Background: an optimization exercise with open tools, aiming at small area, a short achievable clock period and few clock cycles. Do not read the settings as production practice. RTL that was checked went through simulation tests only; none was proved equivalent to the original. The series may have gaps, and a smaller design here may also do less where the tests do not look. Function not checked in runs 3 to 6 and 10: the RTL went through the layout flow alone. Power figures rest on the tool's default switching activity, not on a simulated workload.

==> flow/design.v <==
module rv32i_core (
  input         clk,
  input         rst_n,
  output [31:0] imem_addr,
  input  [31:0] imem_rdata,
  output reg        dmem_valid,
  output reg        dmem_we,
  output reg [31:0] dmem_addr,
  output reg [31:0] dmem_wdata,
  output reg [3:0]  dmem_wstrb,
  input      [31:0] dmem_rdata,
  output reg        halted
);
  localparam [2:0] ST_RESET  = 3'd0;
  localparam [2:0] ST_FETCH  = 3'd1;
  localparam [2:0] ST_DECODE = 3'd2;
  localparam [2:0] ST_EXEC   = 3'd3;
  localparam [2:0] ST_MEM    = 3'd4;
  localparam [2:0] ST_WB     = 3'd5;
  reg [2:0] state;
  reg [31:0] pc;
  reg [31:0] instr;
  reg [31:0] pc_plus4;
  reg [31:0] regs[0:31];
  reg [6:0]  opcode;
  reg [2:0]  funct3;
  reg [6:0]  funct7;
  reg [4:0]  rd, rs1, rs2;
  reg [31:0] rs1_val, rs2_val;
  reg [31:0] imm_i, imm_s, imm_b, imm_u, imm_j;
  reg [31:0] alu_res;
  reg [31:0] wb_data;
  reg        wb_en;
  reg [4:0]  wb_rd;
  reg [4:0]  shamt;
  reg        branch_take;
  reg [31:0] eff_addr_load;
  reg [1:0]  eff_addr_load_lsb;
  reg [31:0] eff_addr_store;
  reg [1:0]  eff_addr_store_lsb;
  reg [31:0] load_shifted;
  reg [31:0] load_wb_data;
  reg        mem_is_load;
  reg [31:0] mem_addr;
  reg [31:0] mem_store_wdata;
  reg [3:0]  mem_store_wstrb;
  reg [2:0]  mem_funct3;
  reg [1:0]  mem_addr_lsb;
  reg [31:0] mem_load_word;
  integer i;
  function [31:0] signext;
    input [31:0] x;
    input integer bits;
    reg [31:0] mask;
    begin
      mask = 32'h1 << (bits - 1);
      signext = (x ^ mask) - mask;
    end
  endfunction
  always @* begin
    opcode = instr[6:0];
    rd     = instr[11:7];
    funct3 = instr[14:12];
    rs1    = instr[19:15];
    rs2    = instr[24:20];
    funct7 = instr[31:25];
    imm_i = signext({20'b0, instr[31:20]}, 12);
    imm_s = signext({20'b0, instr[31:25], instr[11:7]}, 12);
    imm_b = signext({19'b0, instr[31], instr[7], instr[30:25], instr[11:8], 1'b0}, 13);
    imm_u = {instr[31:12], 12'b0};
    imm_j = signext({11'b0, instr[31], instr[19:12], instr[20], instr[30:21], 1'b0}, 21);
  end
  always @* begin
    rs1_val = (rs1 == 5'd0) ? 32'b0 : regs[rs1];
    rs2_val = (rs2 == 5'd0) ? 32'b0 : regs[rs2];
  end
  always @* begin
    shamt = instr[24:20];
    eff_addr_load = rs1_val + imm_i;
    eff_addr_load_lsb = rs1_val[1:0] + imm_i[1:0];
    eff_addr_store = rs1_val + imm_s;
    eff_addr_store_lsb = rs1_val[1:0] + imm_s[1:0];
    branch_take = 1'b0;
    if (opcode == 7'b1100011) begin
      case (funct3)
        3'b000: branch_take = (rs1_val == rs2_val);  
        3'b001: branch_take = (rs1_val != rs2_val);  
        3'b100: branch_take = ($signed(rs1_val) <  $signed(rs2_val));  
        3'b101: branch_take = ($signed(rs1_val) >= $signed(rs2_val));  
        3'b110: branch_take = (rs1_val <  rs2_val);  
        3'b111: branch_take = (rs1_val >= rs2_val);  
        default: branch_take = 1'b0;
      endcase
    end
    load_shifted = mem_load_word >> (mem_addr_lsb * 8);
    load_wb_data = 32'b0;
    case (mem_funct3)
      3'b000: load_wb_data = signext({24'b0, load_shifted[7:0]}, 8);    
      3'b001: load_wb_data = signext({16'b0, load_shifted[15:0]}, 16);  
      3'b010: load_wb_data = load_shifted;                               
      3'b100: load_wb_data = {24'b0, load_shifted[7:0]};                 
      3'b101: load_wb_data = {16'b0, load_shifted[15:0]};                
      default: load_wb_data = 32'b0;
    endcase
  end
  assign imem_addr = pc;
  always @* begin
    dmem_valid = 1'b0;
    dmem_we    = 1'b0;
    dmem_addr  = 32'b0;
    dmem_wdata = 32'b0;
    dmem_wstrb = 4'b0000;
    if (state == ST_MEM) begin
      dmem_valid = 1'b1;
      dmem_we    = !mem_is_load;
      dmem_addr  = mem_addr;
      dmem_wdata = mem_store_wdata;
      dmem_wstrb = mem_store_wstrb;
    end
  end
  always @(posedge clk or negedge rst_n) begin
    if (!rst_n) begin
      state   <= ST_RESET;
      pc      <= 32'b0;
      instr   <= 32'h00000013;
      pc_plus4 <= 32'b0;
      halted  <= 1'b0;
      wb_en   <= 1'b0;
      wb_rd   <= 5'd0;
      wb_data <= 32'b0;
      mem_is_load <= 1'b1;
      mem_addr <= 32'b0;
      mem_store_wdata <= 32'b0;
      mem_store_wstrb <= 4'b0000;
      mem_funct3 <= 3'b000;
      mem_addr_lsb <= 2'b00;
      mem_load_word <= 32'b0;
      for (i = 0; i < 32; i = i + 1) regs[i] <= 32'b0;
    end else begin
      regs[0] <= 32'b0;
      if (!halted) begin
        wb_en <= 1'b0;
        case (state)
          ST_RESET: begin
            pc <= 32'b0;
            state <= ST_FETCH;
          end
          ST_FETCH: begin
            instr <= imem_rdata;
            pc_plus4 <= pc + 32'd4;
            state <= ST_DECODE;
          end
          ST_DECODE: begin
            state <= ST_EXEC;
          end
          ST_EXEC: begin
            wb_rd <= rd;
            case (opcode)
              7'b0110111: begin  
                wb_en   <= (rd != 5'd0);
                wb_data <= imm_u;
                state   <= ST_WB;
              end
              7'b0010111: begin  
                wb_en   <= (rd != 5'd0);
                wb_data <= pc + imm_u;
                state   <= ST_WB;
              end
              7'b1101111: begin  
                if (rd != 5'd0) regs[rd] <= pc_plus4;
                pc <= pc + imm_j;
                state <= ST_FETCH;
              end
              7'b1100111: begin  
                if (rd != 5'd0) regs[rd] <= pc_plus4;
                pc <= (rs1_val + imm_i) & 32'hFFFF_FFFE;
                state <= ST_FETCH;
              end
              7'b1100011: begin  
                pc <= branch_take ? (pc + imm_b) : pc_plus4;
                state <= ST_FETCH;
              end
              7'b0000011: begin  
                mem_is_load <= 1'b1;
                mem_addr  <= eff_addr_load;
                mem_store_wstrb <= 4'b0000;
                mem_funct3 <= funct3;
                mem_addr_lsb <= eff_addr_load_lsb;
                state <= ST_MEM;
              end
              7'b0100011: begin  
                mem_is_load <= 1'b0;
                mem_addr  <= eff_addr_store;
                mem_store_wdata <= rs2_val << {eff_addr_store_lsb, 3'b000};
                case (funct3)
                  3'b000: mem_store_wstrb <= (4'b0001 << eff_addr_store_lsb);  
                  3'b001: mem_store_wstrb <= eff_addr_store_lsb[1] ? 4'b1100 : 4'b0011;  
                  3'b010: mem_store_wstrb <= 4'b1111;  
                  default: mem_store_wstrb <= 4'b0000;
                endcase
                state <= ST_MEM;
              end
              7'b0010011: begin  
                case (funct3)
                  3'b000: alu_res = rs1_val + imm_i;  
                  3'b010: alu_res = ($signed(rs1_val) < $signed(imm_i)) ? 32'd1 : 32'd0;  
                  3'b011: alu_res = (rs1_val < imm_i) ? 32'd1 : 32'd0;  
                  3'b100: alu_res = rs1_val ^ imm_i;  
                  3'b110: alu_res = rs1_val | imm_i;  
                  3'b111: alu_res = rs1_val & imm_i;  
                  3'b001: alu_res = rs1_val << shamt;  
                  3'b101: begin
                    if (funct7 == 7'b0100000) alu_res = $signed(rs1_val) >>> shamt;  
                    else                      alu_res = rs1_val >> shamt;           
                  end
                  default: alu_res = 32'b0;
                endcase
                wb_en   <= (rd != 5'd0);
                wb_data <= alu_res;
                state   <= ST_WB;
              end
              7'b0110011: begin  
                case (funct3)
                  3'b000: alu_res = (funct7 == 7'b0100000) ? (rs1_val - rs2_val) : (rs1_val + rs2_val);  
                  3'b001: alu_res = rs1_val << rs2_val[4:0];  
                  3'b010: alu_res = ($signed(rs1_val) < $signed(rs2_val)) ? 32'd1 : 32'd0;  
                  3'b011: alu_res = (rs1_val < rs2_val) ? 32'd1 : 32'd0;  
                  3'b100: alu_res = rs1_val ^ rs2_val;  
                  3'b101: begin
                    if (funct7 == 7'b0100000) alu_res = $signed(rs1_val) >>> rs2_val[4:0];  
                    else                      alu_res = rs1_val >> rs2_val[4:0];           
                  end
                  3'b110: alu_res = rs1_val | rs2_val;  
                  3'b111: alu_res = rs1_val & rs2_val;  
                  default: alu_res = 32'b0;
                endcase
                wb_en   <= (rd != 5'd0);
                wb_data <= alu_res;
                state   <= ST_WB;
              end
              7'b1110011: begin
                halted <= 1'b1;
                state  <= ST_FETCH;
              end
              default: begin
                halted <= 1'b1;
                state  <= ST_FETCH;
              end
            endcase
          end
          ST_MEM: begin
            if (mem_is_load) begin
              mem_load_word <= dmem_rdata;
              state <= ST_WB;
            end else begin
              pc <= pc_plus4;
              state <= ST_FETCH;
            end
          end
          ST_WB: begin
            if (opcode == 7'b0000011) begin
              if (wb_rd != 5'd0) regs[wb_rd] <= load_wb_data;
            end else if (wb_en && (wb_rd != 5'd0)) begin
              regs[wb_rd] <= wb_data;
            end
            pc <= pc_plus4;
            state <= ST_FETCH;
          end
          default: begin
            state <= ST_FETCH;
          end
        endcase
      end
    end
  end
endmodule
==> flow/run.sh <==
#!/bin/bash
# synth_recipe.tcl (not shown) runs the flow's synth.tcl, then flattens the netlist and writes it again
# the make line also repeats each setting of config.mk as NAME=value (left out here)
make -C /OpenROAD-flow-scripts/flow DESIGN_CONFIG=/design/flow/config.mk WORK_HOME=/design/flow/orfs CLKGATE_MAP_FILE= SYNTH_SCRIPT=/design/flow/synth_recipe.tcl finish
==> flow/config.mk <==
export PLATFORM = sky130hd
export DESIGN_NAME = rv32i_core
export DESIGN_NICKNAME = rv32i_core
export VERILOG_FILES = /design/flow/design.v
export SDC_FILE = /design/flow/constraint.sdc
export NUM_CORES = 4
export LEC_CHECK = 0
export CAP_MARGIN = 20
export CORE_MARGIN = 2
export CORE_UTILIZATION = 25
export PLACE_DENSITY = 0.4
export SLEW_MARGIN = 20
==> flow/constraint.sdc <==
create_clock -name core_clock -period 10.0 [get_ports {clk}]
set_input_delay 2.0000 -clock core_clock [delete_from_list [all_inputs] [get_ports {clk}]]
set_output_delay 2.0000 -clock core_clock [all_outputs]
set_load 0.01 [all_outputs]
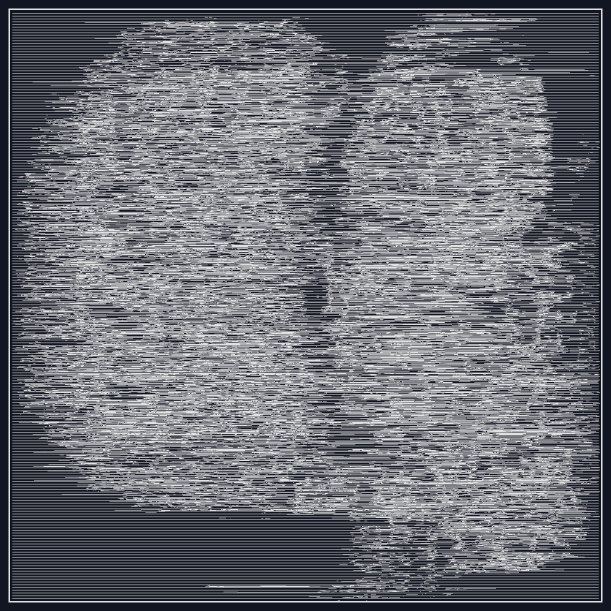
**Above:** run 1 (M1 wires).
(1 px per um) Supply wires on this layer in grey.
nets with wire on the layer	8944
share of all routed wire	40%

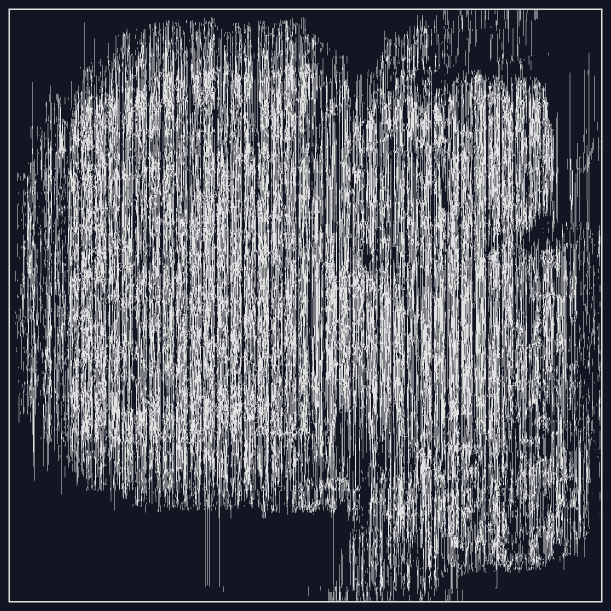
**Above:** run 1 (met2 routing).
(1 px per um)
wire length on this layer	268 mm
nets with wire on the layer	8020

==> run notes, run 1 <==
status complete, no violations; wire length on met2 268 mm; Yosys warning count 2; Max Slew Vio Count 0; fmax 111 MHz; crit-path leading delay family simple AND/OR/NAND/NOR gates; post-CTS setup buffers 0; first-pass GRT wire length 829 mm; ANT nets after route 0; hold buffers post-CTS 0; Least-Margin Pin Slew 1.39 ns; Post-synth EDFFs 0; worst vdd ir 0.165 mV; post-synthesis net count 9617; largest net degree at the start of global routing 161; RSZ-0062 raised after global routing no; Fin Clk Skew 0.100 ns; post-synth top area cell dfrtp_1; crit path cell chain nand2b_1 -> nor2_4 -> buf_4 -> a22o_1 -> a221oi_1 -> nand4_1 -> nor3_1 -> nor2_1 -> inv_1 -> ha_1 -> a21o_1 -> a21oi_1 -> o21ai_0 -> o21ai_0 -> and2_1 -> o211ai_1 -> a221o_1 -> o31ai_4 -> buf_12 -> buf_4 -> nor2_1 -> a2111oi_0 -> o221ai_1; Main synth FF type dfrtp_1; WS Path Type reg2reg; TNS Setup 0 ns; maximum level of the CTS H-tree 4; die extent in y 591 um; asr flop ratio synth 1.00
Testbench counts for the RTL of run 1, summed over its fixed seeds: cycles 267,373.
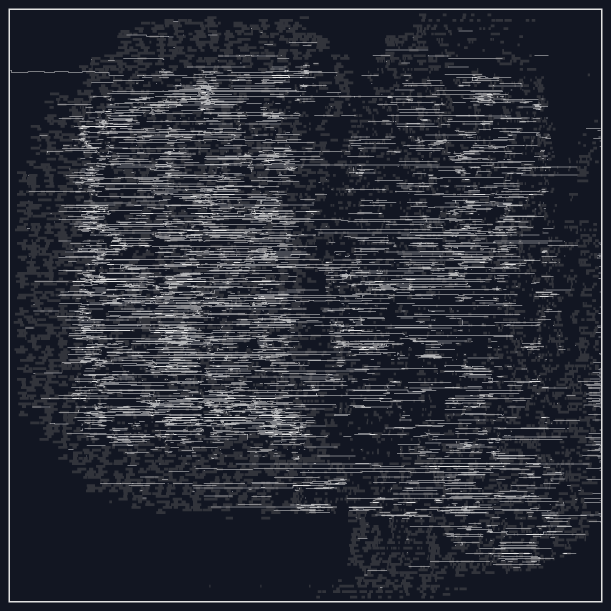
**Above:** run 1 (signal wires on met3).
(1 px per um) Cells faint in the background.
nets with wire on the layer	1742
longest straight run	282 um
share of all routed wire	9.0%
main direction	horizontal
wire length on this layer	56.9 mm
routed vias: 90000
WL final: 629 mm
met3 Use GR: 0.0781

==> run 1: registers in the layout, indices dropped and copies added, names as in the netlist, 2 cells and up <==
signal and flops:
mem_store_wstrb 4, regs 992, wb_rd 5, mem_funct3 3, pc_plus4 32, instr 32
mem_addr_lsb 2, mem_addr 32, pc 32, mem_store_wdata 32, wb_data 32, state 3
mem_load_word 32
==> run 1: final timing paths <==
| kind | start | end | slack (ns) |
|---|---|---|---|
| setup / recovery | instr[20] | pc[5] | 0.99 |
| hold / removal | mem_addr[31] | mem_addr[31] | 0.47 |
| setup reg to reg | instr[20] | pc[5] | 0.99 |
| hold reg to reg | mem_addr[31] | mem_addr[31] | 0.47 |
| max in group asynchronous | rst_n | regs[8][6] | 6.60 |
| min in group asynchronous | rst_n | instr[13] | 1.07 |
==> run 1: metrics by stage <==
| stage | cells | power, uW | hold WS (ns) | cell area (sq um) | util |
|---|---|---|---|---|---|
| final | 14000 | 30500 | 0.468 | 101000 | 0.294 |
| after global routing | 13900 | 30700 | 0.495 | 101000 | 0.293 |
| after CTS | 13900 | 29600 | 0.474 | 101000 | 0.293 |
| after detailed placement | 13600 | 23400 | 0.463 | 95100 | 0.277 |
| after global placement | 13600 | 23500 | 0.458 | 95100 | 0.277 |
| after floorplan | 9289 | 13800 | 0.442 | 86200 | - |
==> run 1: cells in the final DEF, fill, tap and decap left out, types with 164 or more instances in the layout <==
cell type        netlist  layout
dfrtp_1             1232    1218
mux2_2              1084    1084
a21oi_1              696     688
nand2_1              622     619
buf_4                  5     476
and3_1               439     437
nor2_1               462     414
o21ai_0              442     407
nand3_1              303     301
a22oi_1              268     268
ha_1                 255     254
mux2i_1              186     186
a221oi_1             178     177
inv_1                182     177
clkdlybuf4s50_1        0     167
clkbuf_16              0     164
==> run 1: layer usage <==
layer / track usage / vias up
met4: 0.252 / 32
met2: 0.522 / 6611
met5: 0 / -
met1: 0.439 / 46300
li1: - / 35000
met3: 0.0781 / 1970
==> run 1: area by class of cell <==
type / count / share of cell area
sequential: 1236 / 0.308
inverter: 198 / 0.00739
tap: 4557 / 0.0566
clock inverter: 65 / 0.00831
timing repair buffer: 668 / 0.0571
antenna: 48 / 0.00119
multi-input combinational: 6979 / 0.516
clock buffer: 221 / 0.0455
==> run 1: report_power, final <==
part / switching, uW / internal (uW)
clock: 2610 / 3620
sequential: 855 / 5220
combinational: 13900 / 4210
--- run 2 (changed files replaced; the others as in run 1) ---
==> flow/design.v <==
module rv32i_core (
  input         clk,
  input         rst_n,
  output [31:0] imem_addr,
  input  [31:0] imem_rdata,
  output        dmem_valid,
  output        dmem_we,
  output [31:0] dmem_addr,
  output [31:0] dmem_wdata,
  output [3:0]  dmem_wstrb,
  input  [31:0] dmem_rdata,
  output        halted
);
  reg [31:0] rf [1:31];
  reg        x_v;         
  reg        halt_r;      
  reg [31:0] x_pc;
  reg [31:0] x_a;         
  reg [31:0] x_rs2;
  reg [31:0] x_imm;
  reg [4:0]  x_rd;
  reg        x_wen;       
  reg        x_useimm;    
  reg        x_sub;       
  reg        x_sra;
  reg [2:0]  x_f3;
  reg        x_br, x_jal, x_jalr, x_ld, x_st, x_halt;
  reg        x_rsum, x_rsll, x_rslt, x_rsltu, x_rxor, x_rsr, x_ror, x_rand, x_rld, x_rlink;
  wire [31:0] opb = x_useimm ? x_imm : x_rs2;
  wire [31:0] opb_x = x_sub ? ~opb : opb;
  wire [32:0] sum33 = {1'b0, x_a} + {1'b0, opb_x} + {32'b0, x_sub};
  wire [31:0] sum = sum33[31:0];
  wire        ltu = ~sum33[32];
  wire        lt  = (x_a[31] ^ opb[31]) ? x_a[31] : sum[31];
  wire        eq  = (x_a == x_rs2);
  wire        taken = (x_f3[2] ? (x_f3[1] ? ltu : lt) : eq) ^ x_f3[0];
  wire [4:0]  shamt = opb[4:0];
  reg  [31:0] sh_in, sh_rev;
  integer k;
  always @* begin
    for (k = 0; k < 32; k = k + 1) sh_in[k] = x_rsll ? x_a[31-k] : x_a[k];
  end
  wire        sh_fill = x_sra & x_a[31] & ~x_rsll;
  wire [31:0] sh_r = $signed({sh_fill, sh_in}) >>> shamt;
  always @* begin
    for (k = 0; k < 32; k = k + 1) sh_rev[k] = sh_r[31-k];
  end
  wire [31:0] pc4 = x_pc + 32'd4;
  wire [31:0] pc_tgt = x_pc + x_imm;
  wire [1:0]  ba = sum[1:0];
  wire [31:0] ld_sh = dmem_rdata >> {ba, 3'b000};
  reg  [31:0] ld_val;
  always @* begin
    case (x_f3[1:0])
      2'b00:   ld_val = {{24{ld_sh[7]  & ~x_f3[2]}}, ld_sh[7:0]};
      2'b01:   ld_val = {{16{ld_sh[15] & ~x_f3[2]}}, ld_sh[15:0]};
      default: ld_val = ld_sh;
    endcase
  end
  wire [31:0] wdata =
      ({32{x_rsum}}  & sum)
    | ({32{x_rsll}}  & sh_rev)
    | ({32{x_rslt}}  & {31'b0, lt})
    | ({32{x_rsltu}} & {31'b0, ltu})
    | ({32{x_rxor}}  & (x_a ^ opb))
    | ({32{x_rsr}}   & sh_r)
    | ({32{x_ror}}   & (x_a | opb))
    | ({32{x_rand}}  & (x_a & opb))
    | ({32{x_rld}}   & ld_val)
    | ({32{x_rlink}} & pc4);
  wire        x_we = x_v & x_wen;
  wire        redirect = x_v & (x_jal | x_jalr | (x_br & taken));
  assign imem_addr = redirect ? (x_jalr ? {sum[31:1], 1'b0} : pc_tgt) : pc4;
  assign dmem_valid = x_v & (x_ld | x_st);
  assign dmem_we    = x_st;
  assign dmem_addr  = sum;
  assign dmem_wdata = (x_f3[1:0] == 2'b00) ? {4{x_rs2[7:0]}} :
                      (x_f3[1:0] == 2'b01) ? {2{x_rs2[15:0]}} : x_rs2;
  assign dmem_wstrb = (x_f3[1:0] == 2'b00) ? (4'b0001 << ba) :
                      (x_f3[1:0] == 2'b01) ? (ba[1] ? 4'b1100 : 4'b0011) : 4'b1111;
  wire        halt_now = x_v & x_halt;
  assign halted = halt_r | halt_now;
  wire [31:0] in = imem_rdata;
  wire [6:0]  op = in[6:0];
  wire [2:0]  f3 = in[14:12];
  wire [4:0]  rs1 = in[19:15];
  wire [4:0]  rs2 = in[24:20];
  wire d_lui   = (op == 7'b0110111);
  wire d_auipc = (op == 7'b0010111);
  wire d_jal   = (op == 7'b1101111);
  wire d_jalr  = (op == 7'b1100111);
  wire d_br    = (op == 7'b1100011);
  wire d_ld    = (op == 7'b0000011);
  wire d_st    = (op == 7'b0100011);
  wire d_opi   = (op == 7'b0010011);
  wire d_op    = (op == 7'b0110011);
  wire d_known = d_lui | d_auipc | d_jal | d_jalr | d_br | d_ld | d_st | d_opi | d_op;
  wire d_alu   = d_op | d_opi;
  wire [31:0] imm_i = {{20{in[31]}}, in[31:20]};
  wire [31:0] imm_s = {{20{in[31]}}, in[31:25], in[11:7]};
  wire [31:0] imm_b = {{20{in[31]}}, in[7], in[30:25], in[11:8], 1'b0};
  wire [31:0] imm_u = {in[31:12], 12'b0};
  wire [31:0] imm_j = {{12{in[31]}}, in[19:12], in[20], in[30:21], 1'b0};
  wire [31:0] d_imm = d_st ? imm_s : d_br ? imm_b : (d_lui | d_auipc) ? imm_u : d_jal ? imm_j : imm_i;
  reg [31:0] rd1, rd2;
  integer r;
  always @* begin
    rd1 = 32'b0;
    rd2 = 32'b0;
    for (r = 1; r < 32; r = r + 1) begin
      rd1 = rd1 | ({32{rs1 == r}} & rf[r]);
      rd2 = rd2 | ({32{rs2 == r}} & rf[r]);
    end
  end
  wire fw1 = x_we & (x_rd == rs1);
  wire fw2 = x_we & (x_rd == rs2);
  wire [31:0] v1 = fw1 ? wdata : rd1;
  wire [31:0] v2 = fw2 ? wdata : rd2;
  wire halt_next = halt_r | halt_now;
  always @(posedge clk or negedge rst_n) begin
    if (!rst_n) begin
      x_v    <= 1'b0;
      halt_r <= 1'b0;
      x_pc   <= 32'hFFFF_FFFC;
    end else begin
      x_v    <= ~halt_next;
      halt_r <= halt_next;
      x_pc   <= imem_addr;
    end
  end
  always @(posedge clk) begin
    x_a      <= d_lui ? 32'b0 : d_auipc ? imem_addr : v1;
    x_rs2    <= v2;
    x_imm    <= d_imm;
    x_rd     <= in[11:7];
    x_wen    <= (in[11:7] != 5'd0) & (d_lui | d_auipc | d_jal | d_jalr | d_ld | d_alu);
    x_useimm <= ~(d_op | d_br);
    x_sub    <= d_br | (d_op & (f3 == 3'b000) & in[30]) | (d_alu & (f3[2:1] == 2'b01));
    x_sra    <= in[30];
    x_f3     <= f3;
    x_br     <= d_br;
    x_jal    <= d_jal;
    x_jalr   <= d_jalr;
    x_ld     <= d_ld;
    x_st     <= d_st;
    x_halt   <= ~d_known;
    x_rsum   <= d_lui | d_auipc | (d_alu & (f3 == 3'b000));
    x_rsll   <= d_alu & (f3 == 3'b001);
    x_rslt   <= d_alu & (f3 == 3'b010);
    x_rsltu  <= d_alu & (f3 == 3'b011);
    x_rxor   <= d_alu & (f3 == 3'b100);
    x_rsr    <= d_alu & (f3 == 3'b101);
    x_ror    <= d_alu & (f3 == 3'b110);
    x_rand   <= d_alu & (f3 == 3'b111);
    x_rld    <= d_ld;
    x_rlink  <= d_jal | d_jalr;
  end
  integer w;
  always @(posedge clk) begin
    for (w = 1; w < 32; w = w + 1)
      if (x_we && x_rd == w) rf[w] <= wdata;
  end
endmodule
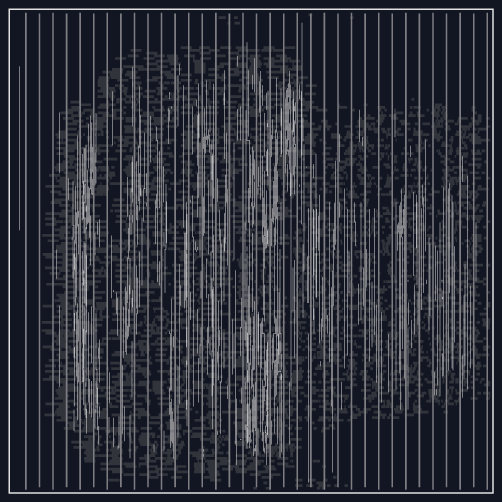
**Above:** run 2 (met4 routing).
(1 px per um) Supply wires on this layer in grey. Cells faint in the background.
nets with wire on the layer	235
wire length on this layer	24.5 mm
routed vias: 51600
WL final: 366 mm

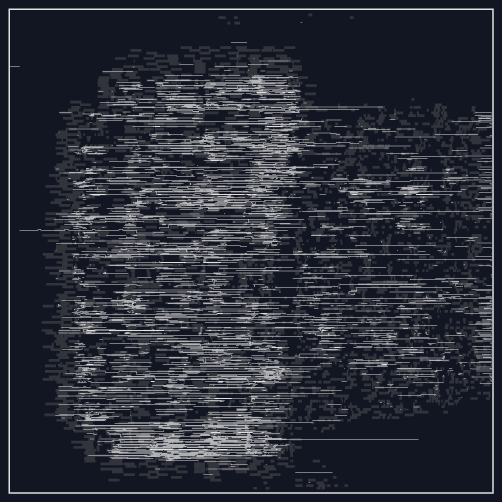
**Above:** run 2 (signal wires on met3).
(1 px per um) Cells faint in the background.
share of all routed wire	12%
wire length on this layer	42.6 mm
nets with wire on the layer	1044

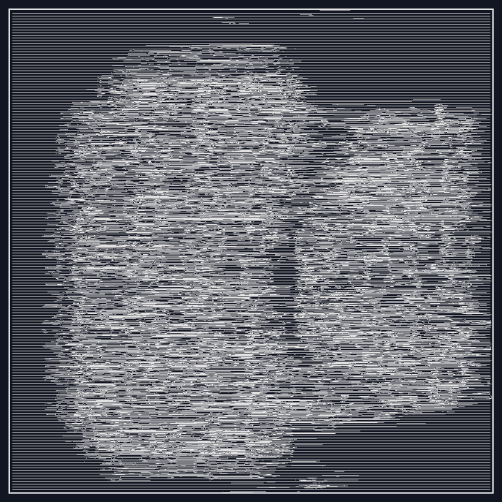
**Above:** run 2 (M1 wires).
(1 px per um) Supply wires on this layer in grey.
wire length on this layer	142 mm
longest straight run	215 um
nets with wire on the layer	4744

==> run 2 against run 1 <==
Still clean. Synthesized area is 34% lower. Combinational power is 87% lower. Total power is 57% lower. Largest cell class is now registers. Highest routed layer unchanged.
==> run notes, run 2 <==
Post-synth EDFFs 992 (+992); asr flop ratio synth 0.0296 (-0.970); die extent in y 482 um (-18%); RSZ-0062 raised after global routing no; most frequent cells in the layout 992 x edfxtp_1, 435 x a22oi_1, 246 x a221oi_1; fmax 112 MHz (+0.86%); maximum level of the CTS H-tree 4 (unchanged); Max Slew Vio Count 0 (unchanged); Largest register FFs 992 (unchanged); commonest non-fill, non-tap cell in the layout edfxtp_1; Main synth FF type edfxtp_1; Fin Clk Skew 0.0501 ns (-0.0503 ns); post-synthesis net count 4832 (-50%); ANT nets after route 0 (unchanged); clk buf depth 3; worst vdd ir 0.189 mV (+15%); largest net degree at the start of global routing 44 (-73%); Yosys warning count 2 (unchanged); first-pass GRT wire length 474 mm (-43%); WS Path Type reg2out; Least-Margin Pin Slew 1.33 ns (-0.0571 ns); post-CTS setup buffers 0 (unchanged); Top reg by flops rf; hold buffers post-CTS 0 (unchanged); status complete, no violations
Testbench counts for the RTL of run 2, summed over its fixed seeds: cycles 69,486.
## run 2: cell types whose count changed after synthesis, moves of 128 or more
cell      delta
a22oi_1    +167
a21oi_1    -501
and3_1     -430
edfxtp_1   +992
clkbuf_1   -419
nand2_1    -429
nand3_1    -155
mux2_2    -1044
dfrtp_1   -1228
nor2_1     -201
o21ai_0    -324
ha_1       -128
## run 2: stage by stage
step,area [sq um],power [uW],hold slack [ns],utilization,cells
final,68600,13000,0.495,0.302,7978
after global routing,68600,13300,0.528,0.302,7971
after CTS,68500,13000,0.490,0.301,7967
after detailed placement,64000,7840,0.475,0.281,7710
after global placement,64000,7860,0.475,0.281,7709
after floorplan,57200,6570,0.499,-,4637
## run 2: report_power, final
group | internal [uW] | total, uW | switching [uW]
registers | 5260 | 5440 | 181
clock network | 2910 | 5170 | 2260
logic | 797 | 2390 | 1600
## run 2: path summary, 6_finish.rpt
path	start	slack [ns]	depth (start not counted)	to
hold / removal	halt_r	0.49	1	halt_r
min in group asynchronous	rst_n	1.33	1	x_v
setup / recovery	x_useimm	1.07	15	imem_addr[24]
max in group asynchronous	rst_n	8.09	1	x_pc[1]
hold reg to reg	halt_r	0.49	1	halt_r
setup reg to reg	x_useimm	3.26	14	x_a[28]
## run 2: area by class of cell
type                            instances  area share
Clock inverter                         84      0.0119
Sequential cell                      1149       0.483
Clock buffer                          173      0.0544
Antenna cell                            7    0.000255
Inverter                              107     0.00589
Timing Repair Buffer                  410      0.0521
Multi-Input combinational cell       3039       0.338
Tap cell                             3009      0.0549
## run 2: worst max-delay path, cell delays in order, from the launching register on
cell	delay (ns)
dfxtp_2	0.97
mux2i_4	0.34
buf_4	0.38
xnor2_1	0.11
ha_1	0.38
nor2b_1	0.17
o31a_1	0.30
o41ai_1	0.32
o211ai_1	0.29
a31o_2	0.34
a21oi_1	0.23
nor4_1	0.11
o31ai_4	0.84
buf_4	0.36
mux2i_1	0.34
clkdlybuf4s50_1	0.60
## run 2: metal layers
layer  vias to the layer above  wire length, um  part of all wire  GRT usage
met1                     26600           142000              0.39      0.392
met4                        22            24500             0.067      0.168
met3                      1143            42600              0.12     0.0871
met5                         -              143           0.00039    0.00204
li1                      19400                -                 -          -
met2                      4529           156000              0.43      0.458
## Run 3: files that changed since run 2, shown whole
==> flow/design.v <==
module rv32i_core (
  input         clk,
  input         rst_n,
  output [31:0] imem_addr,
  input  [31:0] imem_rdata,
  output        dmem_valid,
  output        dmem_we,
  output [31:0] dmem_addr,
  output [31:0] dmem_wdata,
  output [3:0]  dmem_wstrb,
  input  [31:0] dmem_rdata,
  output        halted
);
  reg [31:0] rf [1:31];
  reg [31:0] fpc;         
  reg        halt_r;      
  reg        x_wen;       
  reg        x_br, x_ld, x_st, x_halt;
  reg [31:0] x_a;         
  reg [31:0] x_b;         
  reg [31:0] x_c;         
  reg        x_cin;       
  reg        x_pred;      
  reg        x_late;      
  reg [4:0]  x_rd;
  reg        x_sra;
  reg [2:0]  x_f3;
  reg        x_rsum, x_rsll, x_rslt, x_rxor, x_rsr, x_ror, x_rand, x_rld, x_rc;
  wire [31:0] sum;
  wire        cout;
  add32 u_alu_add (.a(x_a), .b(x_b), .cin(x_cin), .s(sum), .cout(cout));
  wire        ltu = ~cout;                  
  wire        eq  = &(x_a ^ x_b);                
  wire        taken = (x_f3[2] ? ltu : eq) ^ x_f3[0];
  wire        mispredict = x_br & (taken ^ x_pred);
  wire [4:0]  shamt = x_b[4:0];
  reg  [31:0] sh_in, sh_rev;
  integer k;
  always @* begin
    for (k = 0; k < 32; k = k + 1) sh_in[k] = x_rsll ? x_a[31-k] : x_a[k];
  end
  wire        sh_fill = x_sra & x_a[31] & ~x_rsll;
  wire [31:0] sh_r = $signed({sh_fill, sh_in}) >>> shamt;
  always @* begin
    for (k = 0; k < 32; k = k + 1) sh_rev[k] = sh_r[31-k];
  end
  wire [1:0]  ba = x_a[1:0];
  wire [31:0] ld_sh = dmem_rdata >> {ba, 3'b000};
  reg  [31:0] ld_val;
  always @* begin
    case (x_f3[1:0])
      2'b00:   ld_val = {{24{ld_sh[7]  & ~x_f3[2]}}, ld_sh[7:0]};
      2'b01:   ld_val = {{16{ld_sh[15] & ~x_f3[2]}}, ld_sh[15:0]};
      default: ld_val = ld_sh;
    endcase
  end
  wire [31:0] wdata =
      ({32{x_rsum}}  & sum)
    | ({32{x_rsll}}  & sh_rev)
    | ({32{x_rslt}}  & {31'b0, ltu})
    | ({32{x_rxor}}  & (x_a ^ x_b))
    | ({32{x_rsr}}   & sh_r)
    | ({32{x_ror}}   & (x_a | x_b))
    | ({32{x_rand}}  & (x_a & x_b))
    | ({32{x_rld}}   & ld_val)
    | ({32{x_rc}}    & x_c);
  assign imem_addr  = fpc;
  assign dmem_valid = x_ld | x_st;
  assign dmem_we    = x_st;
  assign dmem_addr  = x_a;
  assign dmem_wdata = (x_f3[1:0] == 2'b00) ? {4{x_c[7:0]}} :
                      (x_f3[1:0] == 2'b01) ? {2{x_c[15:0]}} : x_c;
  assign dmem_wstrb = (x_f3[1:0] == 2'b00) ? (4'b0001 << ba) :
                      (x_f3[1:0] == 2'b01) ? (ba[1] ? 4'b1100 : 4'b0011) : 4'b1111;
  assign halted = halt_r | x_halt;
  wire [31:0] in = imem_rdata;
  wire [6:0]  op = in[6:0];
  wire [2:0]  f3 = in[14:12];
  wire [4:0]  rs1 = in[19:15];
  wire [4:0]  rs2 = in[24:20];
  wire d_lui   = (op == 7'b0110111);
  wire d_auipc = (op == 7'b0010111);
  wire d_jal   = (op == 7'b1101111);
  wire d_jalr  = (op == 7'b1100111);
  wire d_br    = (op == 7'b1100011);
  wire d_ld    = (op == 7'b0000011);
  wire d_st    = (op == 7'b0100011);
  wire d_opi   = (op == 7'b0010011);
  wire d_op    = (op == 7'b0110011);
  wire d_known = d_lui | d_auipc | d_jal | d_jalr | d_br | d_ld | d_st | d_opi | d_op;
  wire d_alu   = d_op | d_opi;
  wire [31:0] imm_i = {{20{in[31]}}, in[31:20]};
  wire [31:0] imm_s = {{20{in[31]}}, in[31:25], in[11:7]};
  wire [31:0] imm_b = {{20{in[31]}}, in[7], in[30:25], in[11:8], 1'b0};
  wire [31:0] imm_u = {in[31:12], 12'b0};
  wire [31:0] imm_j = {{12{in[31]}}, in[19:12], in[20], in[30:21], 1'b0};
  reg [31:0] rd1, rd2;
  integer r;
  always @* begin
    rd1 = 32'b0;
    rd2 = 32'b0;
    for (r = 1; r < 32; r = r + 1) begin
      rd1 = rd1 | ({32{rs1 == r}} & rf[r]);
      rd2 = rd2 | ({32{rs2 == r}} & rf[r]);
    end
  end
  wire hit1 = x_wen & (x_rd == rs1);
  wire hit2 = x_wen & (x_rd == rs2);
  wire [31:0] v1 = hit1 ? wdata : rd1;
  wire [31:0] v2 = hit2 ? wdata : rd2;
  wire [31:0] base = hit1 ? x_c : rd1;
  wire [31:0] addr;
  add32 u_addr_add (.a(base), .b(d_st ? imm_s : imm_i), .cin(1'b0), .s(addr), .cout());
  wire        d_usebase = d_ld | d_st | d_jalr;
  wire        stall = d_usebase & hit1 & x_late;
  wire [31:0] fpc4 = fpc + 32'd4;
  wire [31:0] tgt;
  add32 u_tgt_add (.a(fpc), .b(d_jal ? imm_j : d_br ? imm_b : imm_u), .cin(1'b0), .s(tgt), .cout());
  wire        d_pred = d_br & in[31];            
  wire halt_next = halt_r | x_halt;
  wire go = ~halt_next & ~mispredict & ~stall;
  wire [31:0] fpc_next = mispredict ? x_c :
                         stall      ? fpc :
                         d_jalr     ? {addr[31:1], 1'b0} :
                         (d_jal | d_pred) ? tgt : fpc4;
  wire d_sub  = d_br | (d_op & (f3 == 3'b000) & in[30]) | (d_alu & (f3[2:1] == 2'b01));
  wire d_sgn  = (d_br & ~f3[1]) | (d_alu & (f3 == 3'b010));    
  wire [31:0] a_n = (d_ld | d_st) ? addr : {v1[31] ^ d_sgn, v1[30:0]};
  wire [31:0] b_n = (d_op | d_br) ? v2 : imm_i;
  wire [31:0] b_x = b_n ^ {d_sub ^ d_sgn, {31{d_sub}}};
  wire [31:0] c_n = d_st ? v2 :
                    (d_jal | d_jalr | d_pred) ? fpc4 :
                    d_lui ? imm_u : tgt;
  always @(posedge clk or negedge rst_n) begin
    if (!rst_n) begin
      fpc    <= 32'b0;
      halt_r <= 1'b0;
      x_wen  <= 1'b0;
      x_br   <= 1'b0;
      x_ld   <= 1'b0;
      x_st   <= 1'b0;
      x_halt <= 1'b0;
    end else begin
      fpc    <= fpc_next;
      halt_r <= halt_next;
      x_wen  <= go & (in[11:7] != 5'd0) & (d_lui | d_auipc | d_jal | d_jalr | d_ld | d_alu);
      x_br   <= go & d_br;
      x_ld   <= go & d_ld;
      x_st   <= go & d_st;
      x_halt <= go & ~d_known;
    end
  end
  always @(posedge clk) begin
    x_a      <= a_n;
    x_b      <= b_x;
    x_c      <= c_n;
    x_cin    <= d_sub;
    x_pred   <= d_pred;
    x_late   <= d_alu | d_ld;
    x_rd     <= in[11:7];
    x_sra    <= in[30];
    x_f3     <= f3;
    x_rsum   <= d_alu & (f3 == 3'b000);
    x_rsll   <= d_alu & (f3 == 3'b001);
    x_rslt   <= d_alu & (f3[2:1] == 2'b01);
    x_rxor   <= d_alu & (f3 == 3'b100);
    x_rsr    <= d_alu & (f3 == 3'b101);
    x_ror    <= d_alu & (f3 == 3'b110);
    x_rand   <= d_alu & (f3 == 3'b111);
    x_rld    <= d_ld;
    x_rc     <= d_lui | d_auipc | d_jal | d_jalr;
  end
  integer w;
  always @(posedge clk) begin
    for (w = 1; w < 32; w = w + 1)
      if (x_wen && x_rd == w) rf[w] <= wdata;
  end
endmodule
module add32 (
  input  [31:0] a,
  input  [31:0] b,
  input         cin,
  output [31:0] s,
  output        cout
);
  wire [31:0] p0 = a ^ b;
  wire [31:0] g0 = a & b;
  wire [31:0] g [0:5];
  wire [31:0] p [0:5];
  assign g[0] = {g0[31:1], g0[0] | (p0[0] & cin)};
  assign p[0] = p0;
  genvar l, i;
  generate
    for (l = 0; l < 5; l = l + 1) begin : lvl
      for (i = 0; i < 32; i = i + 1) begin : bt
        if (i >= (1 << l)) begin : op
          assign g[l+1][i] = g[l][i] | (p[l][i] & g[l][i - (1 << l)]);
          assign p[l+1][i] = p[l][i] & p[l][i - (1 << l)];
        end else begin : pass
          assign g[l+1][i] = g[l][i];
          assign p[l+1][i] = p[l][i];
        end
      end
    end
  endgenerate
  wire [32:0] c = {g[5], cin};
  assign s = p0 ^ c[31:0];
  assign cout = c[32];
endmodule
==> flow/config.mk <==
export PLATFORM = sky130hd
export DESIGN_NAME = rv32i_core
export DESIGN_NICKNAME = rv32i_core
export VERILOG_FILES = /design/flow/design.v
export SDC_FILE = /design/flow/constraint.sdc
export NUM_CORES = 4
export LEC_CHECK = 0
export CAP_MARGIN = 20
export CORE_MARGIN = 2
export CORE_UTILIZATION = 25
export PLACE_DENSITY = 0.4
export SETUP_SLACK_MARGIN = 5
export SLEW_MARGIN = 20
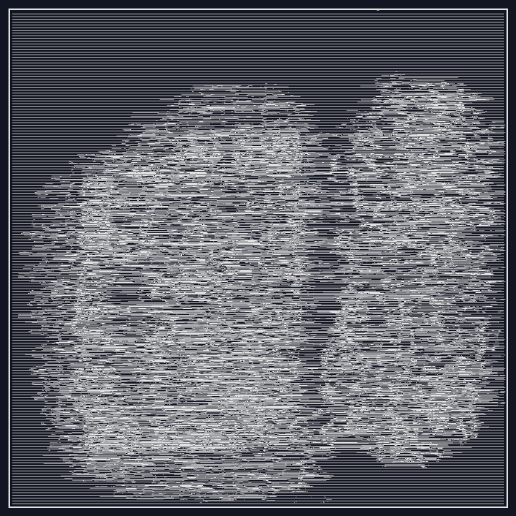
**Above:** run 3 (M1 wires).
(1 px per um) Supply wires on this layer in grey.
share of all routed wire	37%
wire length on this layer	148 mm
main direction	horizontal
longest straight run	166 um
nets with wire on the layer	5762
WL final: 395 mm
routed vias: 59000
met1 Track Usage GR: 0.390

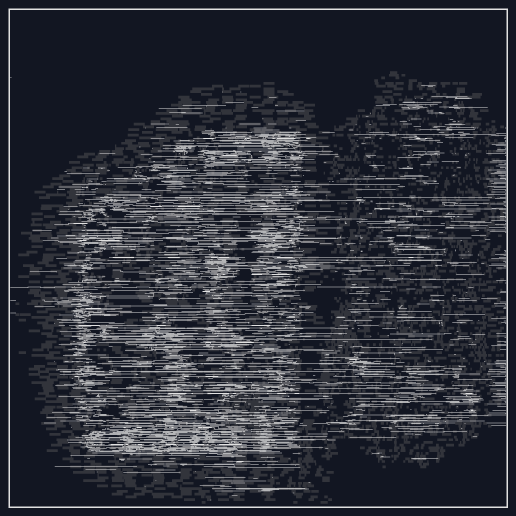
**Above:** run 3 (signal wires on met3).
(1 px per um) Cells faint in the background.
main direction	horizontal
nets with wire on the layer	1350
met3 Use GR: 0.0900

==> run 3 against run 2 <==
Critical path type is now in2reg. Still clean on timing, DRC and antenna. Clock skew is 0.020 ns higher. Sequential share of layout area decreased by 6.2 points. Cell area rose by 15%. Global-route usage up 0.53 points. Hold slack worse by 0.025 ns. Register-to-register slack better by 1.7 ns. Critical path depth rose by 10. Via count grew 14%. Largest cell class unchanged. Die area increased by 5.9%. Highest routed layer unchanged.
==> run notes, run 3 <==
status complete, no violations; Post-Place Cell Area 67800 sq um (+5.9%); die extent in y 496 um (+2.9%); commonest non-fill, non-tap cell in the layout edfxtp_1; total gr overflow 0; die area 246000 sq um; Tot Pwr 14800 uW (+14%); Fin Hold WS 0.470 ns (-0.0253 ns); DR vias/cell 6.39; flop2flop setup slack 4.97 ns (+1.71 ns); hold buffers post-CTS 0 (unchanged); WS Path Type in2reg; ANT nets after route 0 (unchanged); Yosys warning count 3 (+1); FF-to-FF path depth 10 (-4); clk buf depth 3 (unchanged); asr flop ratio synth 0.0331 (+0.00354); most frequent cells in the layout 992 x edfxtp_1, 789 x a22oi_1, 518 x nand2_1; Top reg by flops rf; Design Area, Final 78600 sq um (+15%); Hold Crit Start halt_r; RSZ-0062 raised after global routing yes; crit path from imem_rdata[16]; Area contributors post-synth edfxtp_1 49%, a22oi_1 10%, dfxtp_1 3.9%; Largest register FFs 992 (unchanged); fmax 173 MHz (+55%); first-pass GRT wire length 517 mm (+9.1%); initial antenna violation count 36; Least-Margin Pin Slew 1.21 ns (-0.129 ns); largest net degree at the start of global routing 64 (+45%); WP data required 10.69 ns; Setup crit end fpc[28]; Worst Hold Path Cells 1 (unchanged); maximum level of the CTS H-tree 4 (unchanged); share of cells above drive strength 1 0.234; Util after Layout 0.327 (+0.0249); Post-synth EDFFs 992 (unchanged); non-filler cells in the finished layout 9236 (+16%); Max Slew Vio Count 0 (unchanged); Fin Clk Skew 0.0703 ns (+0.0203 ns); Worst R2R Start x_rsll; CP Max Fanout 10; post-synthesis net count 5631 (+17%); Main synth FF type edfxtp_1
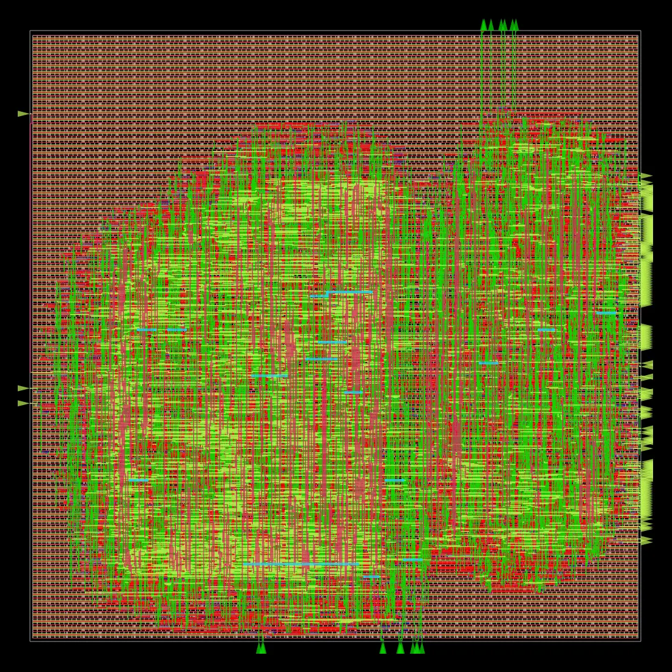
**Above:** run 3 (routing view).
GRT Overall Usage: 0.310
Metal-1 WL: 148 mm

-- run 3: final cells by class --
type	instances	area [sq um]
Tap cell	3185	3990
Timing Repair Buffer	771	7850
Antenna cell	6	15.0
Inverter	118	447
Clock inverter	71	850
Multi-Input combinational cell	3772	28900
Clock buffer	166	3550
Sequential cell	1147	33100
Fill cell	24000	162000
-- run 3: power breakdown --
group	internal [uW]	total (uW)	switching, uW
registers	5330	5940	614
logic	1560	3810	2250
clock network	2820	5030	2220
-- run 3: timing repair --
| item | 4_1_cts | 5_1_grt |
|---|---|---|
| gates resized for setup | 523 | 216 |
| pin swaps | 163 | 96 |
| gates cloned | 9 | 1 |
| hold endpoints to repair | 0 | 0 |
| endpoints found under the setup margin | 171 | 198 |
| setup buffers | 270 | 71 |
-- run 3: critical path, stage by stage --
cell and delay (ns):
buf_6 0.09, buf_8 0.13, nand2b_4 0.18, buf_12 0.15, buf_12 0.12, nor2_4 0.26
buf_4 0.37, a22oi_2 0.09, nand2_1 0.11, nor4_2 0.06, and3_4 0.15, nand3_4 0.12
o21a_1 0.19, ha_4 0.17, fa_2 0.26, a211oi_4 0.08, o21ai_2 0.18, nand3_2 0.13
a2111o_1 0.54, a21oi_4 0.26, buf_6 0.13, nand3_2 0.05, and3_4 0.18, a311o_1 0.26
a21oi_1 0.14
-- run 3: metal layers --
| metal | up-vias | wire length, um | global-route usage |
|---|---|---|---|
| met5 | - | 349 | 0 |
| met4 | 30 | 31100 | 0.188 |
| met3 | 1413 | 46700 | 0.0900 |
| met2 | 5208 | 169000 | 0.467 |
| met1 | 29700 | 148000 | 0.390 |
| li1 | 22600 | - | - |
-- run 3: worst min path at each step --
stage,slack [ns],endpoint
finish,0.47,halt_r
global route,0.50,halt_r
CTS,0.47,halt_r
detailed placement,0.46,halt_r
global placement,0.46,halt_r
floorplan,0.45,fpc[22]
-- run 3: logic make-up (layout without fill, tap and decap cells) --
group / count (synthesis) / in the layout / share of synthesized area
XOR/XNOR: 141 / 141 / 0.0204
buffers and inverters: 519 / 1126 / 0.0333
AND/OR/NAND/NOR: 1466 / 1469 / 0.114
flip-flops: 1147 / 1147 / 0.546
other: 0 / 6 / 0
multiplexers: 153 / 153 / 0.0373
adder cells (fa/ha/maj): 130 / 130 / 0.0273
AO/OA/AOI/OAI: 1879 / 1879 / 0.222
==> run 3 -> run 4 <==
--- a/flow/design.v
+++ b/flow/design.v
@@ -14,4 +14,8 @@
   reg [31:0] rf [1:31];
   reg [31:0] fpc;         
+  reg        d_v;         
+  reg [31:0] d_ir;
+  reg [31:0] d_pc;
+  reg        d_pred;      
   reg        halt_r;      
   reg        x_wen;       
@@ -30,5 +34,5 @@
   wire        cout;
   add32 u_alu_add (.a(x_a), .b(x_b), .cin(x_cin), .s(sum), .cout(cout));
-  wire        ltu = ~cout;                  
+  wire        ltu = ~cout;                       
   wire        eq  = &(x_a ^ x_b);                
   wire        taken = (x_f3[2] ? ltu : eq) ^ x_f3[0];
@@ -74,5 +78,5 @@
                       (x_f3[1:0] == 2'b01) ? (ba[1] ? 4'b1100 : 4'b0011) : 4'b1111;
   assign halted = halt_r | x_halt;
-  wire [31:0] in = imem_rdata;
+  wire [31:0] in = d_ir;
   wire [6:0]  op = in[6:0];
   wire [2:0]  f3 = in[14:12];
@@ -113,15 +117,11 @@
   add32 u_addr_add (.a(base), .b(d_st ? imm_s : imm_i), .cin(1'b0), .s(addr), .cout());
   wire        d_usebase = d_ld | d_st | d_jalr;
-  wire        stall = d_usebase & hit1 & x_late;
-  wire [31:0] fpc4 = fpc + 32'd4;
-  wire [31:0] tgt;
-  add32 u_tgt_add (.a(fpc), .b(d_jal ? imm_j : d_br ? imm_b : imm_u), .cin(1'b0), .s(tgt), .cout());
-  wire        d_pred = d_br & in[31];            
+  wire        stall = d_v & d_usebase & hit1 & x_late;
+  wire [31:0] dpc4 = d_pc + 32'd4;
+  wire [31:0] dtgt;
+  add32 u_tgt_add (.a(d_pc), .b(d_br ? imm_b : imm_u), .cin(1'b0), .s(dtgt), .cout());
   wire halt_next = halt_r | x_halt;
-  wire go = ~halt_next & ~mispredict & ~stall;
-  wire [31:0] fpc_next = mispredict ? x_c :
-                         stall      ? fpc :
-                         d_jalr     ? {addr[31:1], 1'b0} :
-                         (d_jal | d_pred) ? tgt : fpc4;
+  wire go = d_v & ~halt_next & ~mispredict & ~stall;
+  wire redirect_d = go & d_jalr;
   wire d_sub  = d_br | (d_op & (f3 == 3'b000) & in[30]) | (d_alu & (f3[2:1] == 2'b01));
   wire d_sgn  = (d_br & ~f3[1]) | (d_alu & (f3 == 3'b010));    
@@ -130,9 +130,24 @@
   wire [31:0] b_x = b_n ^ {d_sub ^ d_sgn, {31{d_sub}}};
   wire [31:0] c_n = d_st ? v2 :
-                    (d_jal | d_jalr | d_pred) ? fpc4 :
-                    d_lui ? imm_u : tgt;
+                    (d_jal | d_jalr | d_pred) ? dpc4 :
+                    d_lui ? imm_u : dtgt;
+  wire [31:0] fin = imem_rdata;
+  wire f_jal  = (fin[6:0] == 7'b1101111);
+  wire f_pred = (fin[6:0] == 7'b1100011) & fin[31];
+  wire [31:0] f_immj = {{12{fin[31]}}, fin[19:12], fin[20], fin[30:21], 1'b0};
+  wire [31:0] f_immb = {{20{fin[31]}}, fin[7], fin[30:25], fin[11:8], 1'b0};
+  wire [31:0] ftgt_j, ftgt_b;
+  add32 u_ftgtj_add (.a(fpc), .b(f_immj), .cin(1'b0), .s(ftgt_j), .cout());
+  add32 u_ftgtb_add (.a(fpc), .b(f_immb), .cin(1'b0), .s(ftgt_b), .cout());
+  wire [31:0] fpc4 = fpc + 32'd4;
+  wire replay = stall & ~mispredict & ~halt_next;
+  wire [31:0] fpc_next = mispredict ? x_c :
+                         replay     ? d_pc :
+                         redirect_d ? {addr[31:1], 1'b0} :
+                         f_jal ? ftgt_j : f_pred ? ftgt_b : fpc4;
   always @(posedge clk or negedge rst_n) begin
     if (!rst_n) begin
       fpc    <= 32'b0;
+      d_v    <= 1'b0;
       halt_r <= 1'b0;
       x_wen  <= 1'b0;
@@ -143,4 +158,5 @@
     end else begin
       fpc    <= fpc_next;
+      d_v    <= ~(mispredict | replay | redirect_d | halt_next);
       halt_r <= halt_next;
       x_wen  <= go & (in[11:7] != 5'd0) & (d_lui | d_auipc | d_jal | d_jalr | d_ld | d_alu);
@@ -150,4 +166,9 @@
       x_halt <= go & ~d_known;
     end
+  end
+  always @(posedge clk) begin
+    d_ir   <= fin;
+    d_pc   <= fpc;
+    d_pred <= f_pred;
   end
   always @(posedge clk) begin
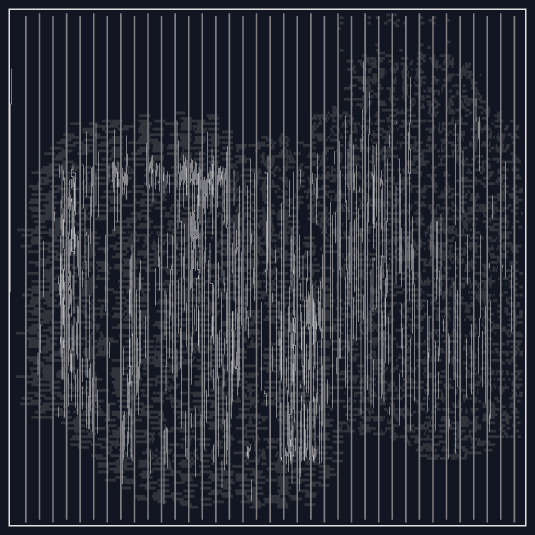
**Above:** run 4 (met4 routing).
(1 px per um) Supply wires on this layer in grey. Cells faint in the background.
wire length on this layer	24.6 mm
longest straight run	212 um
nets with wire on the layer	282
share of all routed wire	6.2%
main direction	vertical

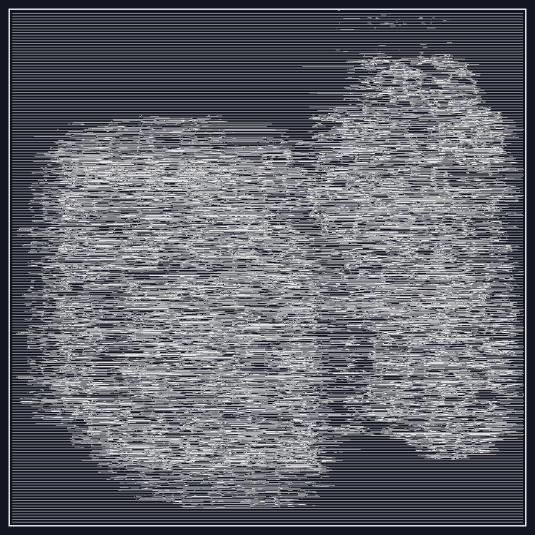
**Above:** run 4 (M1 wires).
(1 px per um) Supply wires on this layer in grey.
wire length on this layer	156 mm
nets with wire on the layer	6062
share of all routed wire	39%
main direction	horizontal
routed vias: 61400
WL final: 398 mm
met1 Track Usage GR: 0.376

==> run 4 against run 3 <==
Still clean. Fmax rose by 11%. Sequential cell count rose by 66. Synthesized cell count rose by 10%. Critical path type is now reg2reg. Hold slack got worse by 0.065 ns.
==> run notes, run 4 <==
ANT nets after route 0 (unchanged); Clk pin slew, worst setup/hold paths 0.06 ns; Reg area 34400 sq um (+4.1%); total gr overflow 0 (unchanged); status complete, no violations; Main synth FF type edfxtp_1; Area contributors post-synth edfxtp_1 46%, a22oi_1 9.8%, dfxtp_1 5.6%; LEAKAGE 0.0280 uW; area of the multi-input gates 30200 sq um (+4.8%); FILL cells 26500 (+10%); CP Max Fanout 18 (+8); GRT Overall Usage 0.288 (-0.0211); RSZ-0062 raised after global routing yes; clk buf depth 3 (unchanged); WP data required 10.63 ns (-0.06 ns); most frequent cells in the layout 992 x edfxtp_1, 845 x a22oi_1, 636 x nand2_1; Sw Ratio 0.340 (-0.00368); Top reg by flops rf; largest net degree at the start of global routing 64 (unchanged); commonest non-fill, non-tap cell in the layout edfxtp_1; Worst R2R Start d_ir[21]; Largest register FFs 992 (unchanged); Yosys warning count 3 (unchanged); asr flop ratio synth 0.0322 (-0.000978); die extent in y 515 um (+3.7%); Design Area, Final 78900 sq um (+0.29%); maximum level of the CTS H-tree 4 (unchanged); flop2flop setup slack 4.80 ns (-0.17 ns); fmax 192 MHz (+11%); Post-Place Cell Area 72200 sq um (+6.5%); WS Path Type reg2reg; Least-Margin Pin Slew 1.20 ns (-0.00193 ns); die area 265000 sq um (+7.6%); sequential share of the synthesized area 0.527; hold buffers post-CTS 0 (unchanged); P_int 9900 uW (+2.1%); post-synthesis net count 6247 (+11%); HP Class reg2reg; Tot Pwr 15000 uW (+1.5%); sequential share of power 0.415 (+0.013); crit path from d_ir[21]; clock power share 0.356 (+0.015); Fin Clk Skew 0.0660 ns (-0.00431 ns); Setup crit end x_b[3]; share of cells above drive strength 1 0.143 (-0.0919); DR vias/cell 6.30 (-1.5%)
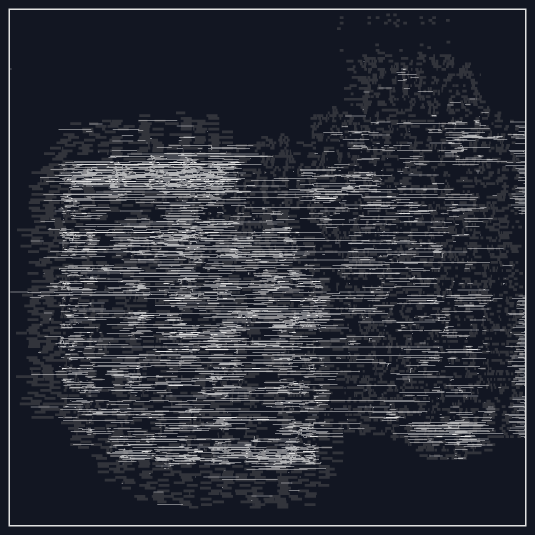
**Above:** run 4 (signal wires on met3).
(1 px per um) Cells faint in the background.
wire length on this layer	44.8 mm
share of all routed wire	11%
main direction	horizontal
nets with wire on the layer	1220

run 4: cell families after synthesis:
| kind of cell | count (synthesis) | share of synthesized area |
|---|---|---|
| buffers and inverters | 539 | 0.0326 |
| muxes | 159 | 0.0361 |
| AOI/OAI and AO/OA | 2042 | 0.224 |
| adders and majority gates | 176 | 0.0344 |
| DFF | 1213 | 0.527 |
| and+or+nand+nor | 1704 | 0.122 |
| xor gates and xnor gates | 172 | 0.0231 |
run 4: metal layers:
metal  share of wire  GRT usage  vias up
li1                -          -    24200
met1            0.39      0.376    31100
met2            0.43      0.440     4903
met3            0.11     0.0729     1180
met4           0.062      0.147       14
met5         0.00021          0        -
run 4: power by group through the flow:
stage                     clock network (uW)  logic [uW]  registers, uW
after floorplan                            0        1920           5920
after global placement                     0        3240           6310
after detailed placement                   0        3240           6300
after CTS                               5380        3300           6200
after global routing                    5560        3640           6210
final                                   5340        3440           6220
run 4: stage by stage:
stage	hold WS, ns	utilization	std cells
floorplan	0.329	-	6005
global placement	0.413	0.278	9387
detailed placement	0.405	0.278	9391
CTS	0.407	0.300	9703
global route	0.409	0.304	9749
finish	0.405	0.304	9755
run 4: worst max-delay path: stages, from the launching register on:
cell,delay (ns)
dfxtp_1,0.31
buf_4,0.29
nor3b_1,0.86
and2_2,1.00
buf_4,0.61
a22oi_1,0.17
nand2_1,0.13
nor4_1,0.06
nand3_1,0.42
o21ai_1,0.30
o21ai_0,0.70
xor2_1,0.14
run 4: worst min path at each step:
stage               startpoint       to  slack, ns  depth (start not counted)
finish                  d_pred   x_pred       0.40                          0
global route            d_pred   x_pred       0.41                          0
CTS                     d_pred   x_pred       0.41                          0
detailed placement      d_pred   x_pred       0.41                          0
global placement        d_pred   x_pred       0.41                          0
floorplan             d_ir[13]  x_f3[1]       0.33                          0
run 4: layout make-up:
type,count,share of cell area
Multi-Input combinational cell,4254,0.384
Tap cell,3402,0.0540
Clock inverter,74,0.0113
Inverter,128,0.00620
Clock buffer,176,0.0474
Timing Repair Buffer,496,0.0604
Timing Repair inverter,2,0.000159
Sequential cell,1213,0.437
Antenna cell,10,0.000317
run 4: what timing repair did:
action                                  in CTS  in global routing
endpoints found under the setup margin     137                117
pin swaps                                   25                 30
buffers inserted                            59                 39
resized for setup                          112                132
gates cloned                                 3                  3
==> run 4 -> run 5 <==
==> flow/flow/run.sh (new file) <==
#!/bin/bash
set -euo pipefail
bash standard.sh SETUP_SLACK_MARGIN=6 finish > standard_flow.log 2>&1
==> flow/standard.sh (new file) <==
#!/bin/bash
# synth_recipe.tcl (not shown) runs the flow's synth.tcl, then flattens the netlist and writes it again
# the make line also repeats each setting of config.mk as NAME=value (left out here)
make -C /OpenROAD-flow-scripts/flow DESIGN_CONFIG=/design/flow/config.mk WORK_HOME=/design/flow/orfs CLKGATE_MAP_FILE= SYNTH_SCRIPT=/design/flow/synth_recipe.tcl "${@:-finish}"
--- a/flow/config.mk
+++ b/flow/config.mk
@@ -10,4 +10,3 @@
 export CORE_UTILIZATION = 25
 export PLACE_DENSITY = 0.4
-export SETUP_SLACK_MARGIN = 5
 export SLEW_MARGIN = 20
removed: flow/run.sh
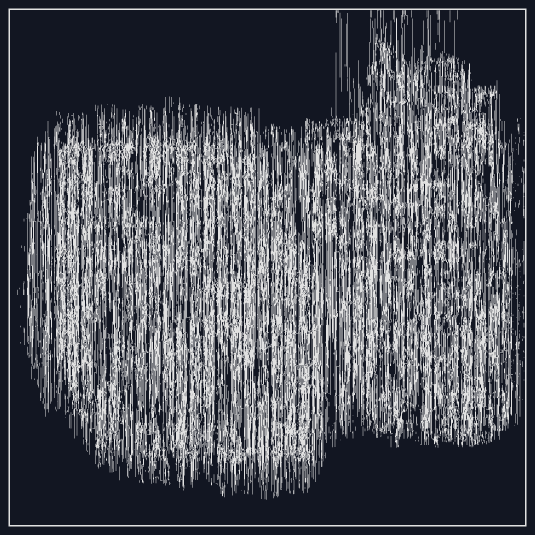
**Above:** run 5 (met2 routing).
(1 px per um)
longest straight run	144 um
main direction	vertical
nets with wire on the layer	5673
share of all routed wire	42%
wire length on this layer	174 mm
GR Util met2: 0.444
WL final: 415 mm

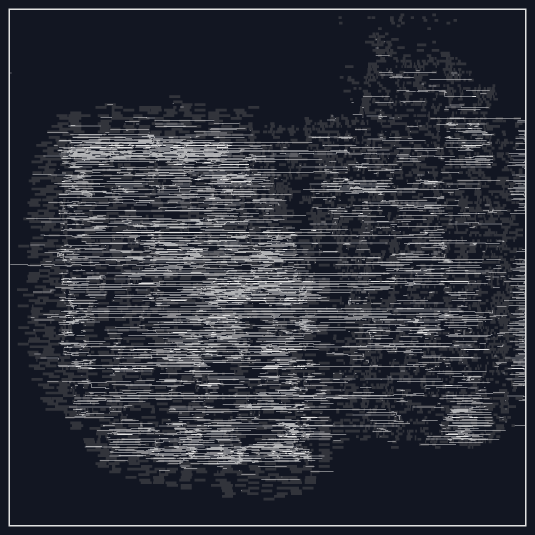
**Above:** run 5 (signal wires on met3).
(1 px per um) Cells faint in the background.
longest straight run	324 um
main direction	horizontal
routed vias: 63600
met3 Use GR: 0.0926

==> run 5 against run 4 <==
Critical path type unchanged. Still clean on timing, DRC and antenna. Setup slack gained 0.46 ns. Sequential power is essentially flat. Sequential cell count is the same. Total power grew 4.8%. Hold slack gained 0.0072 ns. Final cell count grew 2.6%. Synthesized cell count is the same. Global-route usage grew 1.2 points. First-iteration DRC count shrank 0.57%.
==> run notes, run 5 <==
status complete, no violations; HP Class reg2reg; area of the multi-input gates 32600 sq um (+7.9%); maximum level of the CTS H-tree 4 (unchanged); Main synth FF type edfxtp_1; Fin Clk Skew 0.0666 ns (+0.000601 ns); post-synthesis net count 6247 (unchanged); Area contributors post-synth edfxtp_1 46%, a22oi_1 9.8%, dfxtp_1 5.6%; hold buffers post-CTS 0 (unchanged); asr flop ratio synth 0.0322 (unchanged); FILL cells 26100 (-1.3%); initial antenna violation count 34; Post-Place Cell Area 72500 sq um (+0.48%); Util after Layout 0.327 (+0.0233); router iterations before antenna repair 10; commonest non-fill, non-tap cell in the layout edfxtp_1; Post-synth EDFFs 992; Yosys warning count 3 (unchanged); RSZ-0062 raised after global routing yes; WP data required 10.70 ns (+0.07 ns); die extent in y 515 um (unchanged); clock sinks 1213; TNS Setup 0 ns; largest net degree at the start of global routing 62 (-3.1%); die area 265000 sq um (unchanged); Clk pin slew, worst setup/hold paths 0.06 ns (about the same); Least-Margin Pin Slew 1.24 ns (+0.0363 ns); GRT Overall Usage 0.300 (+0.0117); fmax 211 MHz (+9.7%); non-filler cells in the finished layout 10000 (+2.6%); Tot Pwr 15700 uW (+4.8%); most frequent cells in the layout 992 x edfxtp_1, 819 x a22oi_1, 630 x nand2_1; placed cells 9392 (+0.011%); WS Path Type reg2reg; Top reg by flops rf; CP Max Fanout 13 (-5); DR vias/cell 6.35 (+0.88%); sequential share of the synthesized area 0.527 (unchanged); IO buf count 168; Design Area, Final 84900 sq um (+7.7%); Reg area 34600 sq um (+0.54%); Fin Hold WS 0.412 ns (+0.00725 ns); ANT nets after route 0 (unchanged); clk buf depth 3 (unchanged); total gr overflow 0 (unchanged); post-synth design cell area 65300 sq um; Largest register FFs 992 (unchanged); LEAKAGE 0.0305 uW (+8.8%); share of cells above drive strength 1 0.234 (+0.0914)
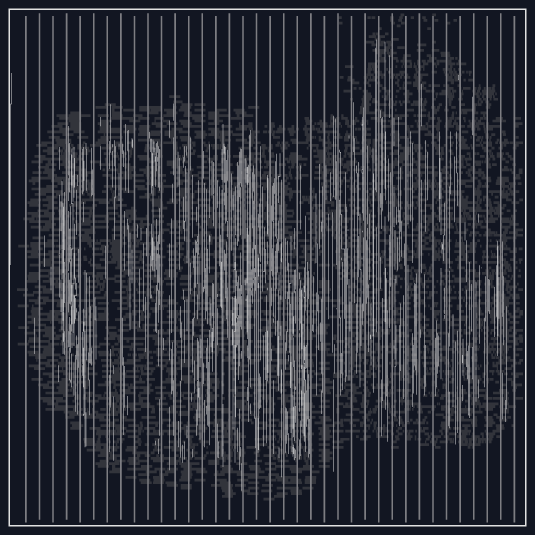
**Above:** run 5 (met4 routing).
(1 px per um) Supply wires on this layer in grey. Cells faint in the background.
nets with wire on the layer	332
longest straight run	270 um
wire length on this layer	30.8 mm
main direction	vertical
share of all routed wire	7.4%

## run 5: report_power, final
part / switching (uW) / internal [uW] / total [uW]
Combinational: 2450 / 1630 / 4080
Sequential: 603 / 5620 / 6230
Clock: 2370 / 3050 / 5410
## run 5: worst max-delay path: stages, from the launching register on
cell and delay (ns):
dfxtp_4 0.38, buf_6 0.15, or3b_4 0.43, nor2_4 0.21, buf_4 0.42, a22oi_1 0.12
nand2_1 0.09, nor4_1 0.05, and3_4 0.18, nand3_4 0.16, o21a_1 0.19, ha_4 0.22
buf_4 0.13, and4_1 0.18, a21o_1 0.20, o21ai_2 0.19, nand4_1 0.27, a211oi_2 0.24
buf_4 0.17, o31ai_2 0.07, xnor2_1 0.17, and2_1 0.18, o31ai_1 0.20
## run 5: kinds of logic (layout without fill, tap and decap cells)
group | Yosys count | after routing | synth area share
flip-flops | 1213 | 1213 | 0.527
adder cells (fa/ha/maj) | 176 | 176 | 0.0344
AO/OA/AOI/OAI | 2042 | 2044 | 0.224
other | 0 | 13 | 0
multiplexers | 159 | 159 | 0.0361
AND/OR/NAND/NOR | 1704 | 1708 | 0.122
buffers and inverters | 539 | 1119 | 0.0326
XOR/XNOR | 172 | 172 | 0.0231
## run 5: path summary, 6_finish.rpt
kind	start	endpoint	slack [ns]	depth (start not counted)
min in group asynchronous	rst_n	d_v	1.21	1
worst min-delay path	d_pred	x_pred	0.41	0
worst min register to register	d_pred	x_pred	0.41	0
worst max register to register	d_ir[18]	fpc[28]	5.26	22
max in group asynchronous	rst_n	fpc[14]	8.26	1
worst max-delay path	d_ir[18]	fpc[28]	5.26	22
## run 5: layer usage
layer,vias to the layer above,GRT usage,share of wire
li1,24700,-,-
met1,32300,0.384,0.38
met2,5214,0.444,0.42
met3,1318,0.0926,0.12
met4,8,0.176,0.074
met5,-,0,0.00016
## run 5: final cells by class
cell class,count,share of cell area
well taps,3402,0.0501
clock inverters,75,0.0106
repair buffers,730,0.0951
flip-flops and latches,1213,0.408
clock buffers,186,0.0458
diodes,13,0.000383
multi-input cells,4259,0.384
inverters,128,0.00592
## run 5: what timing repair did
| item | 4_1_cts | 5_1_grt |
|---|---|---|
| buffers inserted | 234 | 78 |
| gates cloned | 26 | 2 |
| pin swaps | 110 | 130 |
| endpoints found under the setup margin | 904 | 270 |
| resized for setup | 790 | 313 |
**Run 5: routing view**

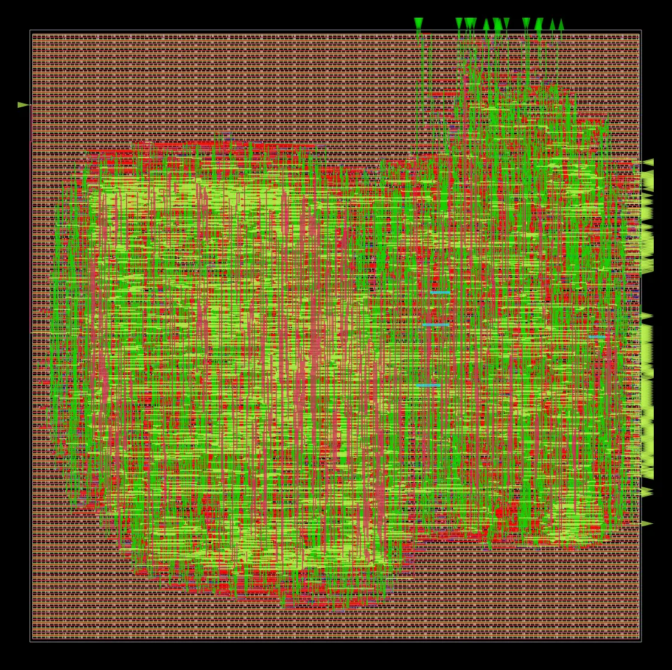

==> run 5 -> run 6 <==
--- a/flow/design.v
+++ b/flow/design.v
@@ -14,8 +14,11 @@
   reg [31:0] rf [1:31];
   reg [31:0] fpc;         
+  reg [1:0]  bht [0:15];  
   reg        d_v;         
   reg [31:0] d_ir;
   reg [31:0] d_pc;
   reg        d_pred;      
+  reg [31:1] d_s1;        
+  reg        d_h1, d_h2;  
   reg        halt_r;      
   reg        x_wen;       
@@ -26,7 +29,10 @@
   reg        x_cin;       
   reg        x_pred;      
+  reg        x_back;      
+  reg [3:0]  x_bi;        
   reg        x_late;      
   reg [4:0]  x_rd;
-  reg        x_sra;
+  reg        x_sra;       
+  reg [4:0]  x_sh;        
   reg [2:0]  x_f3;
   reg        x_rsum, x_rsll, x_rslt, x_rxor, x_rsr, x_ror, x_rand, x_rld, x_rc;
@@ -38,12 +44,8 @@
   wire        taken = (x_f3[2] ? ltu : eq) ^ x_f3[0];
   wire        mispredict = x_br & (taken ^ x_pred);
-  wire [4:0]  shamt = x_b[4:0];
-  reg  [31:0] sh_in, sh_rev;
+  wire        sh_fill = x_sra & x_a[31];
+  wire [31:0] sh_r = $signed({sh_fill, x_a}) >>> x_sh;
+  reg  [31:0] sh_rev;
   integer k;
-  always @* begin
-    for (k = 0; k < 32; k = k + 1) sh_in[k] = x_rsll ? x_a[31-k] : x_a[k];
-  end
-  wire        sh_fill = x_sra & x_a[31] & ~x_rsll;
-  wire [31:0] sh_r = $signed({sh_fill, sh_in}) >>> shamt;
   always @* begin
     for (k = 0; k < 32; k = k + 1) sh_rev[k] = sh_r[31-k];
@@ -105,10 +107,10 @@
     rd2 = 32'b0;
     for (r = 1; r < 32; r = r + 1) begin
-      rd1 = rd1 | ({32{rs1 == r}} & rf[r]);
+      rd1 = rd1 | ({32{d_s1[r]}} & rf[r]);
       rd2 = rd2 | ({32{rs2 == r}} & rf[r]);
     end
   end
-  wire hit1 = x_wen & (x_rd == rs1);
-  wire hit2 = x_wen & (x_rd == rs2);
+  wire hit1 = x_wen & d_h1;
+  wire hit2 = x_wen & d_h2;
   wire [31:0] v1 = hit1 ? wdata : rd1;
   wire [31:0] v2 = hit2 ? wdata : rd2;
@@ -126,5 +128,10 @@
   wire d_sub  = d_br | (d_op & (f3 == 3'b000) & in[30]) | (d_alu & (f3[2:1] == 2'b01));
   wire d_sgn  = (d_br & ~f3[1]) | (d_alu & (f3 == 3'b010));    
-  wire [31:0] a_n = (d_ld | d_st) ? addr : {v1[31] ^ d_sgn, v1[30:0]};
+  reg  [31:0] v1_rev;
+  always @* begin
+    for (r = 0; r < 32; r = r + 1) v1_rev[r] = v1[31-r];
+  end
+  wire d_sll = d_alu & (f3 == 3'b001);
+  wire [31:0] a_n = (d_ld | d_st) ? addr : d_sll ? v1_rev : {v1[31] ^ d_sgn, v1[30:0]};
   wire [31:0] b_n = (d_op | d_br) ? v2 : imm_i;
   wire [31:0] b_x = b_n ^ {d_sub ^ d_sgn, {31{d_sub}}};
@@ -134,10 +141,17 @@
   wire [31:0] fin = imem_rdata;
   wire f_jal  = (fin[6:0] == 7'b1101111);
-  wire f_pred = (fin[6:0] == 7'b1100011) & fin[31];
-  wire [31:0] f_immj = {{12{fin[31]}}, fin[19:12], fin[20], fin[30:21], 1'b0};
-  wire [31:0] f_immb = {{20{fin[31]}}, fin[7], fin[30:25], fin[11:8], 1'b0};
-  wire [31:0] ftgt_j, ftgt_b;
-  add32 u_ftgtj_add (.a(fpc), .b(f_immj), .cin(1'b0), .s(ftgt_j), .cout());
-  add32 u_ftgtb_add (.a(fpc), .b(f_immb), .cin(1'b0), .s(ftgt_b), .cout());
+  wire f_agree = bht[fpc[5:2]][1];
+  wire f_pred = (fin[6:0] == 7'b1100011) & (fin[31] ~^ f_agree);
+  wire        f_s = fin[31];
+  wire [12:0] lo_b = {1'b0, fpc[11:0]} + {1'b0, fin[7], fin[30:25], fin[11:8], 1'b0};
+  wire [20:0] lo_j = {1'b0, fpc[19:0]} + {1'b0, fin[19:12], fin[20], fin[30:21], 1'b0};
+  wire [19:0] hb_inc = fpc[31:12] + 20'd1;
+  wire [19:0] hb_dec = fpc[31:12] - 20'd1;
+  wire [11:0] hj_inc = fpc[31:20] + 12'd1;
+  wire [11:0] hj_dec = fpc[31:20] - 12'd1;
+  wire [19:0] hb = (lo_b[12] == f_s) ? fpc[31:12] : lo_b[12] ? hb_inc : hb_dec;
+  wire [11:0] hj = (lo_j[20] == f_s) ? fpc[31:20] : lo_j[20] ? hj_inc : hj_dec;
+  wire [31:0] ftgt_b = {hb, lo_b[11:0]};
+  wire [31:0] ftgt_j = {hj, lo_j[19:0]};
   wire [31:0] fpc4 = fpc + 32'd4;
   wire replay = stall & ~mispredict & ~halt_next;
@@ -171,4 +185,7 @@
     d_pc   <= fpc;
     d_pred <= f_pred;
+    for (r = 1; r < 32; r = r + 1) d_s1[r] <= (fin[19:15] == r);
+    d_h1   <= (fin[19:15] == in[11:7]);
+    d_h2   <= (fin[24:20] == in[11:7]);
   end
   always @(posedge clk) begin
@@ -178,10 +195,13 @@
     x_cin    <= d_sub;
     x_pred   <= d_pred;
+    x_back   <= in[31];
+    x_bi     <= d_pc[5:2];
     x_late   <= d_alu | d_ld;
     x_rd     <= in[11:7];
-    x_sra    <= in[30];
+    x_sra    <= in[30] & ~d_sll;
+    x_sh     <= d_op ? v2[4:0] : in[24:20];
     x_f3     <= f3;
     x_rsum   <= d_alu & (f3 == 3'b000);
-    x_rsll   <= d_alu & (f3 == 3'b001);
+    x_rsll   <= d_sll;
     x_rslt   <= d_alu & (f3[2:1] == 2'b01);
     x_rxor   <= d_alu & (f3 == 3'b100);
@@ -191,4 +211,14 @@
     x_rld    <= d_ld;
     x_rc     <= d_lui | d_auipc | d_jal | d_jalr;
+  end
+  wire        agreed = taken ~^ x_back;
+  integer e;
+  always @(posedge clk or negedge rst_n) begin
+    if (!rst_n) begin
+      for (e = 0; e < 16; e = e + 1) bht[e] <= 2'b10;
+    end else if (x_br) begin
+      if (agreed) bht[x_bi] <= (bht[x_bi] == 2'b11) ? 2'b11 : bht[x_bi] + 2'b01;
+      else        bht[x_bi] <= (bht[x_bi] == 2'b00) ? 2'b00 : bht[x_bi] - 2'b01;
+    end
   end
   integer w;
==> flow/run.sh (new file) <==
#!/bin/bash
# synth_recipe.tcl (not shown) runs the flow's synth.tcl, then flattens the netlist and writes it again
# the make line also repeats each setting of config.mk as NAME=value (left out here)
make -C /OpenROAD-flow-scripts/flow DESIGN_CONFIG=/design/flow/config.mk WORK_HOME=/design/flow/orfs CLKGATE_MAP_FILE= SYNTH_SCRIPT=/design/flow/synth_recipe.tcl finish
--- a/flow/config.mk
+++ b/flow/config.mk
@@ -10,3 +10,4 @@
 export CORE_UTILIZATION = 25
 export PLACE_DENSITY = 0.4
+export SETUP_SLACK_MARGIN = 5
 export SLEW_MARGIN = 20
removed: flow/flow/run.sh
removed: flow/standard.sh
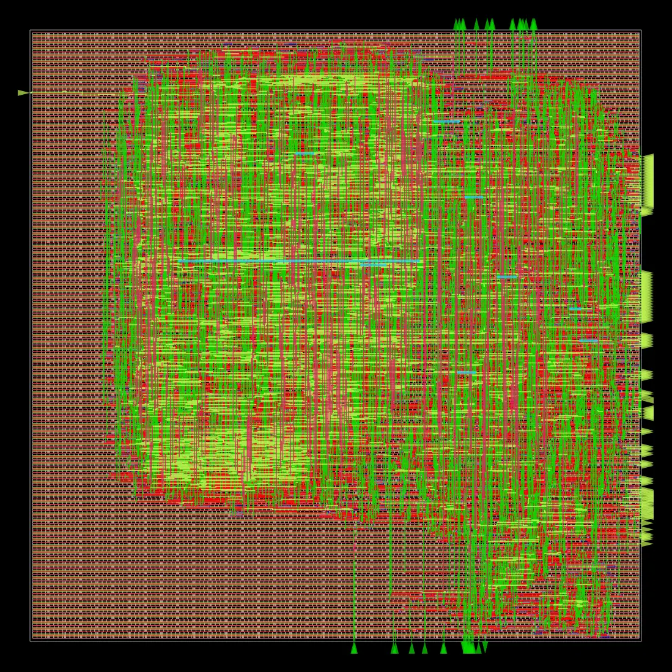
**Above:** run 6 (routing view).
GRT Overall Usage: 0.285
Highest Signal Layer: met5
drt wl/cell: 41.2 um
wire length on met2: 175 mm
routed vias: 61100

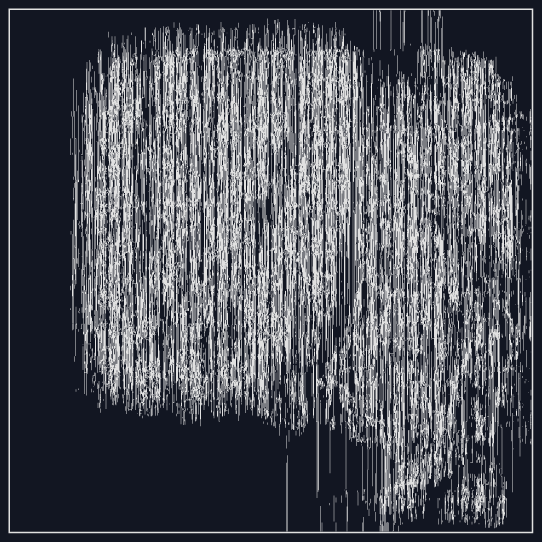
**Above:** run 6 (met2 routing).
(1 px per um)
longest straight run	188 um
share of all routed wire	44%
main direction	vertical
wire length on this layer	175 mm
nets with wire on the layer	5397
WL final: 403 mm
GR Util met2: 0.439

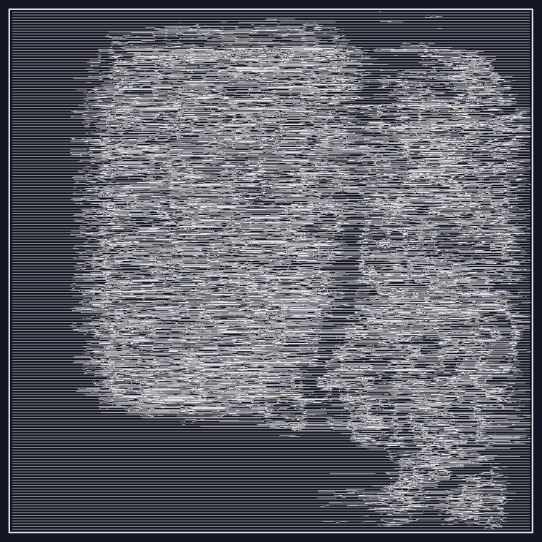
**Above:** run 6 (M1 wires).
(1 px per um) Supply wires on this layer in grey.
main direction	horizontal
wire length on this layer	154 mm
share of all routed wire	38%
met1 Track Usage GR: 0.355

==> run 6 against run 5 <==
Die area grew 2.7%. First-iteration DRC count is 12% lower. Critical path depth decreased by 5. Via count down 3.9%. Count of clock-buffer cells in the layout rose by 5. Fmax shrank 7.3%. Total power increased by 16%. Largest power group unchanged. Non-clock buffer count down 262. Sequential cell count grew 75. Critical path type unchanged. Clock skew decreased by 0.0070 ns. Cell area decreased by 4.6%. Still clean on timing, DRC and antenna.
==> run notes, run 6 <==
crit-path leading delay family compound AO/OA/AOI/OAI gates; Util after Layout 0.303 (-0.0242); post-synthesis mux area share 0.0341 (-0.00204); Worst R2R Start d_s1[19]; Area contributors post-synth edfxtp_1 44%, dfxtp_1 6.7%, a221oi_1 4.9%; largest net degree at the start of global routing 47 (-24%); die area 272000 sq um (+2.7%); Top reg by flops rf; Compound-Gate Fraction of Synth Area 0.230 (+0.00602); WP data required 10.68 ns (-0.02 ns); status complete, no violations; Clk pin slew, worst setup/hold paths 0.06 ns (about the same); clock sinks 1288 (+6.2%); HP Class reg2reg; IO buf count 168 (unchanged); Yosys warning count 4 (+1); Largest register FFs 992 (unchanged); Post-Place Cell Area 74100 sq um (+2.2%); Synth Area in Simple Gates 0.100 (-0.0219); Least-Margin Pin Slew 1.22 ns (-0.0239 ns); commonest non-fill, non-tap cell in the layout edfxtp_1; crit path cell chain buf_4 -> a221oi_1 -> nand3_1 -> or4_4 -> o21a_1 -> ha_1 -> a21o_1 -> a21o_1 -> a2111oi_4 -> o211ai_1 -> a21oi_2 -> nor2_2 -> a221oi_2 -> xor2_2 -> buf_4 -> o221ai_1 -> a31oi_1; most frequent cells in the layout 992 x edfxtp_1, 415 x nand2_1, 369 x a22oi_1; router iterations before antenna repair 6 (-4); post-synthesis net count 6134 (-1.8%); sequential share of the synthesized area 0.538 (+0.0111); slowest library cell on the worst path dfxtp_2; Main synth FF type edfxtp_1; asr flop ratio synth 0.0551 (+0.0230); Hold Crit Start d_pred; die extent in y 522 um (+1.3%); Buf+Inv Stages, Crit Path 2 (-2); clk buf depth 3 (unchanged); LEAKAGE 0.0280 uW (-8.2%); RSZ-0062 raised after global routing yes; CP Max Fanout 18 (+5); WS Path Type reg2reg
[run 6: layer usage]
layer | GRT usage | vias up | part of all wire
li1 | - | 24000 | -
met3 | 0.0751 | 1296 | 0.11
met2 | 0.439 | 4654 | 0.43
met5 | 0.00527 | - | 0.00080
met1 | 0.355 | 31100 | 0.38
met4 | 0.175 | 18 | 0.074
[run 6: cells by family after synthesis]
| family | Yosys count |
|---|---|
| AOI/OAI and AO/OA | 2072 |
| xor gates and xnor gates | 205 |
| adders and majority gates | 192 |
| buffers and inverters | 545 |
| DFF | 1288 |
| muxes | 165 |
| and+or+nand+nor | 1411 |
[run 6: layout make-up]
cell class,instances,share of cell area
Sequential cell,1288,0.447
Clock inverter,87,0.0130
Multi-Input combinational cell,4048,0.378
Timing Repair inverter,3,0.000201
Inverter,131,0.00649
Timing Repair Buffer,468,0.0508
Antenna cell,5,0.000155
Tap cell,3552,0.0549
Clock buffer,191,0.0501
[run 6: report_power, final]
part | internal [uW] | switching [uW] | total [uW]
Sequential | 5970 | 884 | 6850
Combinational | 2340 | 3230 | 5570
Clock | 3320 | 2490 | 5810
Total | 11600 | 6600 | 18200
[run 6: what timing repair did]
| item | CTS | global route |
|---|---|---|
| pin swaps | 44 | 38 |
| setup buffers | 38 | 25 |
| gates cloned | 4 | 2 |
| endpoints found under the setup margin | 103 | 129 |
| resized for setup | 217 | 121 |
[run 6: final timing paths]
kind,endpoint,slack (ns),depth (start not counted)
worst min-delay path,x_pred,0.43,0
worst max register to register,fpc[31],4.88,17
max in group asynchronous,x_ld,7.87,2
worst max-delay path,fpc[31],4.88,17
min in group asynchronous,bht[2][0],1.13,1
worst min register to register,x_pred,0.43,0
[run 6: stage by stage]
step,hold slack (ns),setup slack [ns],power (uW)
6_report,0.434,4.88,18200
5_1_grt,0.447,4.77,18800
4_1_cts,0.426,4.92,17900
3_5_place_dp,0.419,3.10,11800
3_3_place_gp,0.414,3.00,11800
2_1_floorplan,0.329,4.45,9530
==> run 6 -> run 7 <==
--- a/flow/design.v
+++ b/flow/design.v
@@ -14,9 +14,10 @@
   reg [31:0] rf [1:31];
   reg [31:0] fpc;         
-  reg [1:0]  bht [0:15];  
+  reg [15:0] bht;         
   reg        d_v;         
   reg [31:0] d_ir;
   reg [31:0] d_pc;
   reg        d_pred;      
+  reg        d_fused;     
   reg [31:1] d_s1;        
   reg        d_h1, d_h2;  
@@ -125,5 +126,5 @@
   wire halt_next = halt_r | x_halt;
   wire go = d_v & ~halt_next & ~mispredict & ~stall;
-  wire redirect_d = go & d_jalr;
+  wire redirect_d = go & d_jalr & ~d_fused;
   wire d_sub  = d_br | (d_op & (f3 == 3'b000) & in[30]) | (d_alu & (f3[2:1] == 2'b01));
   wire d_sgn  = (d_br & ~f3[1]) | (d_alu & (f3 == 3'b010));    
@@ -141,5 +142,7 @@
   wire [31:0] fin = imem_rdata;
   wire f_jal  = (fin[6:0] == 7'b1101111);
-  wire f_agree = bht[fpc[5:2]][1];
+  wire f_agree = bht[fpc[5:2]];
+  wire f_fuse = (fin[6:0] == 7'b1100111) & d_v & d_auipc & (in[11:7] != 5'd0) & (fin[19:15] == in[11:7]);
+  wire [31:0] fjt = dtgt + {{20{fin[31]}}, fin[31:20]};
   wire f_pred = (fin[6:0] == 7'b1100011) & (fin[31] ~^ f_agree);
   wire        f_s = fin[31];
@@ -159,4 +162,5 @@
                          replay     ? d_pc :
                          redirect_d ? {addr[31:1], 1'b0} :
+                         f_fuse ? {fjt[31:1], 1'b0} :
                          f_jal ? ftgt_j : f_pred ? ftgt_b : fpc4;
   always @(posedge clk or negedge rst_n) begin
@@ -185,4 +189,5 @@
     d_pc   <= fpc;
     d_pred <= f_pred;
+    d_fused <= f_fuse;
     for (r = 1; r < 32; r = r + 1) d_s1[r] <= (fin[19:15] == r);
     d_h1   <= (fin[19:15] == in[11:7]);
@@ -213,12 +218,7 @@
   end
   wire        agreed = taken ~^ x_back;
-  integer e;
   always @(posedge clk or negedge rst_n) begin
-    if (!rst_n) begin
-      for (e = 0; e < 16; e = e + 1) bht[e] <= 2'b10;
-    end else if (x_br) begin
-      if (agreed) bht[x_bi] <= (bht[x_bi] == 2'b11) ? 2'b11 : bht[x_bi] + 2'b01;
-      else        bht[x_bi] <= (bht[x_bi] == 2'b00) ? 2'b00 : bht[x_bi] - 2'b01;
-    end
+    if (!rst_n)    bht <= 16'hFFFF;
+    else if (x_br) bht[x_bi] <= agreed;
   end
   integer w;
--- a/flow/config.mk
+++ b/flow/config.mk
@@ -8,6 +8,7 @@
 export CAP_MARGIN = 20
 export CORE_MARGIN = 2
-export CORE_UTILIZATION = 25
-export PLACE_DENSITY = 0.4
+export CORE_UTILIZATION = 35
+export CTS_BUF_LIST = sky130_fd_sc_hd__clkbuf_8
+export PLACE_DENSITY = 0.5
 export SETUP_SLACK_MARGIN = 5
 export SLEW_MARGIN = 20
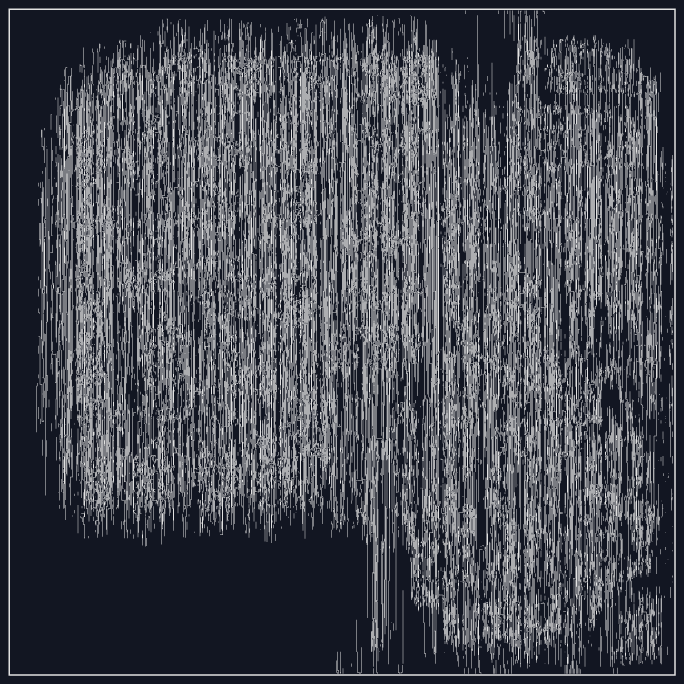
**Above:** run 7 (met2 routing).
(1.5 px per um)
main direction	vertical
share of all routed wire	41%
wire length on this layer	155 mm

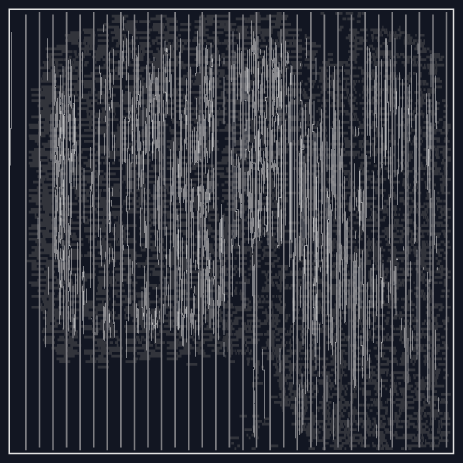
**Above:** run 7 (met4 routing).
(1 px per um) Supply wires on this layer in grey. Cells faint in the background.
nets with wire on the layer	353
longest straight run	241 um
WL final: 374 mm
routed vias: 62800

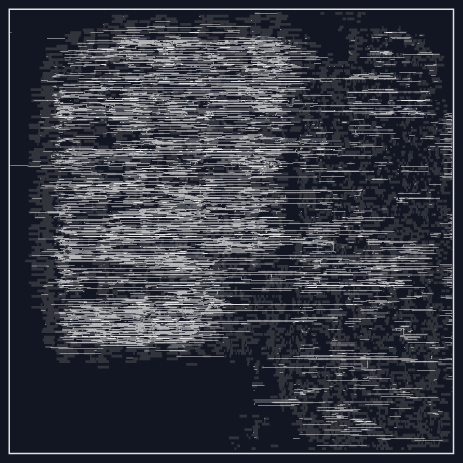
**Above:** run 7 (signal wires on met3).
(1 px per um) Cells faint in the background.
longest straight run	273 um
main direction	horizontal
met3 Use GR: 0.136

==> run 7 against run 6 <==
Still clean on timing, DRC and antenna. Sequential power down 2%. Total power up 2.1%. Clock skew up 0.023 ns. Cell area down 0.50%. Final cell count down 7.7%. Sequential share of layout area down 0.20 points. Critical path type is now in2reg. Largest power group is now combinational logic.
==> run notes, run 7 <==
Worst Hold End x_pred; router iterations before antenna repair 9 (+3); clk buf depth 3 (unchanged); RSZ-0062 raised after global routing yes; Clk pin slew, worst setup/hold paths 0.06 ns (about the same); largest net degree at the start of global routing 57 (+21%); GRT Overall Usage 0.366 (+0.0810); Hold Crit Start d_pred; crit-path leading delay family compound AO/OA/AOI/OAI gates; HPWL after DPL 234 mm; clock sinks 1273 (-1.2%); status complete, no violations; LEAKAGE 0.0288 uW (+2.9%); HP Class reg2reg; die area 196000 sq um (-28%); WP data required 10.91 ns (+0.23 ns); WS Path Type in2reg; sequential share of the synthesized area 0.530 (-0.00833); Fin Hold WS 0.454 ns (+0.0199 ns); CP Max Fanout 5 (-13); Yosys warning count 3 (-1); Top reg by flops rf; Max Cap Viol 0; crit path cell chain buf_6 -> ha_4 -> a2111oi_4 -> o21ai_2 -> a32o_2 -> a31o_4 -> a31o_4 -> a31oi_4 -> buf_12 -> ha_4 -> a211oi_4 -> o21ai_2 -> o31a_1 -> a211o_1 -> a21o_1 -> a21oi_2 -> xnor2_1 -> xnor2_1 -> a211oi_1 -> o21ai_1 -> a22o_1; IO buf count 168 (unchanged); Buf+Inv Stages, Crit Path 2 (unchanged); post-synth top area cell edfxtp_1; Main synth FF type edfxtp_1; Inserted Clock Buffers 217; most frequent cells in the layout 992 x edfxtp_1, 423 x nand2_1, 361 x a221oi_1; Critical R2R Capture fpc[25]; Worst Path Arrival 6.18 ns; drt wl/cell 41.5 um (+0.72%); die extent in y 443 um (-15%); FF-to-FF path depth 17 (unchanged); worst vdd ir 0.172 mV; Area contributors post-synth edfxtp_1 44%, dfxtp_1 6.7%, a221oi_1 4.8%; commonest non-fill, non-tap cell in the layout edfxtp_1; asr flop ratio synth 0.0432 (-0.0119); final hold viol count 0; post-synthesis net count 6268 (+2.2%); Worst Hold Path Cells 0 (unchanged); Worst R2R Start d_s1[18]; Largest register FFs 992 (unchanged); Least-Margin Pin Slew 1.31 ns (+0.0944 ns); flop2flop setup slack 4.73 ns (-0.15 ns); Tot Pwr 18600 uW (+2.1%); Max Slew Vio Count 0
Testbench counts for the RTL of run 7, summed over its fixed seeds: cycles 73,590.
run 7: per-layer routing:
| metal | share of wire | vias up | GRT usage | wire length, um |
|---|---|---|---|---|
| met3 | 0.14 | 1673 | 0.136 | 52400 |
| met2 | 0.41 | 5749 | 0.532 | 155000 |
| met4 | 0.086 | 19 | 0.250 | 32100 |
| met1 | 0.36 | 30800 | 0.449 | 134000 |
| li1 | - | 24600 | - | - |
| met5 | 0.0015 | - | 0.0166 | 562 |
run 7: logic make-up after synthesis:
| kind of cell | after synthesis | synth area share |
|---|---|---|
| compound gates | 2167 | 0.236 |
| xor+xnor | 242 | 0.0317 |
| flops | 1273 | 0.530 |
| simple gates | 1379 | 0.0982 |
| mux | 146 | 0.0300 |
| fa+ha+maj | 222 | 0.0422 |
| buf+inv | 551 | 0.0318 |
run 7: cell type report:
cell class                      count  share of cell area
Sequential cell                  1273               0.445
Multi-Input combinational cell   4157               0.397
Timing Repair Buffer              489              0.0554
Clock buffer                      240              0.0410
Tap cell                         2526              0.0392
Clock inverter                    163              0.0145
Inverter                          152             0.00728
Antenna cell                       17            0.000528
Timing Repair inverter              2            0.000109
run 7: repair_timing:
action	in CTS	in global routing
gates resized for setup	285	241
buffers inserted	59	55
pin swaps	81	106
setup endpoints to repair	82	94
hold buffers	0	0
cloned	4	0
run 7: worst max-delay path by stage:
stage	start	to	slack (ns)	cells after the start
finish	imem_rdata[26]	fpc[31]	4.73	21
CTS	imem_rdata[27]	fpc[31]	4.73	21
global route	imem_rdata[27]	fpc[31]	4.63	21
floorplan	imem_rdata[27]	fpc[31]	3.96	20
global placement	imem_rdata[23]	fpc[30]	2.64	21
detailed placement	imem_rdata[23]	fpc[31]	2.73	20
run 7: power by group:
group          leakage, uW  switching [uW]  total [uW]  internal, uW
Clock              0.00254            2430        4950          2530
Sequential          0.0116             818        6730          5910
Combinational       0.0147            3990        6930          2940
run 7: metrics by stage:
stage	util	area, sq um	setup WS [ns]
after floorplan	-	67600	3.96
after global placement	0.380	72900	2.64
after detailed placement	0.380	73000	2.73
after CTS	0.412	79100	4.73
after global routing	0.419	80500	4.63
final	0.420	80600	4.73
==> run 7 -> run 8 <==
--- a/flow/config.mk
+++ b/flow/config.mk
@@ -6,9 +6,9 @@
 export NUM_CORES = 4
 export LEC_CHECK = 0
+export ABC_AREA = 1
 export CAP_MARGIN = 20
 export CORE_MARGIN = 2
-export CORE_UTILIZATION = 35
-export CTS_BUF_LIST = sky130_fd_sc_hd__clkbuf_8
-export PLACE_DENSITY = 0.5
+export CORE_UTILIZATION = 25
+export PLACE_DENSITY = 0.4
 export SETUP_SLACK_MARGIN = 5
 export SLEW_MARGIN = 20
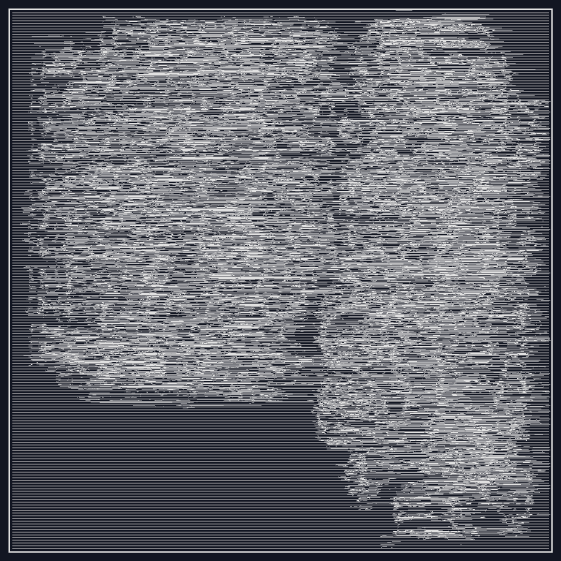
**Above:** run 8 (M1 wires).
(1 px per um) Supply wires on this layer in grey.
main direction	horizontal
share of all routed wire	40%
nets with wire on the layer	8701
longest straight run	179 um
wire length on this layer	187 mm

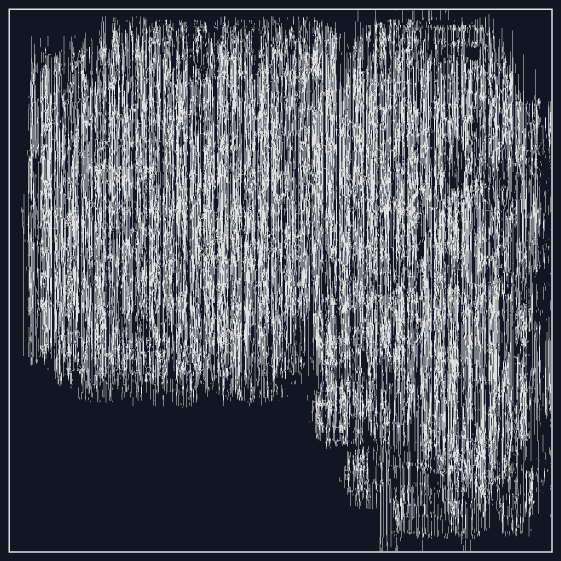
**Above:** run 8 (met2 routing).
(1 px per um)
wire length on this layer	204 mm
share of all routed wire	44%
main direction	vertical
nets with wire on the layer	7493
longest straight run	215 um
WL final: 465 mm
routed vias: 73100
GR Util met2: 0.474

==> run 8 against run 7 <==
Still clean. Register-to-register slack better by 0.02 ns. First-iteration DRC count down 8.6%. Die area up 49%. Synthesized cell count up 42%. Utilization down 11 points. Clock skew up 0.023 ns. Count of clock-buffer cells in the layout down 26. Combinational power up 18%. Critical endpoint is now x_b[20]. Synthesized area up 7.1%. Sequential share of layout area down 4.5 points.
==> run notes, run 8 <==
asr flop ratio synth 0.0432 (unchanged); Yosys warning count 3 (unchanged); Hold Crit Start fpc[0]; Fin Hold WS 0.427 ns (-0.0261 ns); clock sinks 1273 (unchanged); crit path cell chain inv_2 -> nand2_1 -> nor2_1 -> nand2_1 -> buf_4 -> inv_2 -> buf_4 -> nand2_1 -> o211ai_1 -> nor4_2 -> nand4_1 -> nand2_1 -> nand2_1 -> nand2_1 -> nand2_1 -> nand2_1; Top reg by flops rf; FF-to-FF path depth 16 (-1); Worst Hold End d_pc[0]; hold buffers post-CTS 0 (unchanged); Sw Ratio 0.411 (+0.0226); most frequent cells in the layout 2455 x nand2_1, 992 x edfxtp_1, 775 x inv_1; worst vdd ir 0.145 mV (-16%); IO buf count 168 (unchanged); total number of cells along the worst setup path 16 (-24%); crit-path leading delay family simple AND/OR/NAND/NOR gates; WS Path Type reg2reg; root buffer cell clkbuf_16; Least-Margin Pin Slew 1.25 ns (-0.0639 ns); CP Max Fanout 14 (+9); GRT Overall Usage 0.304 (-0.0618); Area contributors post-synth edfxtp_1 41%, nand2_1 13%, dfxtp_1 6.3%; crit path from d_ir[20]; Worst R2R Start d_ir[20]; Critical R2R Capture x_b[20]; drt wl/cell 36.2 um (-13%); WP data required 10.78 ns (-0.13 ns); Inserted Clock Buffers 162 (-25%); P_int 12300 uW (+8.3%); core box area 288000 sq um; Clk pin slew, worst setup/hold paths 0.06 ns (about the same); Largest register FFs 992 (unchanged); Main synth FF type edfxtp_1; Worst Path Arrival 6.02 ns (-0.16 ns); Comb group 8180 uW (+18%); Max Slew Vio Count 0 (unchanged); Seq group 6710 uW (about the same); post-synthesis net count 8785 (+40%); Comb power frac 0.391 (+0.019); largest net degree at the start of global routing 70 (+23%); Max Cap Viol 0 (unchanged); die area 293000 sq um (+49%); clock power share 0.288 (+0.022); P_sw 8610 uW (+19%); final hold viol count 0 (unchanged); Buf+Inv Stages, Crit Path 4 (+2); largest power group combinational logic; sequential share of power 0.321 (-0.041); Clock net power 6030 uW (+22%); die extent in y 541 um (+22%); flop2flop setup slack 4.76 ns (+0.02 ns); Worst Hold Path Cells 0 (unchanged); Setup crit end x_b[20]; HPWL after DPL 324 mm (+39%); power density cells 234 nW/um^2; status complete, no violations; sequential share of the synthesized area 0.495 (-0.0350); HP Class reg2reg
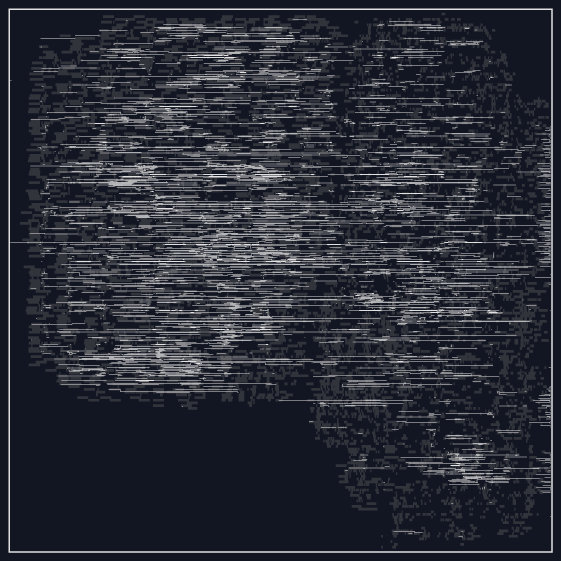
**Above:** run 8 (signal wires on met3).
(1 px per um) Cells faint in the background.
main direction	horizontal
longest straight run	272 um
share of all routed wire	10%
wire length on this layer	46.6 mm
nets with wire on the layer	1308
met3 Use GR: 0.0679

-- run 8: changes by cell type in the layout (fill, tap and decap cells not counted), moves of 160 or more --
| cell | change |
|---|---|
| a221oi_1 | -160 |
| a22o_1 | -268 |
| a22oi_1 | -291 |
| clkbuf_16 | +165 |
| clkbuf_8 | -226 |
| inv_1 | +561 |
| nand2_1 | +2032 |
| nand3_1 | +354 |
| o21ai_0 | +243 |
-- run 8: layout make-up --
| class | instances | area share |
|---|---|---|
| Clock buffer | 214 | 0.0498 |
| Multi-Input combinational cell | 6024 | 0.390 |
| Timing Repair Buffer | 610 | 0.0601 |
| Clock inverter | 72 | 0.00902 |
| Tap cell | 3781 | 0.0529 |
| Timing Repair inverter | 6 | 0.000447 |
| Sequential cell | 1273 | 0.400 |
| Inverter | 853 | 0.0371 |
| Antenna cell | 22 | 0.000615 |
-- run 8: layer usage --
| layer | GRT usage | share of wire | vias to the layer above |
|---|---|---|---|
| li1 | - | - | 30600 |
| met3 | 0.0679 | 0.10 | 1055 |
| met1 | 0.396 | 0.40 | 36700 |
| met2 | 0.474 | 0.44 | 4741 |
| met5 | 0 | 0.00036 | - |
| met4 | 0.149 | 0.058 | 20 |
-- run 8: metrics by stage --
step | total power [uW] | worst slack, ns | instances | instance area (sq um) | util
after detailed placement | 13200 | 3.04 | 12400 | 79400 | 0.276
after floorplan | 9990 | 5.01 | 8497 | 72100 | -
after CTS | 20000 | 4.86 | 12700 | 87100 | 0.303
after global routing | 21600 | 4.86 | 12800 | 89400 | 0.311
after global placement | 13300 | 2.98 | 12400 | 79300 | 0.276
final | 20900 | 4.76 | 12900 | 89500 | 0.311
-- run 8: logic make-up (layout without fill, tap and decap cells) --
family / after synthesis / after routing / synth area share
flip-flops: 1273 / 1273 / 0.495
other: 0 / 22 / 0
XOR/XNOR: 139 / 139 / 0.0169
AO/OA/AOI/OAI: 1677 / 1677 / 0.149
buffers and inverters: 1203 / 1755 / 0.0663
AND/OR/NAND/NOR: 3970 / 3973 / 0.232
adder cells (fa/ha/maj): 222 / 222 / 0.0394
multiplexers: 13 / 13 / 0.00180
-- run 8: timing repair --
item / CTS / global route
setup buffers: 83 / 94
endpoints found under the setup margin: 95 / 49
gates cloned: 3 / 7
pin swaps: 56 / 149
resized for setup: 402 / 408
==> run 8 -> run 9 <==
--- a/flow/config.mk
+++ b/flow/config.mk
@@ -6,5 +6,4 @@
 export NUM_CORES = 4
 export LEC_CHECK = 0
-export ABC_AREA = 1
 export CAP_MARGIN = 20
 export CORE_MARGIN = 2
==> run 9 against run 8 <==
Still clean. Wire length decreased by 13%. Cell area decreased by 7.5%. Die area down 6.6%. Sequential power is 0.7% higher. Hold slack better by 0.0096 ns. Synthesized cell count is 30% lower. Synthesized area down 6.6%. Largest power group unchanged. Highest routed layer unchanged.
==> run notes, run 9 <==
Buf+Inv Stages, Crit Path 2 (-2); IO buf count 168 (unchanged); Clk pin slew, worst setup/hold paths 0.06 ns (about the same); Worst Path Arrival 6.09 ns (+0.07 ns); Inserted Clock Buffers 146 (-9.9%); Post-Place Cell Area 74500 sq um (-6.2%); Least-Margin Pin Slew 1.31 ns (+0.0587 ns); routed vias 61800 (-15%); hold buffers post-CTS 0 (unchanged); die area 274000 sq um (-6.6%); crit path cell chain buf_8 -> ha_4 -> a2111oi_4 -> o21ai_2 -> a32o_2 -> a31o_4 -> a31o_4 -> a31oi_4 -> buf_12 -> ha_4 -> a211oi_4 -> o21ai_2 -> o31a_1 -> a211o_1 -> a21o_1 -> a21oi_2 -> xnor2_1 -> xnor2_1 -> a211oi_1 -> o21ai_1 -> a22o_1; Main synth FF type edfxtp_1; status complete, no violations; worst vdd ir 0.134 mV (-7.1%); HPWL after DPL 257 mm (-21%); clock sinks 1273 (unchanged); Util after Layout 0.309 (-0.00214); Design Area, Final 82800 sq um (-7.5%); Tot Pwr 19600 uW (-6.3%); root buffer cell clkbuf_16; largest net degree at the start of global routing 57 (-19%); CP Max Fanout 7 (-7); power density cells 237 nW/um^2 (+1.3%); final hold viol count 0 (unchanged); crit-path leading delay family compound AO/OA/AOI/OAI gates; number of synthesized register bits 1273; die extent in y 523 um (-3.3%); Area contributors post-synth edfxtp_1 44%, dfxtp_1 6.7%, a221oi_1 4.8%; HP Class reg2reg; core box area 268000 sq um (-6.9%); post-synthesis net count 6268 (-29%); Yosys warning count 3 (unchanged); Placement Setup Slack 2.82 ns (-0.224 ns); Top reg by flops rf; WS Path Type in2reg; FF-to-FF path depth 16 (unchanged); sequential share of the synthesized area 0.530 (+0.0350); asr flop ratio synth 0.0432 (unchanged); total number of cells along the worst setup path 21 (+5); most frequent cells in the layout 992 x edfxtp_1, 424 x nand2_1, 362 x a221oi_1; final setup margin 4.62 ns (-0.135 ns); drt wl/cell 40.9 um (+13%); Max Slew Vio Count 0 (unchanged); Max Cap Viol 0 (unchanged)
run 9: layer usage:
metal | vias to the layer above | track usage | routed length [um]
met1 | 31500 | 0.356 | 154000
met2 | 4584 | 0.441 | 176000
li1 | 24400 | - | -
met5 | - | 0.00849 | 470
met3 | 1223 | 0.0843 | 45500
met4 | 26 | 0.169 | 29600
run 9: cells by family after synthesis:
family	share of synthesized area
AO/OA/AOI/OAI	0.236
XOR/XNOR	0.0317
adder cells (fa/ha/maj)	0.0422
buffers and inverters	0.0318
flip-flops	0.530
multiplexers	0.0300
AND/OR/NAND/NOR	0.0982
run 9: path summary, 6_finish.rpt:
check	start	end
min	fpc[0]	d_pc[0]
min in group asynchronous	rst_n	fpc[5]
max reg2reg	d_s1[25]	fpc[31]
max	imem_rdata[27]	fpc[31]
max in group asynchronous	rst_n	x_wen
min reg2reg	fpc[0]	d_pc[0]
run 9: cell type report:
type                       count  share of cell area
sequential                  1273               0.433
multi-input combinational   4158               0.388
timing repair buffer         520              0.0572
tap                         3552              0.0537
clock buffer                 183              0.0477
clock inverter                84              0.0128
inverter                     152             0.00732
timing repair inverter         6            0.000438
antenna                       13            0.000393
run 9: timing repair:
| action | in CTS | in global routing |
|---|---|---|
| setup buffers | 87 | 40 |
| setup endpoints to repair | 210 | 155 |
| cloned | 8 | 0 |
| gates resized for setup | 374 | 184 |
| pin swaps | 78 | 79 |
run 9: where the power goes:
group	total (uW)	internal (uW)	switching (uW)
Combinational	7130	3020	4110
Clock	5710	3230	2480
Sequential	6760	5910	849
run 9: metrics by stage:
step	cells	hold slack [ns]
finish	9941	0.437
global route	9929	0.432
CTS	9888	0.426
detailed placement	9526	0.417
global placement	9523	0.430
floorplan	5980	0.329
run 9: worst register-to-register path, stage by stage, from the launching register on:
cell and delay (ns):
dfxtp_2 0.57, buf_6 0.41, a22o_1 0.28, a221oi_1 0.25, nand3_1 0.12, or4_1 0.74
o21a_1 0.24, ha_1 0.39, a21o_1 0.21, a21oi_1 0.31, nor2_1 0.11, a211oi_1 0.39
a21oi_1 0.18, nor3b_4 0.40, o221ai_1 0.25, o21ai_0 0.22, a22o_1 0.14
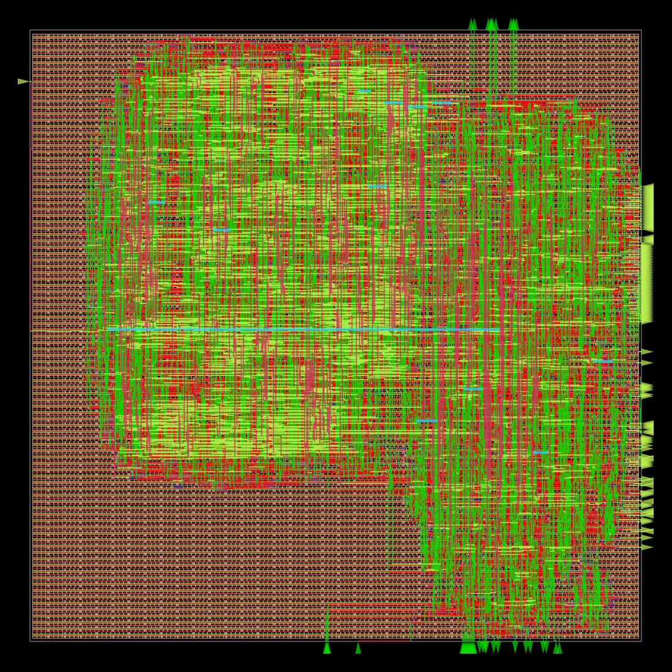
**Above:** run 9 (routing view).
wire length on met2: 176 mm
Metal-1 WL: 154 mm
GRT Overall Usage: 0.287
WL final: 406 mm

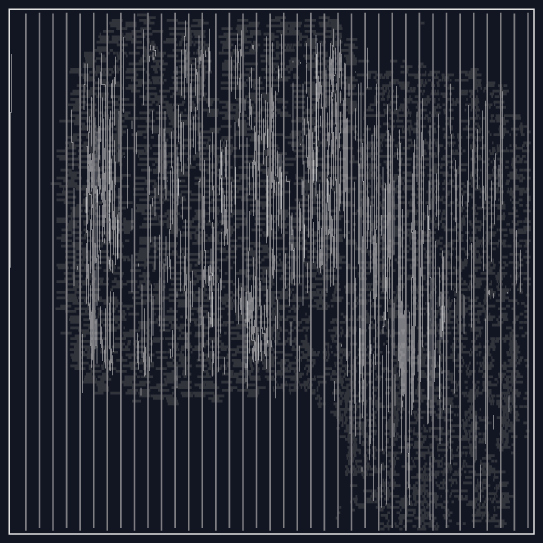
**Above:** run 9 (met4 routing).
(1 px per um) Supply wires on this layer in grey. Cells faint in the background.
main direction	vertical
wire length on this layer	29.6 mm
longest straight run	291 um

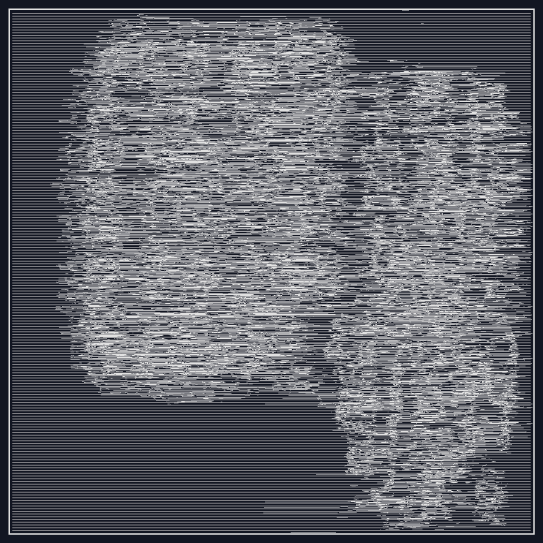
**Above:** run 9 (M1 wires).
(1 px per um) Supply wires on this layer in grey.
nets with wire on the layer	6202
wire length on this layer	154 mm
longest straight run	110 um
share of all routed wire	38%
main direction	horizontal

==> run 9 -> run 10 <==
--- a/flow/design.v
+++ b/flow/design.v
@@ -19,5 +19,4 @@
   reg [31:0] d_pc;
   reg        d_pred;      
-  reg        d_fused;     
   reg [31:1] d_s1;        
   reg        d_h1, d_h2;  
@@ -126,5 +125,5 @@
   wire halt_next = halt_r | x_halt;
   wire go = d_v & ~halt_next & ~mispredict & ~stall;
-  wire redirect_d = go & d_jalr & ~d_fused;
+  wire redirect_d = go & d_jalr;
   wire d_sub  = d_br | (d_op & (f3 == 3'b000) & in[30]) | (d_alu & (f3[2:1] == 2'b01));
   wire d_sgn  = (d_br & ~f3[1]) | (d_alu & (f3 == 3'b010));    
@@ -143,14 +142,14 @@
   wire f_jal  = (fin[6:0] == 7'b1101111);
   wire f_agree = bht[fpc[5:2]];
-  wire f_fuse = (fin[6:0] == 7'b1100111) & d_v & d_auipc & (in[11:7] != 5'd0) & (fin[19:15] == in[11:7]);
-  wire [31:0] fjt = dtgt + {{20{fin[31]}}, fin[31:20]};
   wire f_pred = (fin[6:0] == 7'b1100011) & (fin[31] ~^ f_agree);
   wire        f_s = fin[31];
-  wire [12:0] lo_b = {1'b0, fpc[11:0]} + {1'b0, fin[7], fin[30:25], fin[11:8], 1'b0};
-  wire [20:0] lo_j = {1'b0, fpc[19:0]} + {1'b0, fin[19:12], fin[20], fin[30:21], 1'b0};
-  wire [19:0] hb_inc = fpc[31:12] + 20'd1;
-  wire [19:0] hb_dec = fpc[31:12] - 20'd1;
-  wire [11:0] hj_inc = fpc[31:20] + 12'd1;
-  wire [11:0] hj_dec = fpc[31:20] - 12'd1;
+  wire [12:0] lo_b;
+  wire [20:0] lo_j;
+  wire [19:0] hb_inc, hb_dec;
+  wire [11:0] hj_inc, hj_dec;
+  addks #(.W(12)) u_lob (.a(fpc[11:0]), .b({fin[7], fin[30:25], fin[11:8], 1'b0}), .s(lo_b[11:0]), .cout(lo_b[12]));
+  addks #(.W(20)) u_loj (.a(fpc[19:0]), .b({fin[19:12], fin[20], fin[30:21], 1'b0}), .s(lo_j[19:0]), .cout(lo_j[20]));
+  incdec #(.W(20)) u_hb (.a(fpc[31:12]), .inc(hb_inc), .dec(hb_dec));
+  incdec #(.W(12)) u_hj (.a(fpc[31:20]), .inc(hj_inc), .dec(hj_dec));
   wire [19:0] hb = (lo_b[12] == f_s) ? fpc[31:12] : lo_b[12] ? hb_inc : hb_dec;
   wire [11:0] hj = (lo_j[20] == f_s) ? fpc[31:20] : lo_j[20] ? hj_inc : hj_dec;
@@ -162,5 +161,4 @@
                          replay     ? d_pc :
                          redirect_d ? {addr[31:1], 1'b0} :
-                         f_fuse ? {fjt[31:1], 1'b0} :
                          f_jal ? ftgt_j : f_pred ? ftgt_b : fpc4;
   always @(posedge clk or negedge rst_n) begin
@@ -189,5 +187,4 @@
     d_pc   <= fpc;
     d_pred <= f_pred;
-    d_fused <= f_fuse;
     for (r = 1; r < 32; r = r + 1) d_s1[r] <= (fin[19:15] == r);
     d_h1   <= (fin[19:15] == in[11:7]);
@@ -259,2 +256,49 @@
   assign cout = c[32];
 endmodule
+module addks #(parameter W = 12) (
+  input  [W-1:0] a,
+  input  [W-1:0] b,
+  output [W-1:0] s,
+  output         cout
+);
+  localparam L = $clog2(W);
+  wire [W-1:0] p0 = a ^ b;
+  wire [W-1:0] g [0:L];
+  wire [W-1:0] p [0:L];
+  assign g[0] = a & b;
+  assign p[0] = p0;
+  genvar l, i;
+  generate
+    for (l = 0; l < L; l = l + 1) begin : lvl
+      for (i = 0; i < W; i = i + 1) begin : bt
+        if (i >= (1 << l)) begin : op
+          assign g[l+1][i] = g[l][i] | (p[l][i] & g[l][i - (1 << l)]);
+          assign p[l+1][i] = p[l][i] & p[l][i - (1 << l)];
+        end else begin : pass
+          assign g[l+1][i] = g[l][i];
+          assign p[l+1][i] = p[l][i];
+        end
+      end
+    end
+  endgenerate
+  assign s = p0 ^ {g[L][W-2:0], 1'b0};
+  assign cout = g[L][W-1];
+endmodule
+module incdec #(parameter W = 12) (
+  input  [W-1:0] a,
+  output [W-1:0] inc,
+  output [W-1:0] dec
+);
+  genvar i;
+  generate
+    for (i = 0; i < W; i = i + 1) begin : bt
+      if (i == 0) begin : lsb
+        assign inc[i] = ~a[i];
+        assign dec[i] = ~a[i];
+      end else begin : msb
+        assign inc[i] = a[i] ^ (&a[i-1:0]);
+        assign dec[i] = a[i] ^ ~(|a[i-1:0]);
+      end
+    end
+  endgenerate
+endmodule
--- a/flow/config.mk
+++ b/flow/config.mk
@@ -8,6 +8,9 @@
 export CAP_MARGIN = 20
 export CORE_MARGIN = 2
-export CORE_UTILIZATION = 25
-export PLACE_DENSITY = 0.4
+export CORE_UTILIZATION = 35
+export CTS_BUF_LIST = sky130_fd_sc_hd__clkbuf_16
+export CTS_CLUSTER_DIAMETER = 120
+export CTS_CLUSTER_SIZE = 24
+export PLACE_DENSITY = 0.5
 export SETUP_SLACK_MARGIN = 5
 export SLEW_MARGIN = 20
==> run 10 against run 9 <==
Critical path depth shrank 10. Highest routed layer unchanged. Fmax up 6.7%. Sequential power decreased by 3%.
==> run notes, run 10 <==
Worst R2R Start d_s1[25]; crit path cell chain clkdlybuf4s50_1 -> mux2i_1 -> nand2_1 -> nand3_1 -> o2111ai_1 -> a221oi_1 -> nand2_1 -> buf_4 -> o22ai_1 -> o21ai_0 -> xor2_1; HP Class reg2reg; Max Cap Viol 0 (unchanged); worst vdd ir 0.135 mV (+0.49%); number of synthesized register bits 1272 (-0.079%); Critical R2R Capture fpc[31]; Post-Place Cell Area 70200 sq um (-5.8%); Area contributors post-synth edfxtp_1 46%, dfxtp_1 6.9%, a221oi_1 5.2%; FF-to-FF path depth 17 (+1); gpl congestion 0.995; Main synth FF type edfxtp_1; largest net degree at the start of global routing 63 (+11%); final hold viol count 0 (unchanged); post-synthesis mux area share 0.0317 (+0.00169); post-synthesis xor/xnor area fraction 0.0256 (-0.00609); Synth Area in Simple Gates 0.0938 (-0.00440); first-pass GRT wire length 473 mm; Adder-Cell Fraction of Synth Area 0.0317 (-0.0105); ANT nets after route 0; HPWL after DPL 216 mm (-16%); die extent in y 435 um (-17%); post-route minimum period 5.04 ns; top-area cell type share of the netlist area 0.459; Least-Margin Pin Slew 1.28 ns (-0.0208 ns); fin nets 5938; count leader, synth edfxtp_1; core box area 185000 sq um (-31%); Unique masters post-synth 94; power density cells 178 nW/um^2 (-25%); Top reg by flops rf; die area 189000 sq um (-31%); largest family of logic cells by synthesized area compound AO/OA/AOI/OAI gates; critical path capture point type register; top post-synthesis cells by count 992 x edfxtp_1, 388 x a221oi_1, 362 x nand2_1; sequential share of the synthesized area 0.550 (+0.0197); placed cells 8079 (-15%); GRT Overall Usage 0.359 (+0.0724); crit path from dmem_rdata[24]; Max Slew Vio Count 0 (unchanged); non-filler cells in the finished layout 8239 (-17%); IO buf count 168 (unchanged); Setup crit end x_b[0]; asr flop ratio synth 0.0432 (about the same); Inserted Clock Buffers 61 (-58%); Design Area, Final 73400 sq um (-11%); initial core utilization 0.351; CP Max Fanout 33 (+26); most frequent cells in the layout 992 x edfxtp_1, 381 x a221oi_1, 358 x nand2_1; Tot Pwr 13100 uW (-33%); status complete, no violations; root buffer cell clkbuf_16; Yosys warning count 5 (+2); Clk pin slew, worst setup/hold paths 0.10 ns (+0.04 ns); WS Path Type in2reg; Worst Path Arrival 5.64 ns (-0.45 ns); clock sinks 1272 (-0.079%); # setup viols final 0; hold buffers post-CTS 0 (unchanged); post-synthesis net count 5866 (-6.4%)
run 10: repair_timing:
item | 4_1_cts | 5_1_grt
gates resized for setup | 107 | 106
buffers inserted | 12 | 28
endpoints found under the setup margin | 122 | 129
pin swaps | 6 | 19
gates cloned | 5 | 3
hold endpoints to repair | 0 | 0
run 10: per-layer routing:
| metal | routed length (um) | up-vias | GRT usage |
|---|---|---|---|
| li1 | - | 22700 | - |
| met1 | 127000 | 29200 | 0.445 |
| met2 | 148000 | 5669 | 0.523 |
| met3 | 51800 | 1568 | 0.135 |
| met4 | 29900 | 28 | 0.234 |
| met5 | 298 | - | 0.00454 |
run 10: worst min path at each step:
stage / from / endpoint / slack, ns / cells after the start
4_1_cts: d_pred / x_pred / 0.43 / 0
5_1_grt: d_pred / x_pred / 0.42 / 0
6_report: d_pred / x_pred / 0.43 / 0
3_3_place_gp: d_pred / x_pred / 0.41 / 0
3_5_place_dp: d_pred / x_pred / 0.41 / 0
2_1_floorplan: d_pred / x_pred / 0.35 / 0
run 10: final cells by class:
type	count	area (sq um)
Inverter	131	514
Clock buffer	61	1530
Timing Repair inverter	5	30.0
Antenna cell	11	27.5
Fill cell	17600	111000
Tap cell	2480	3100
Timing Repair Buffer	415	3800
Sequential cell	1272	35800
Multi-Input combinational cell	3825	28400
Clock inverter	39	253
run 10: worst max-delay path: cells and delay by family:
kind | cells | cell delay [ns]
AO/OA/AOI/OAI | 4 | 1.91
buffers and inverters | 2 | 0.73
AND/OR/NAND/NOR | 3 | 0.44
XOR/XNOR | 1 | 0.26
multiplexers | 1 | 0.25
run 10: report_power, final:
group | switching [uW] | leakage (uW) | internal, uW
registers | 726 | 0.0117 | 5860
logic | 2200 | 0.0127 | 1330
clock network | 1840 | 0.000969 | 1130
total | 4770 | 0.0253 | 8320
run 10: logic make-up after synthesis:
logic type | after synthesis
AOI/OAI and AO/OA | 2058
xor gates and xnor gates | 188
adders and majority gates | 161
buffers and inverters | 544
DFF | 1272
muxes | 154
and+or+nand+nor | 1262
run 10: through the flow:
stage                      util  hold slack [ns]  setup WS, ns
after floorplan               -            0.346          5.14
after global placement    0.380            0.407          3.85
after detailed placement  0.380            0.408          3.77
after CTS                 0.393            0.427          4.83
after global routing      0.397            0.419          4.92
final                     0.397            0.431          4.96
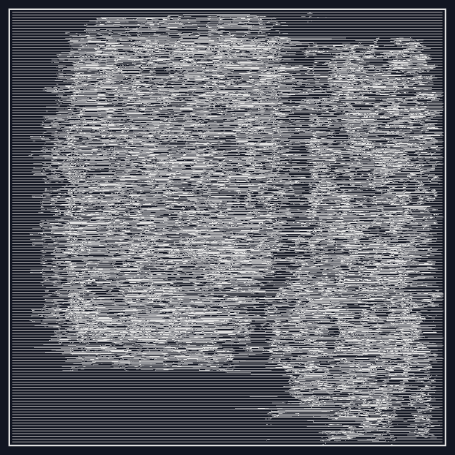
**Above:** run 10 (M1 wires).
(1 px per um) Supply wires on this layer in grey.
nets with wire on the layer	5563
wire length on this layer	127 mm
main direction	horizontal
met1 Track Usage GR: 0.445
routed vias: 59100
WL final: 357 mm

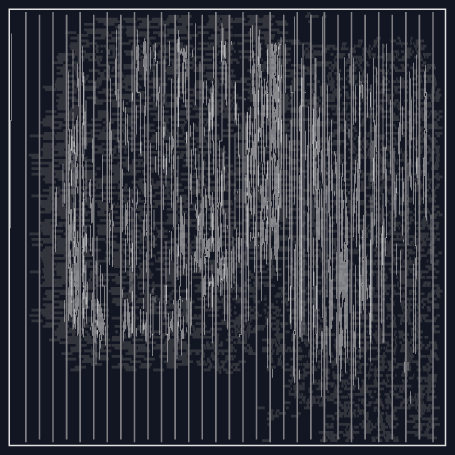
**Above:** run 10 (met4 routing).
(1 px per um) Supply wires on this layer in grey. Cells faint in the background.
wire length on this layer	29.9 mm
longest straight run	270 um
main direction	vertical
nets with wire on the layer	332
share of all routed wire	8.4%

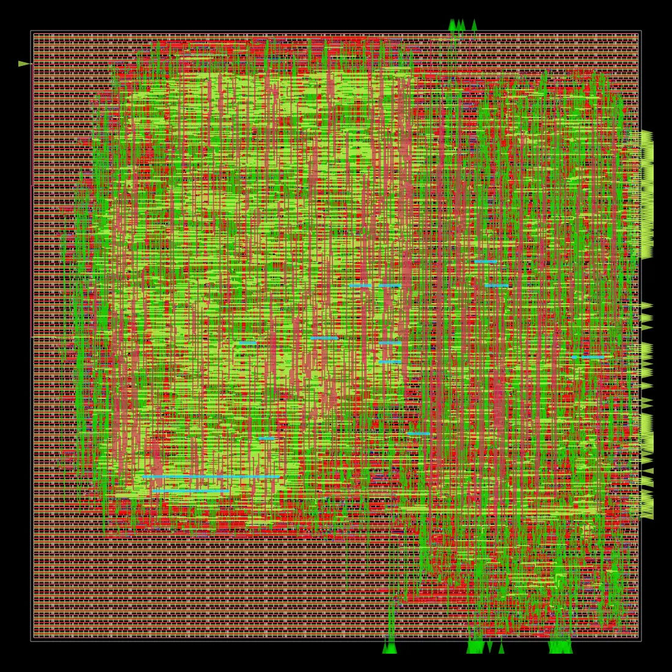
**Above:** run 10 (routing view).
wire length on met2: 148 mm
met3 wire len: 51.8 mm


==> notes/layouts.md <==
Pictures saved along the way, in no particular order.

Met2 routing.
(1.5 px per um)
picture 1
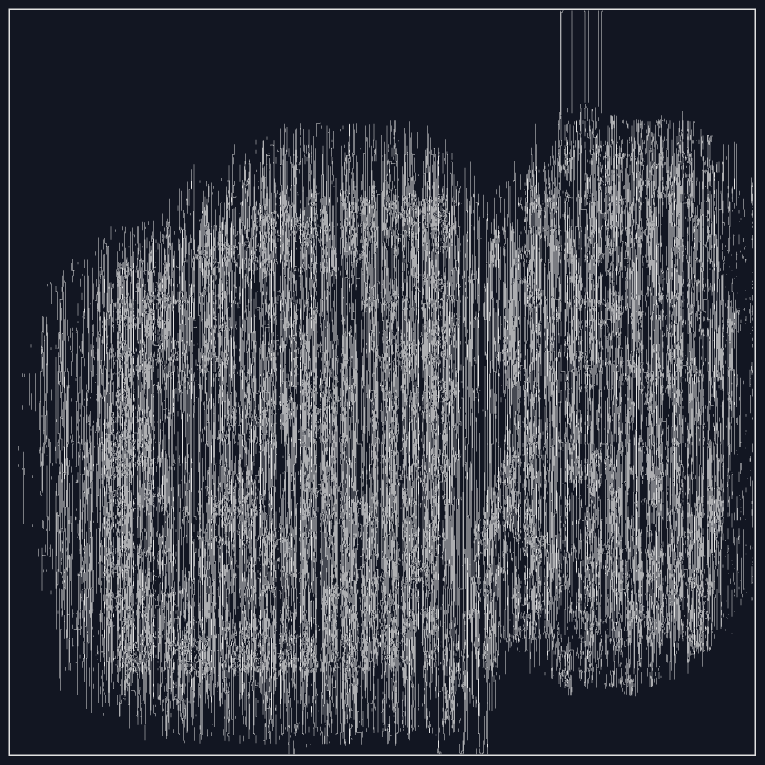
picture 2
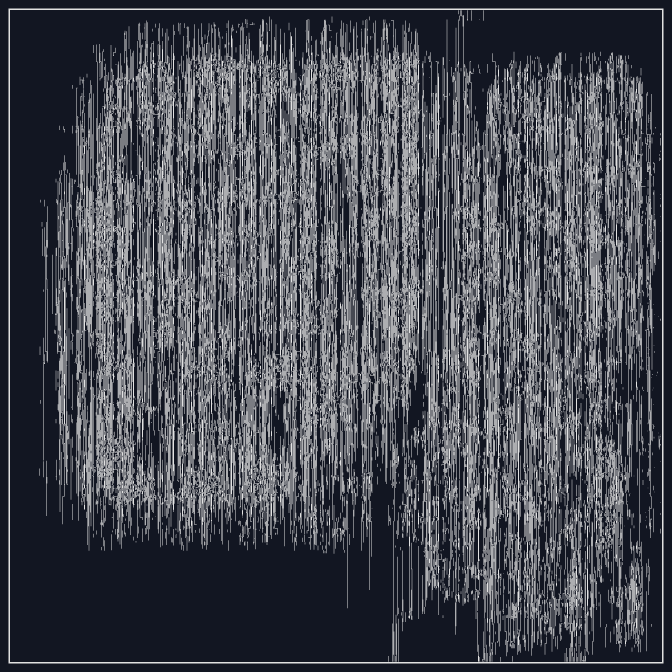
picture 3
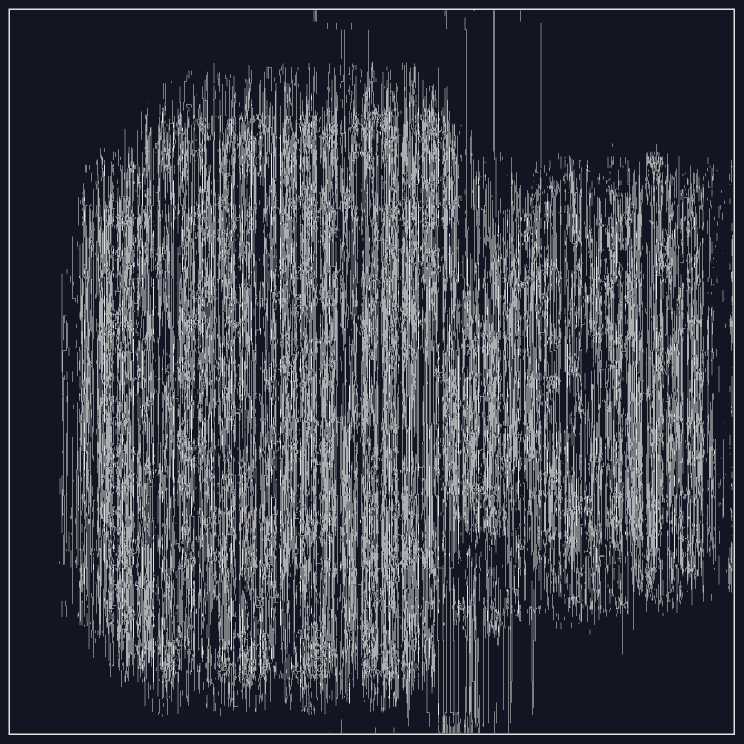
Of these, smallest die: picture 2
picture 3: run 2
picture 2: run 10
picture 1: run 3


==> screenshots <==
Signal wires on met3.
(1 px per um) Cells faint in the background.
Plate I
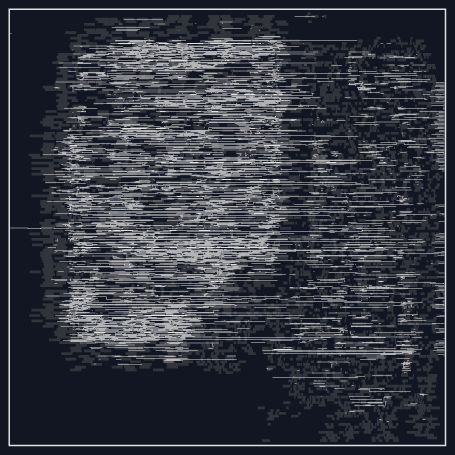
Plate II
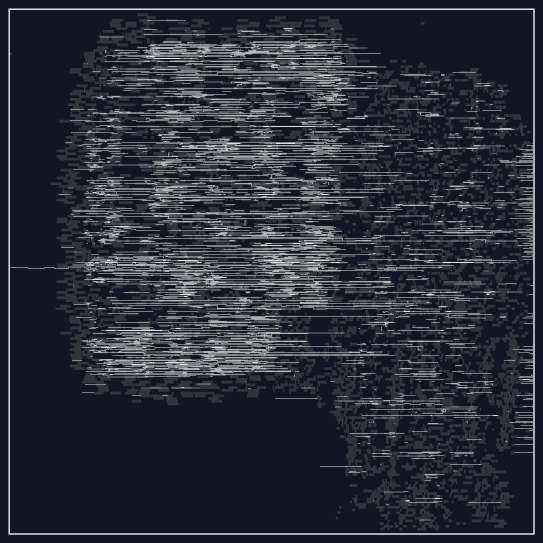
- Plate I = run 10
- Plate II = run 9
- largest die: Plate II

Key to Plate I:
wire length on this layer	51.8 mm
share of all routed wire	15%

==> static timing again, ports no longer ideal <==
How much do the figures lean on ideal ports? The routed layouts below were timed once more, with nothing changed but the port constraints. Step 1: set_driving_cell puts a clkbuf_16 on clk and a buf_2 on each other input, an assumption about the parent block. Step 2 adds t to the input delays and takes it off the output delays; t is the mean of the earliest and latest rising clock arrival at the registers after step 1. Input paths then give back, and output paths get back, about the clock's delay inside the block. Slacks: ideal ports / drivers / drivers and shift; pairs: ideal ports / drivers.
| run | t, ns | setup slack, ns | slew at the worst register clock pin (ns) | cell pins on the clock port's net |
|---|---|---|---|---|
| run 1 | 0.997 | 0.995 / 0.995 / 0.995 | 0.07 / 0.07 | 1 |
| run 2 | 0.907 | 1.072 / 0.978 / 1.885 | 0.06 / 0.06 | 1 |
| run 3 | 0.889 | 4.229 / 4.265 / 3.376 | 0.07 / 0.07 | 1 |
| run 4 | 0.904 | 4.798 / 4.798 / 4.067 | 0.07 / 0.07 | 1 |
| run 5 | 0.901 | 5.257 / 5.257 / 4.550 | 0.07 / 0.07 | 1 |
| run 6 | 0.928 | 4.882 / 4.882 / 4.039 | 0.07 / 0.07 | 1 |
| run 7 | 1.134 | 4.735 / 4.735 / 3.648 | 0.08 / 0.08 | 1 |
| run 8 | 0.905 | 4.757 / 4.757 / 4.223 | 0.07 / 0.07 | 1 |
| run 9 | 0.910 | 4.622 / 4.676 / 3.766 | 0.07 / 0.07 | 1 |
| run 10 | 0.850 | 4.960 / 4.978 / 4.165 | 0.11 / 0.11 | 1 |
After both steps every run listed still meets setup and hold. The setup slack of run 7, which loses most, moves by 0.000 ns with the drivers and by -1.087 ns with both steps.
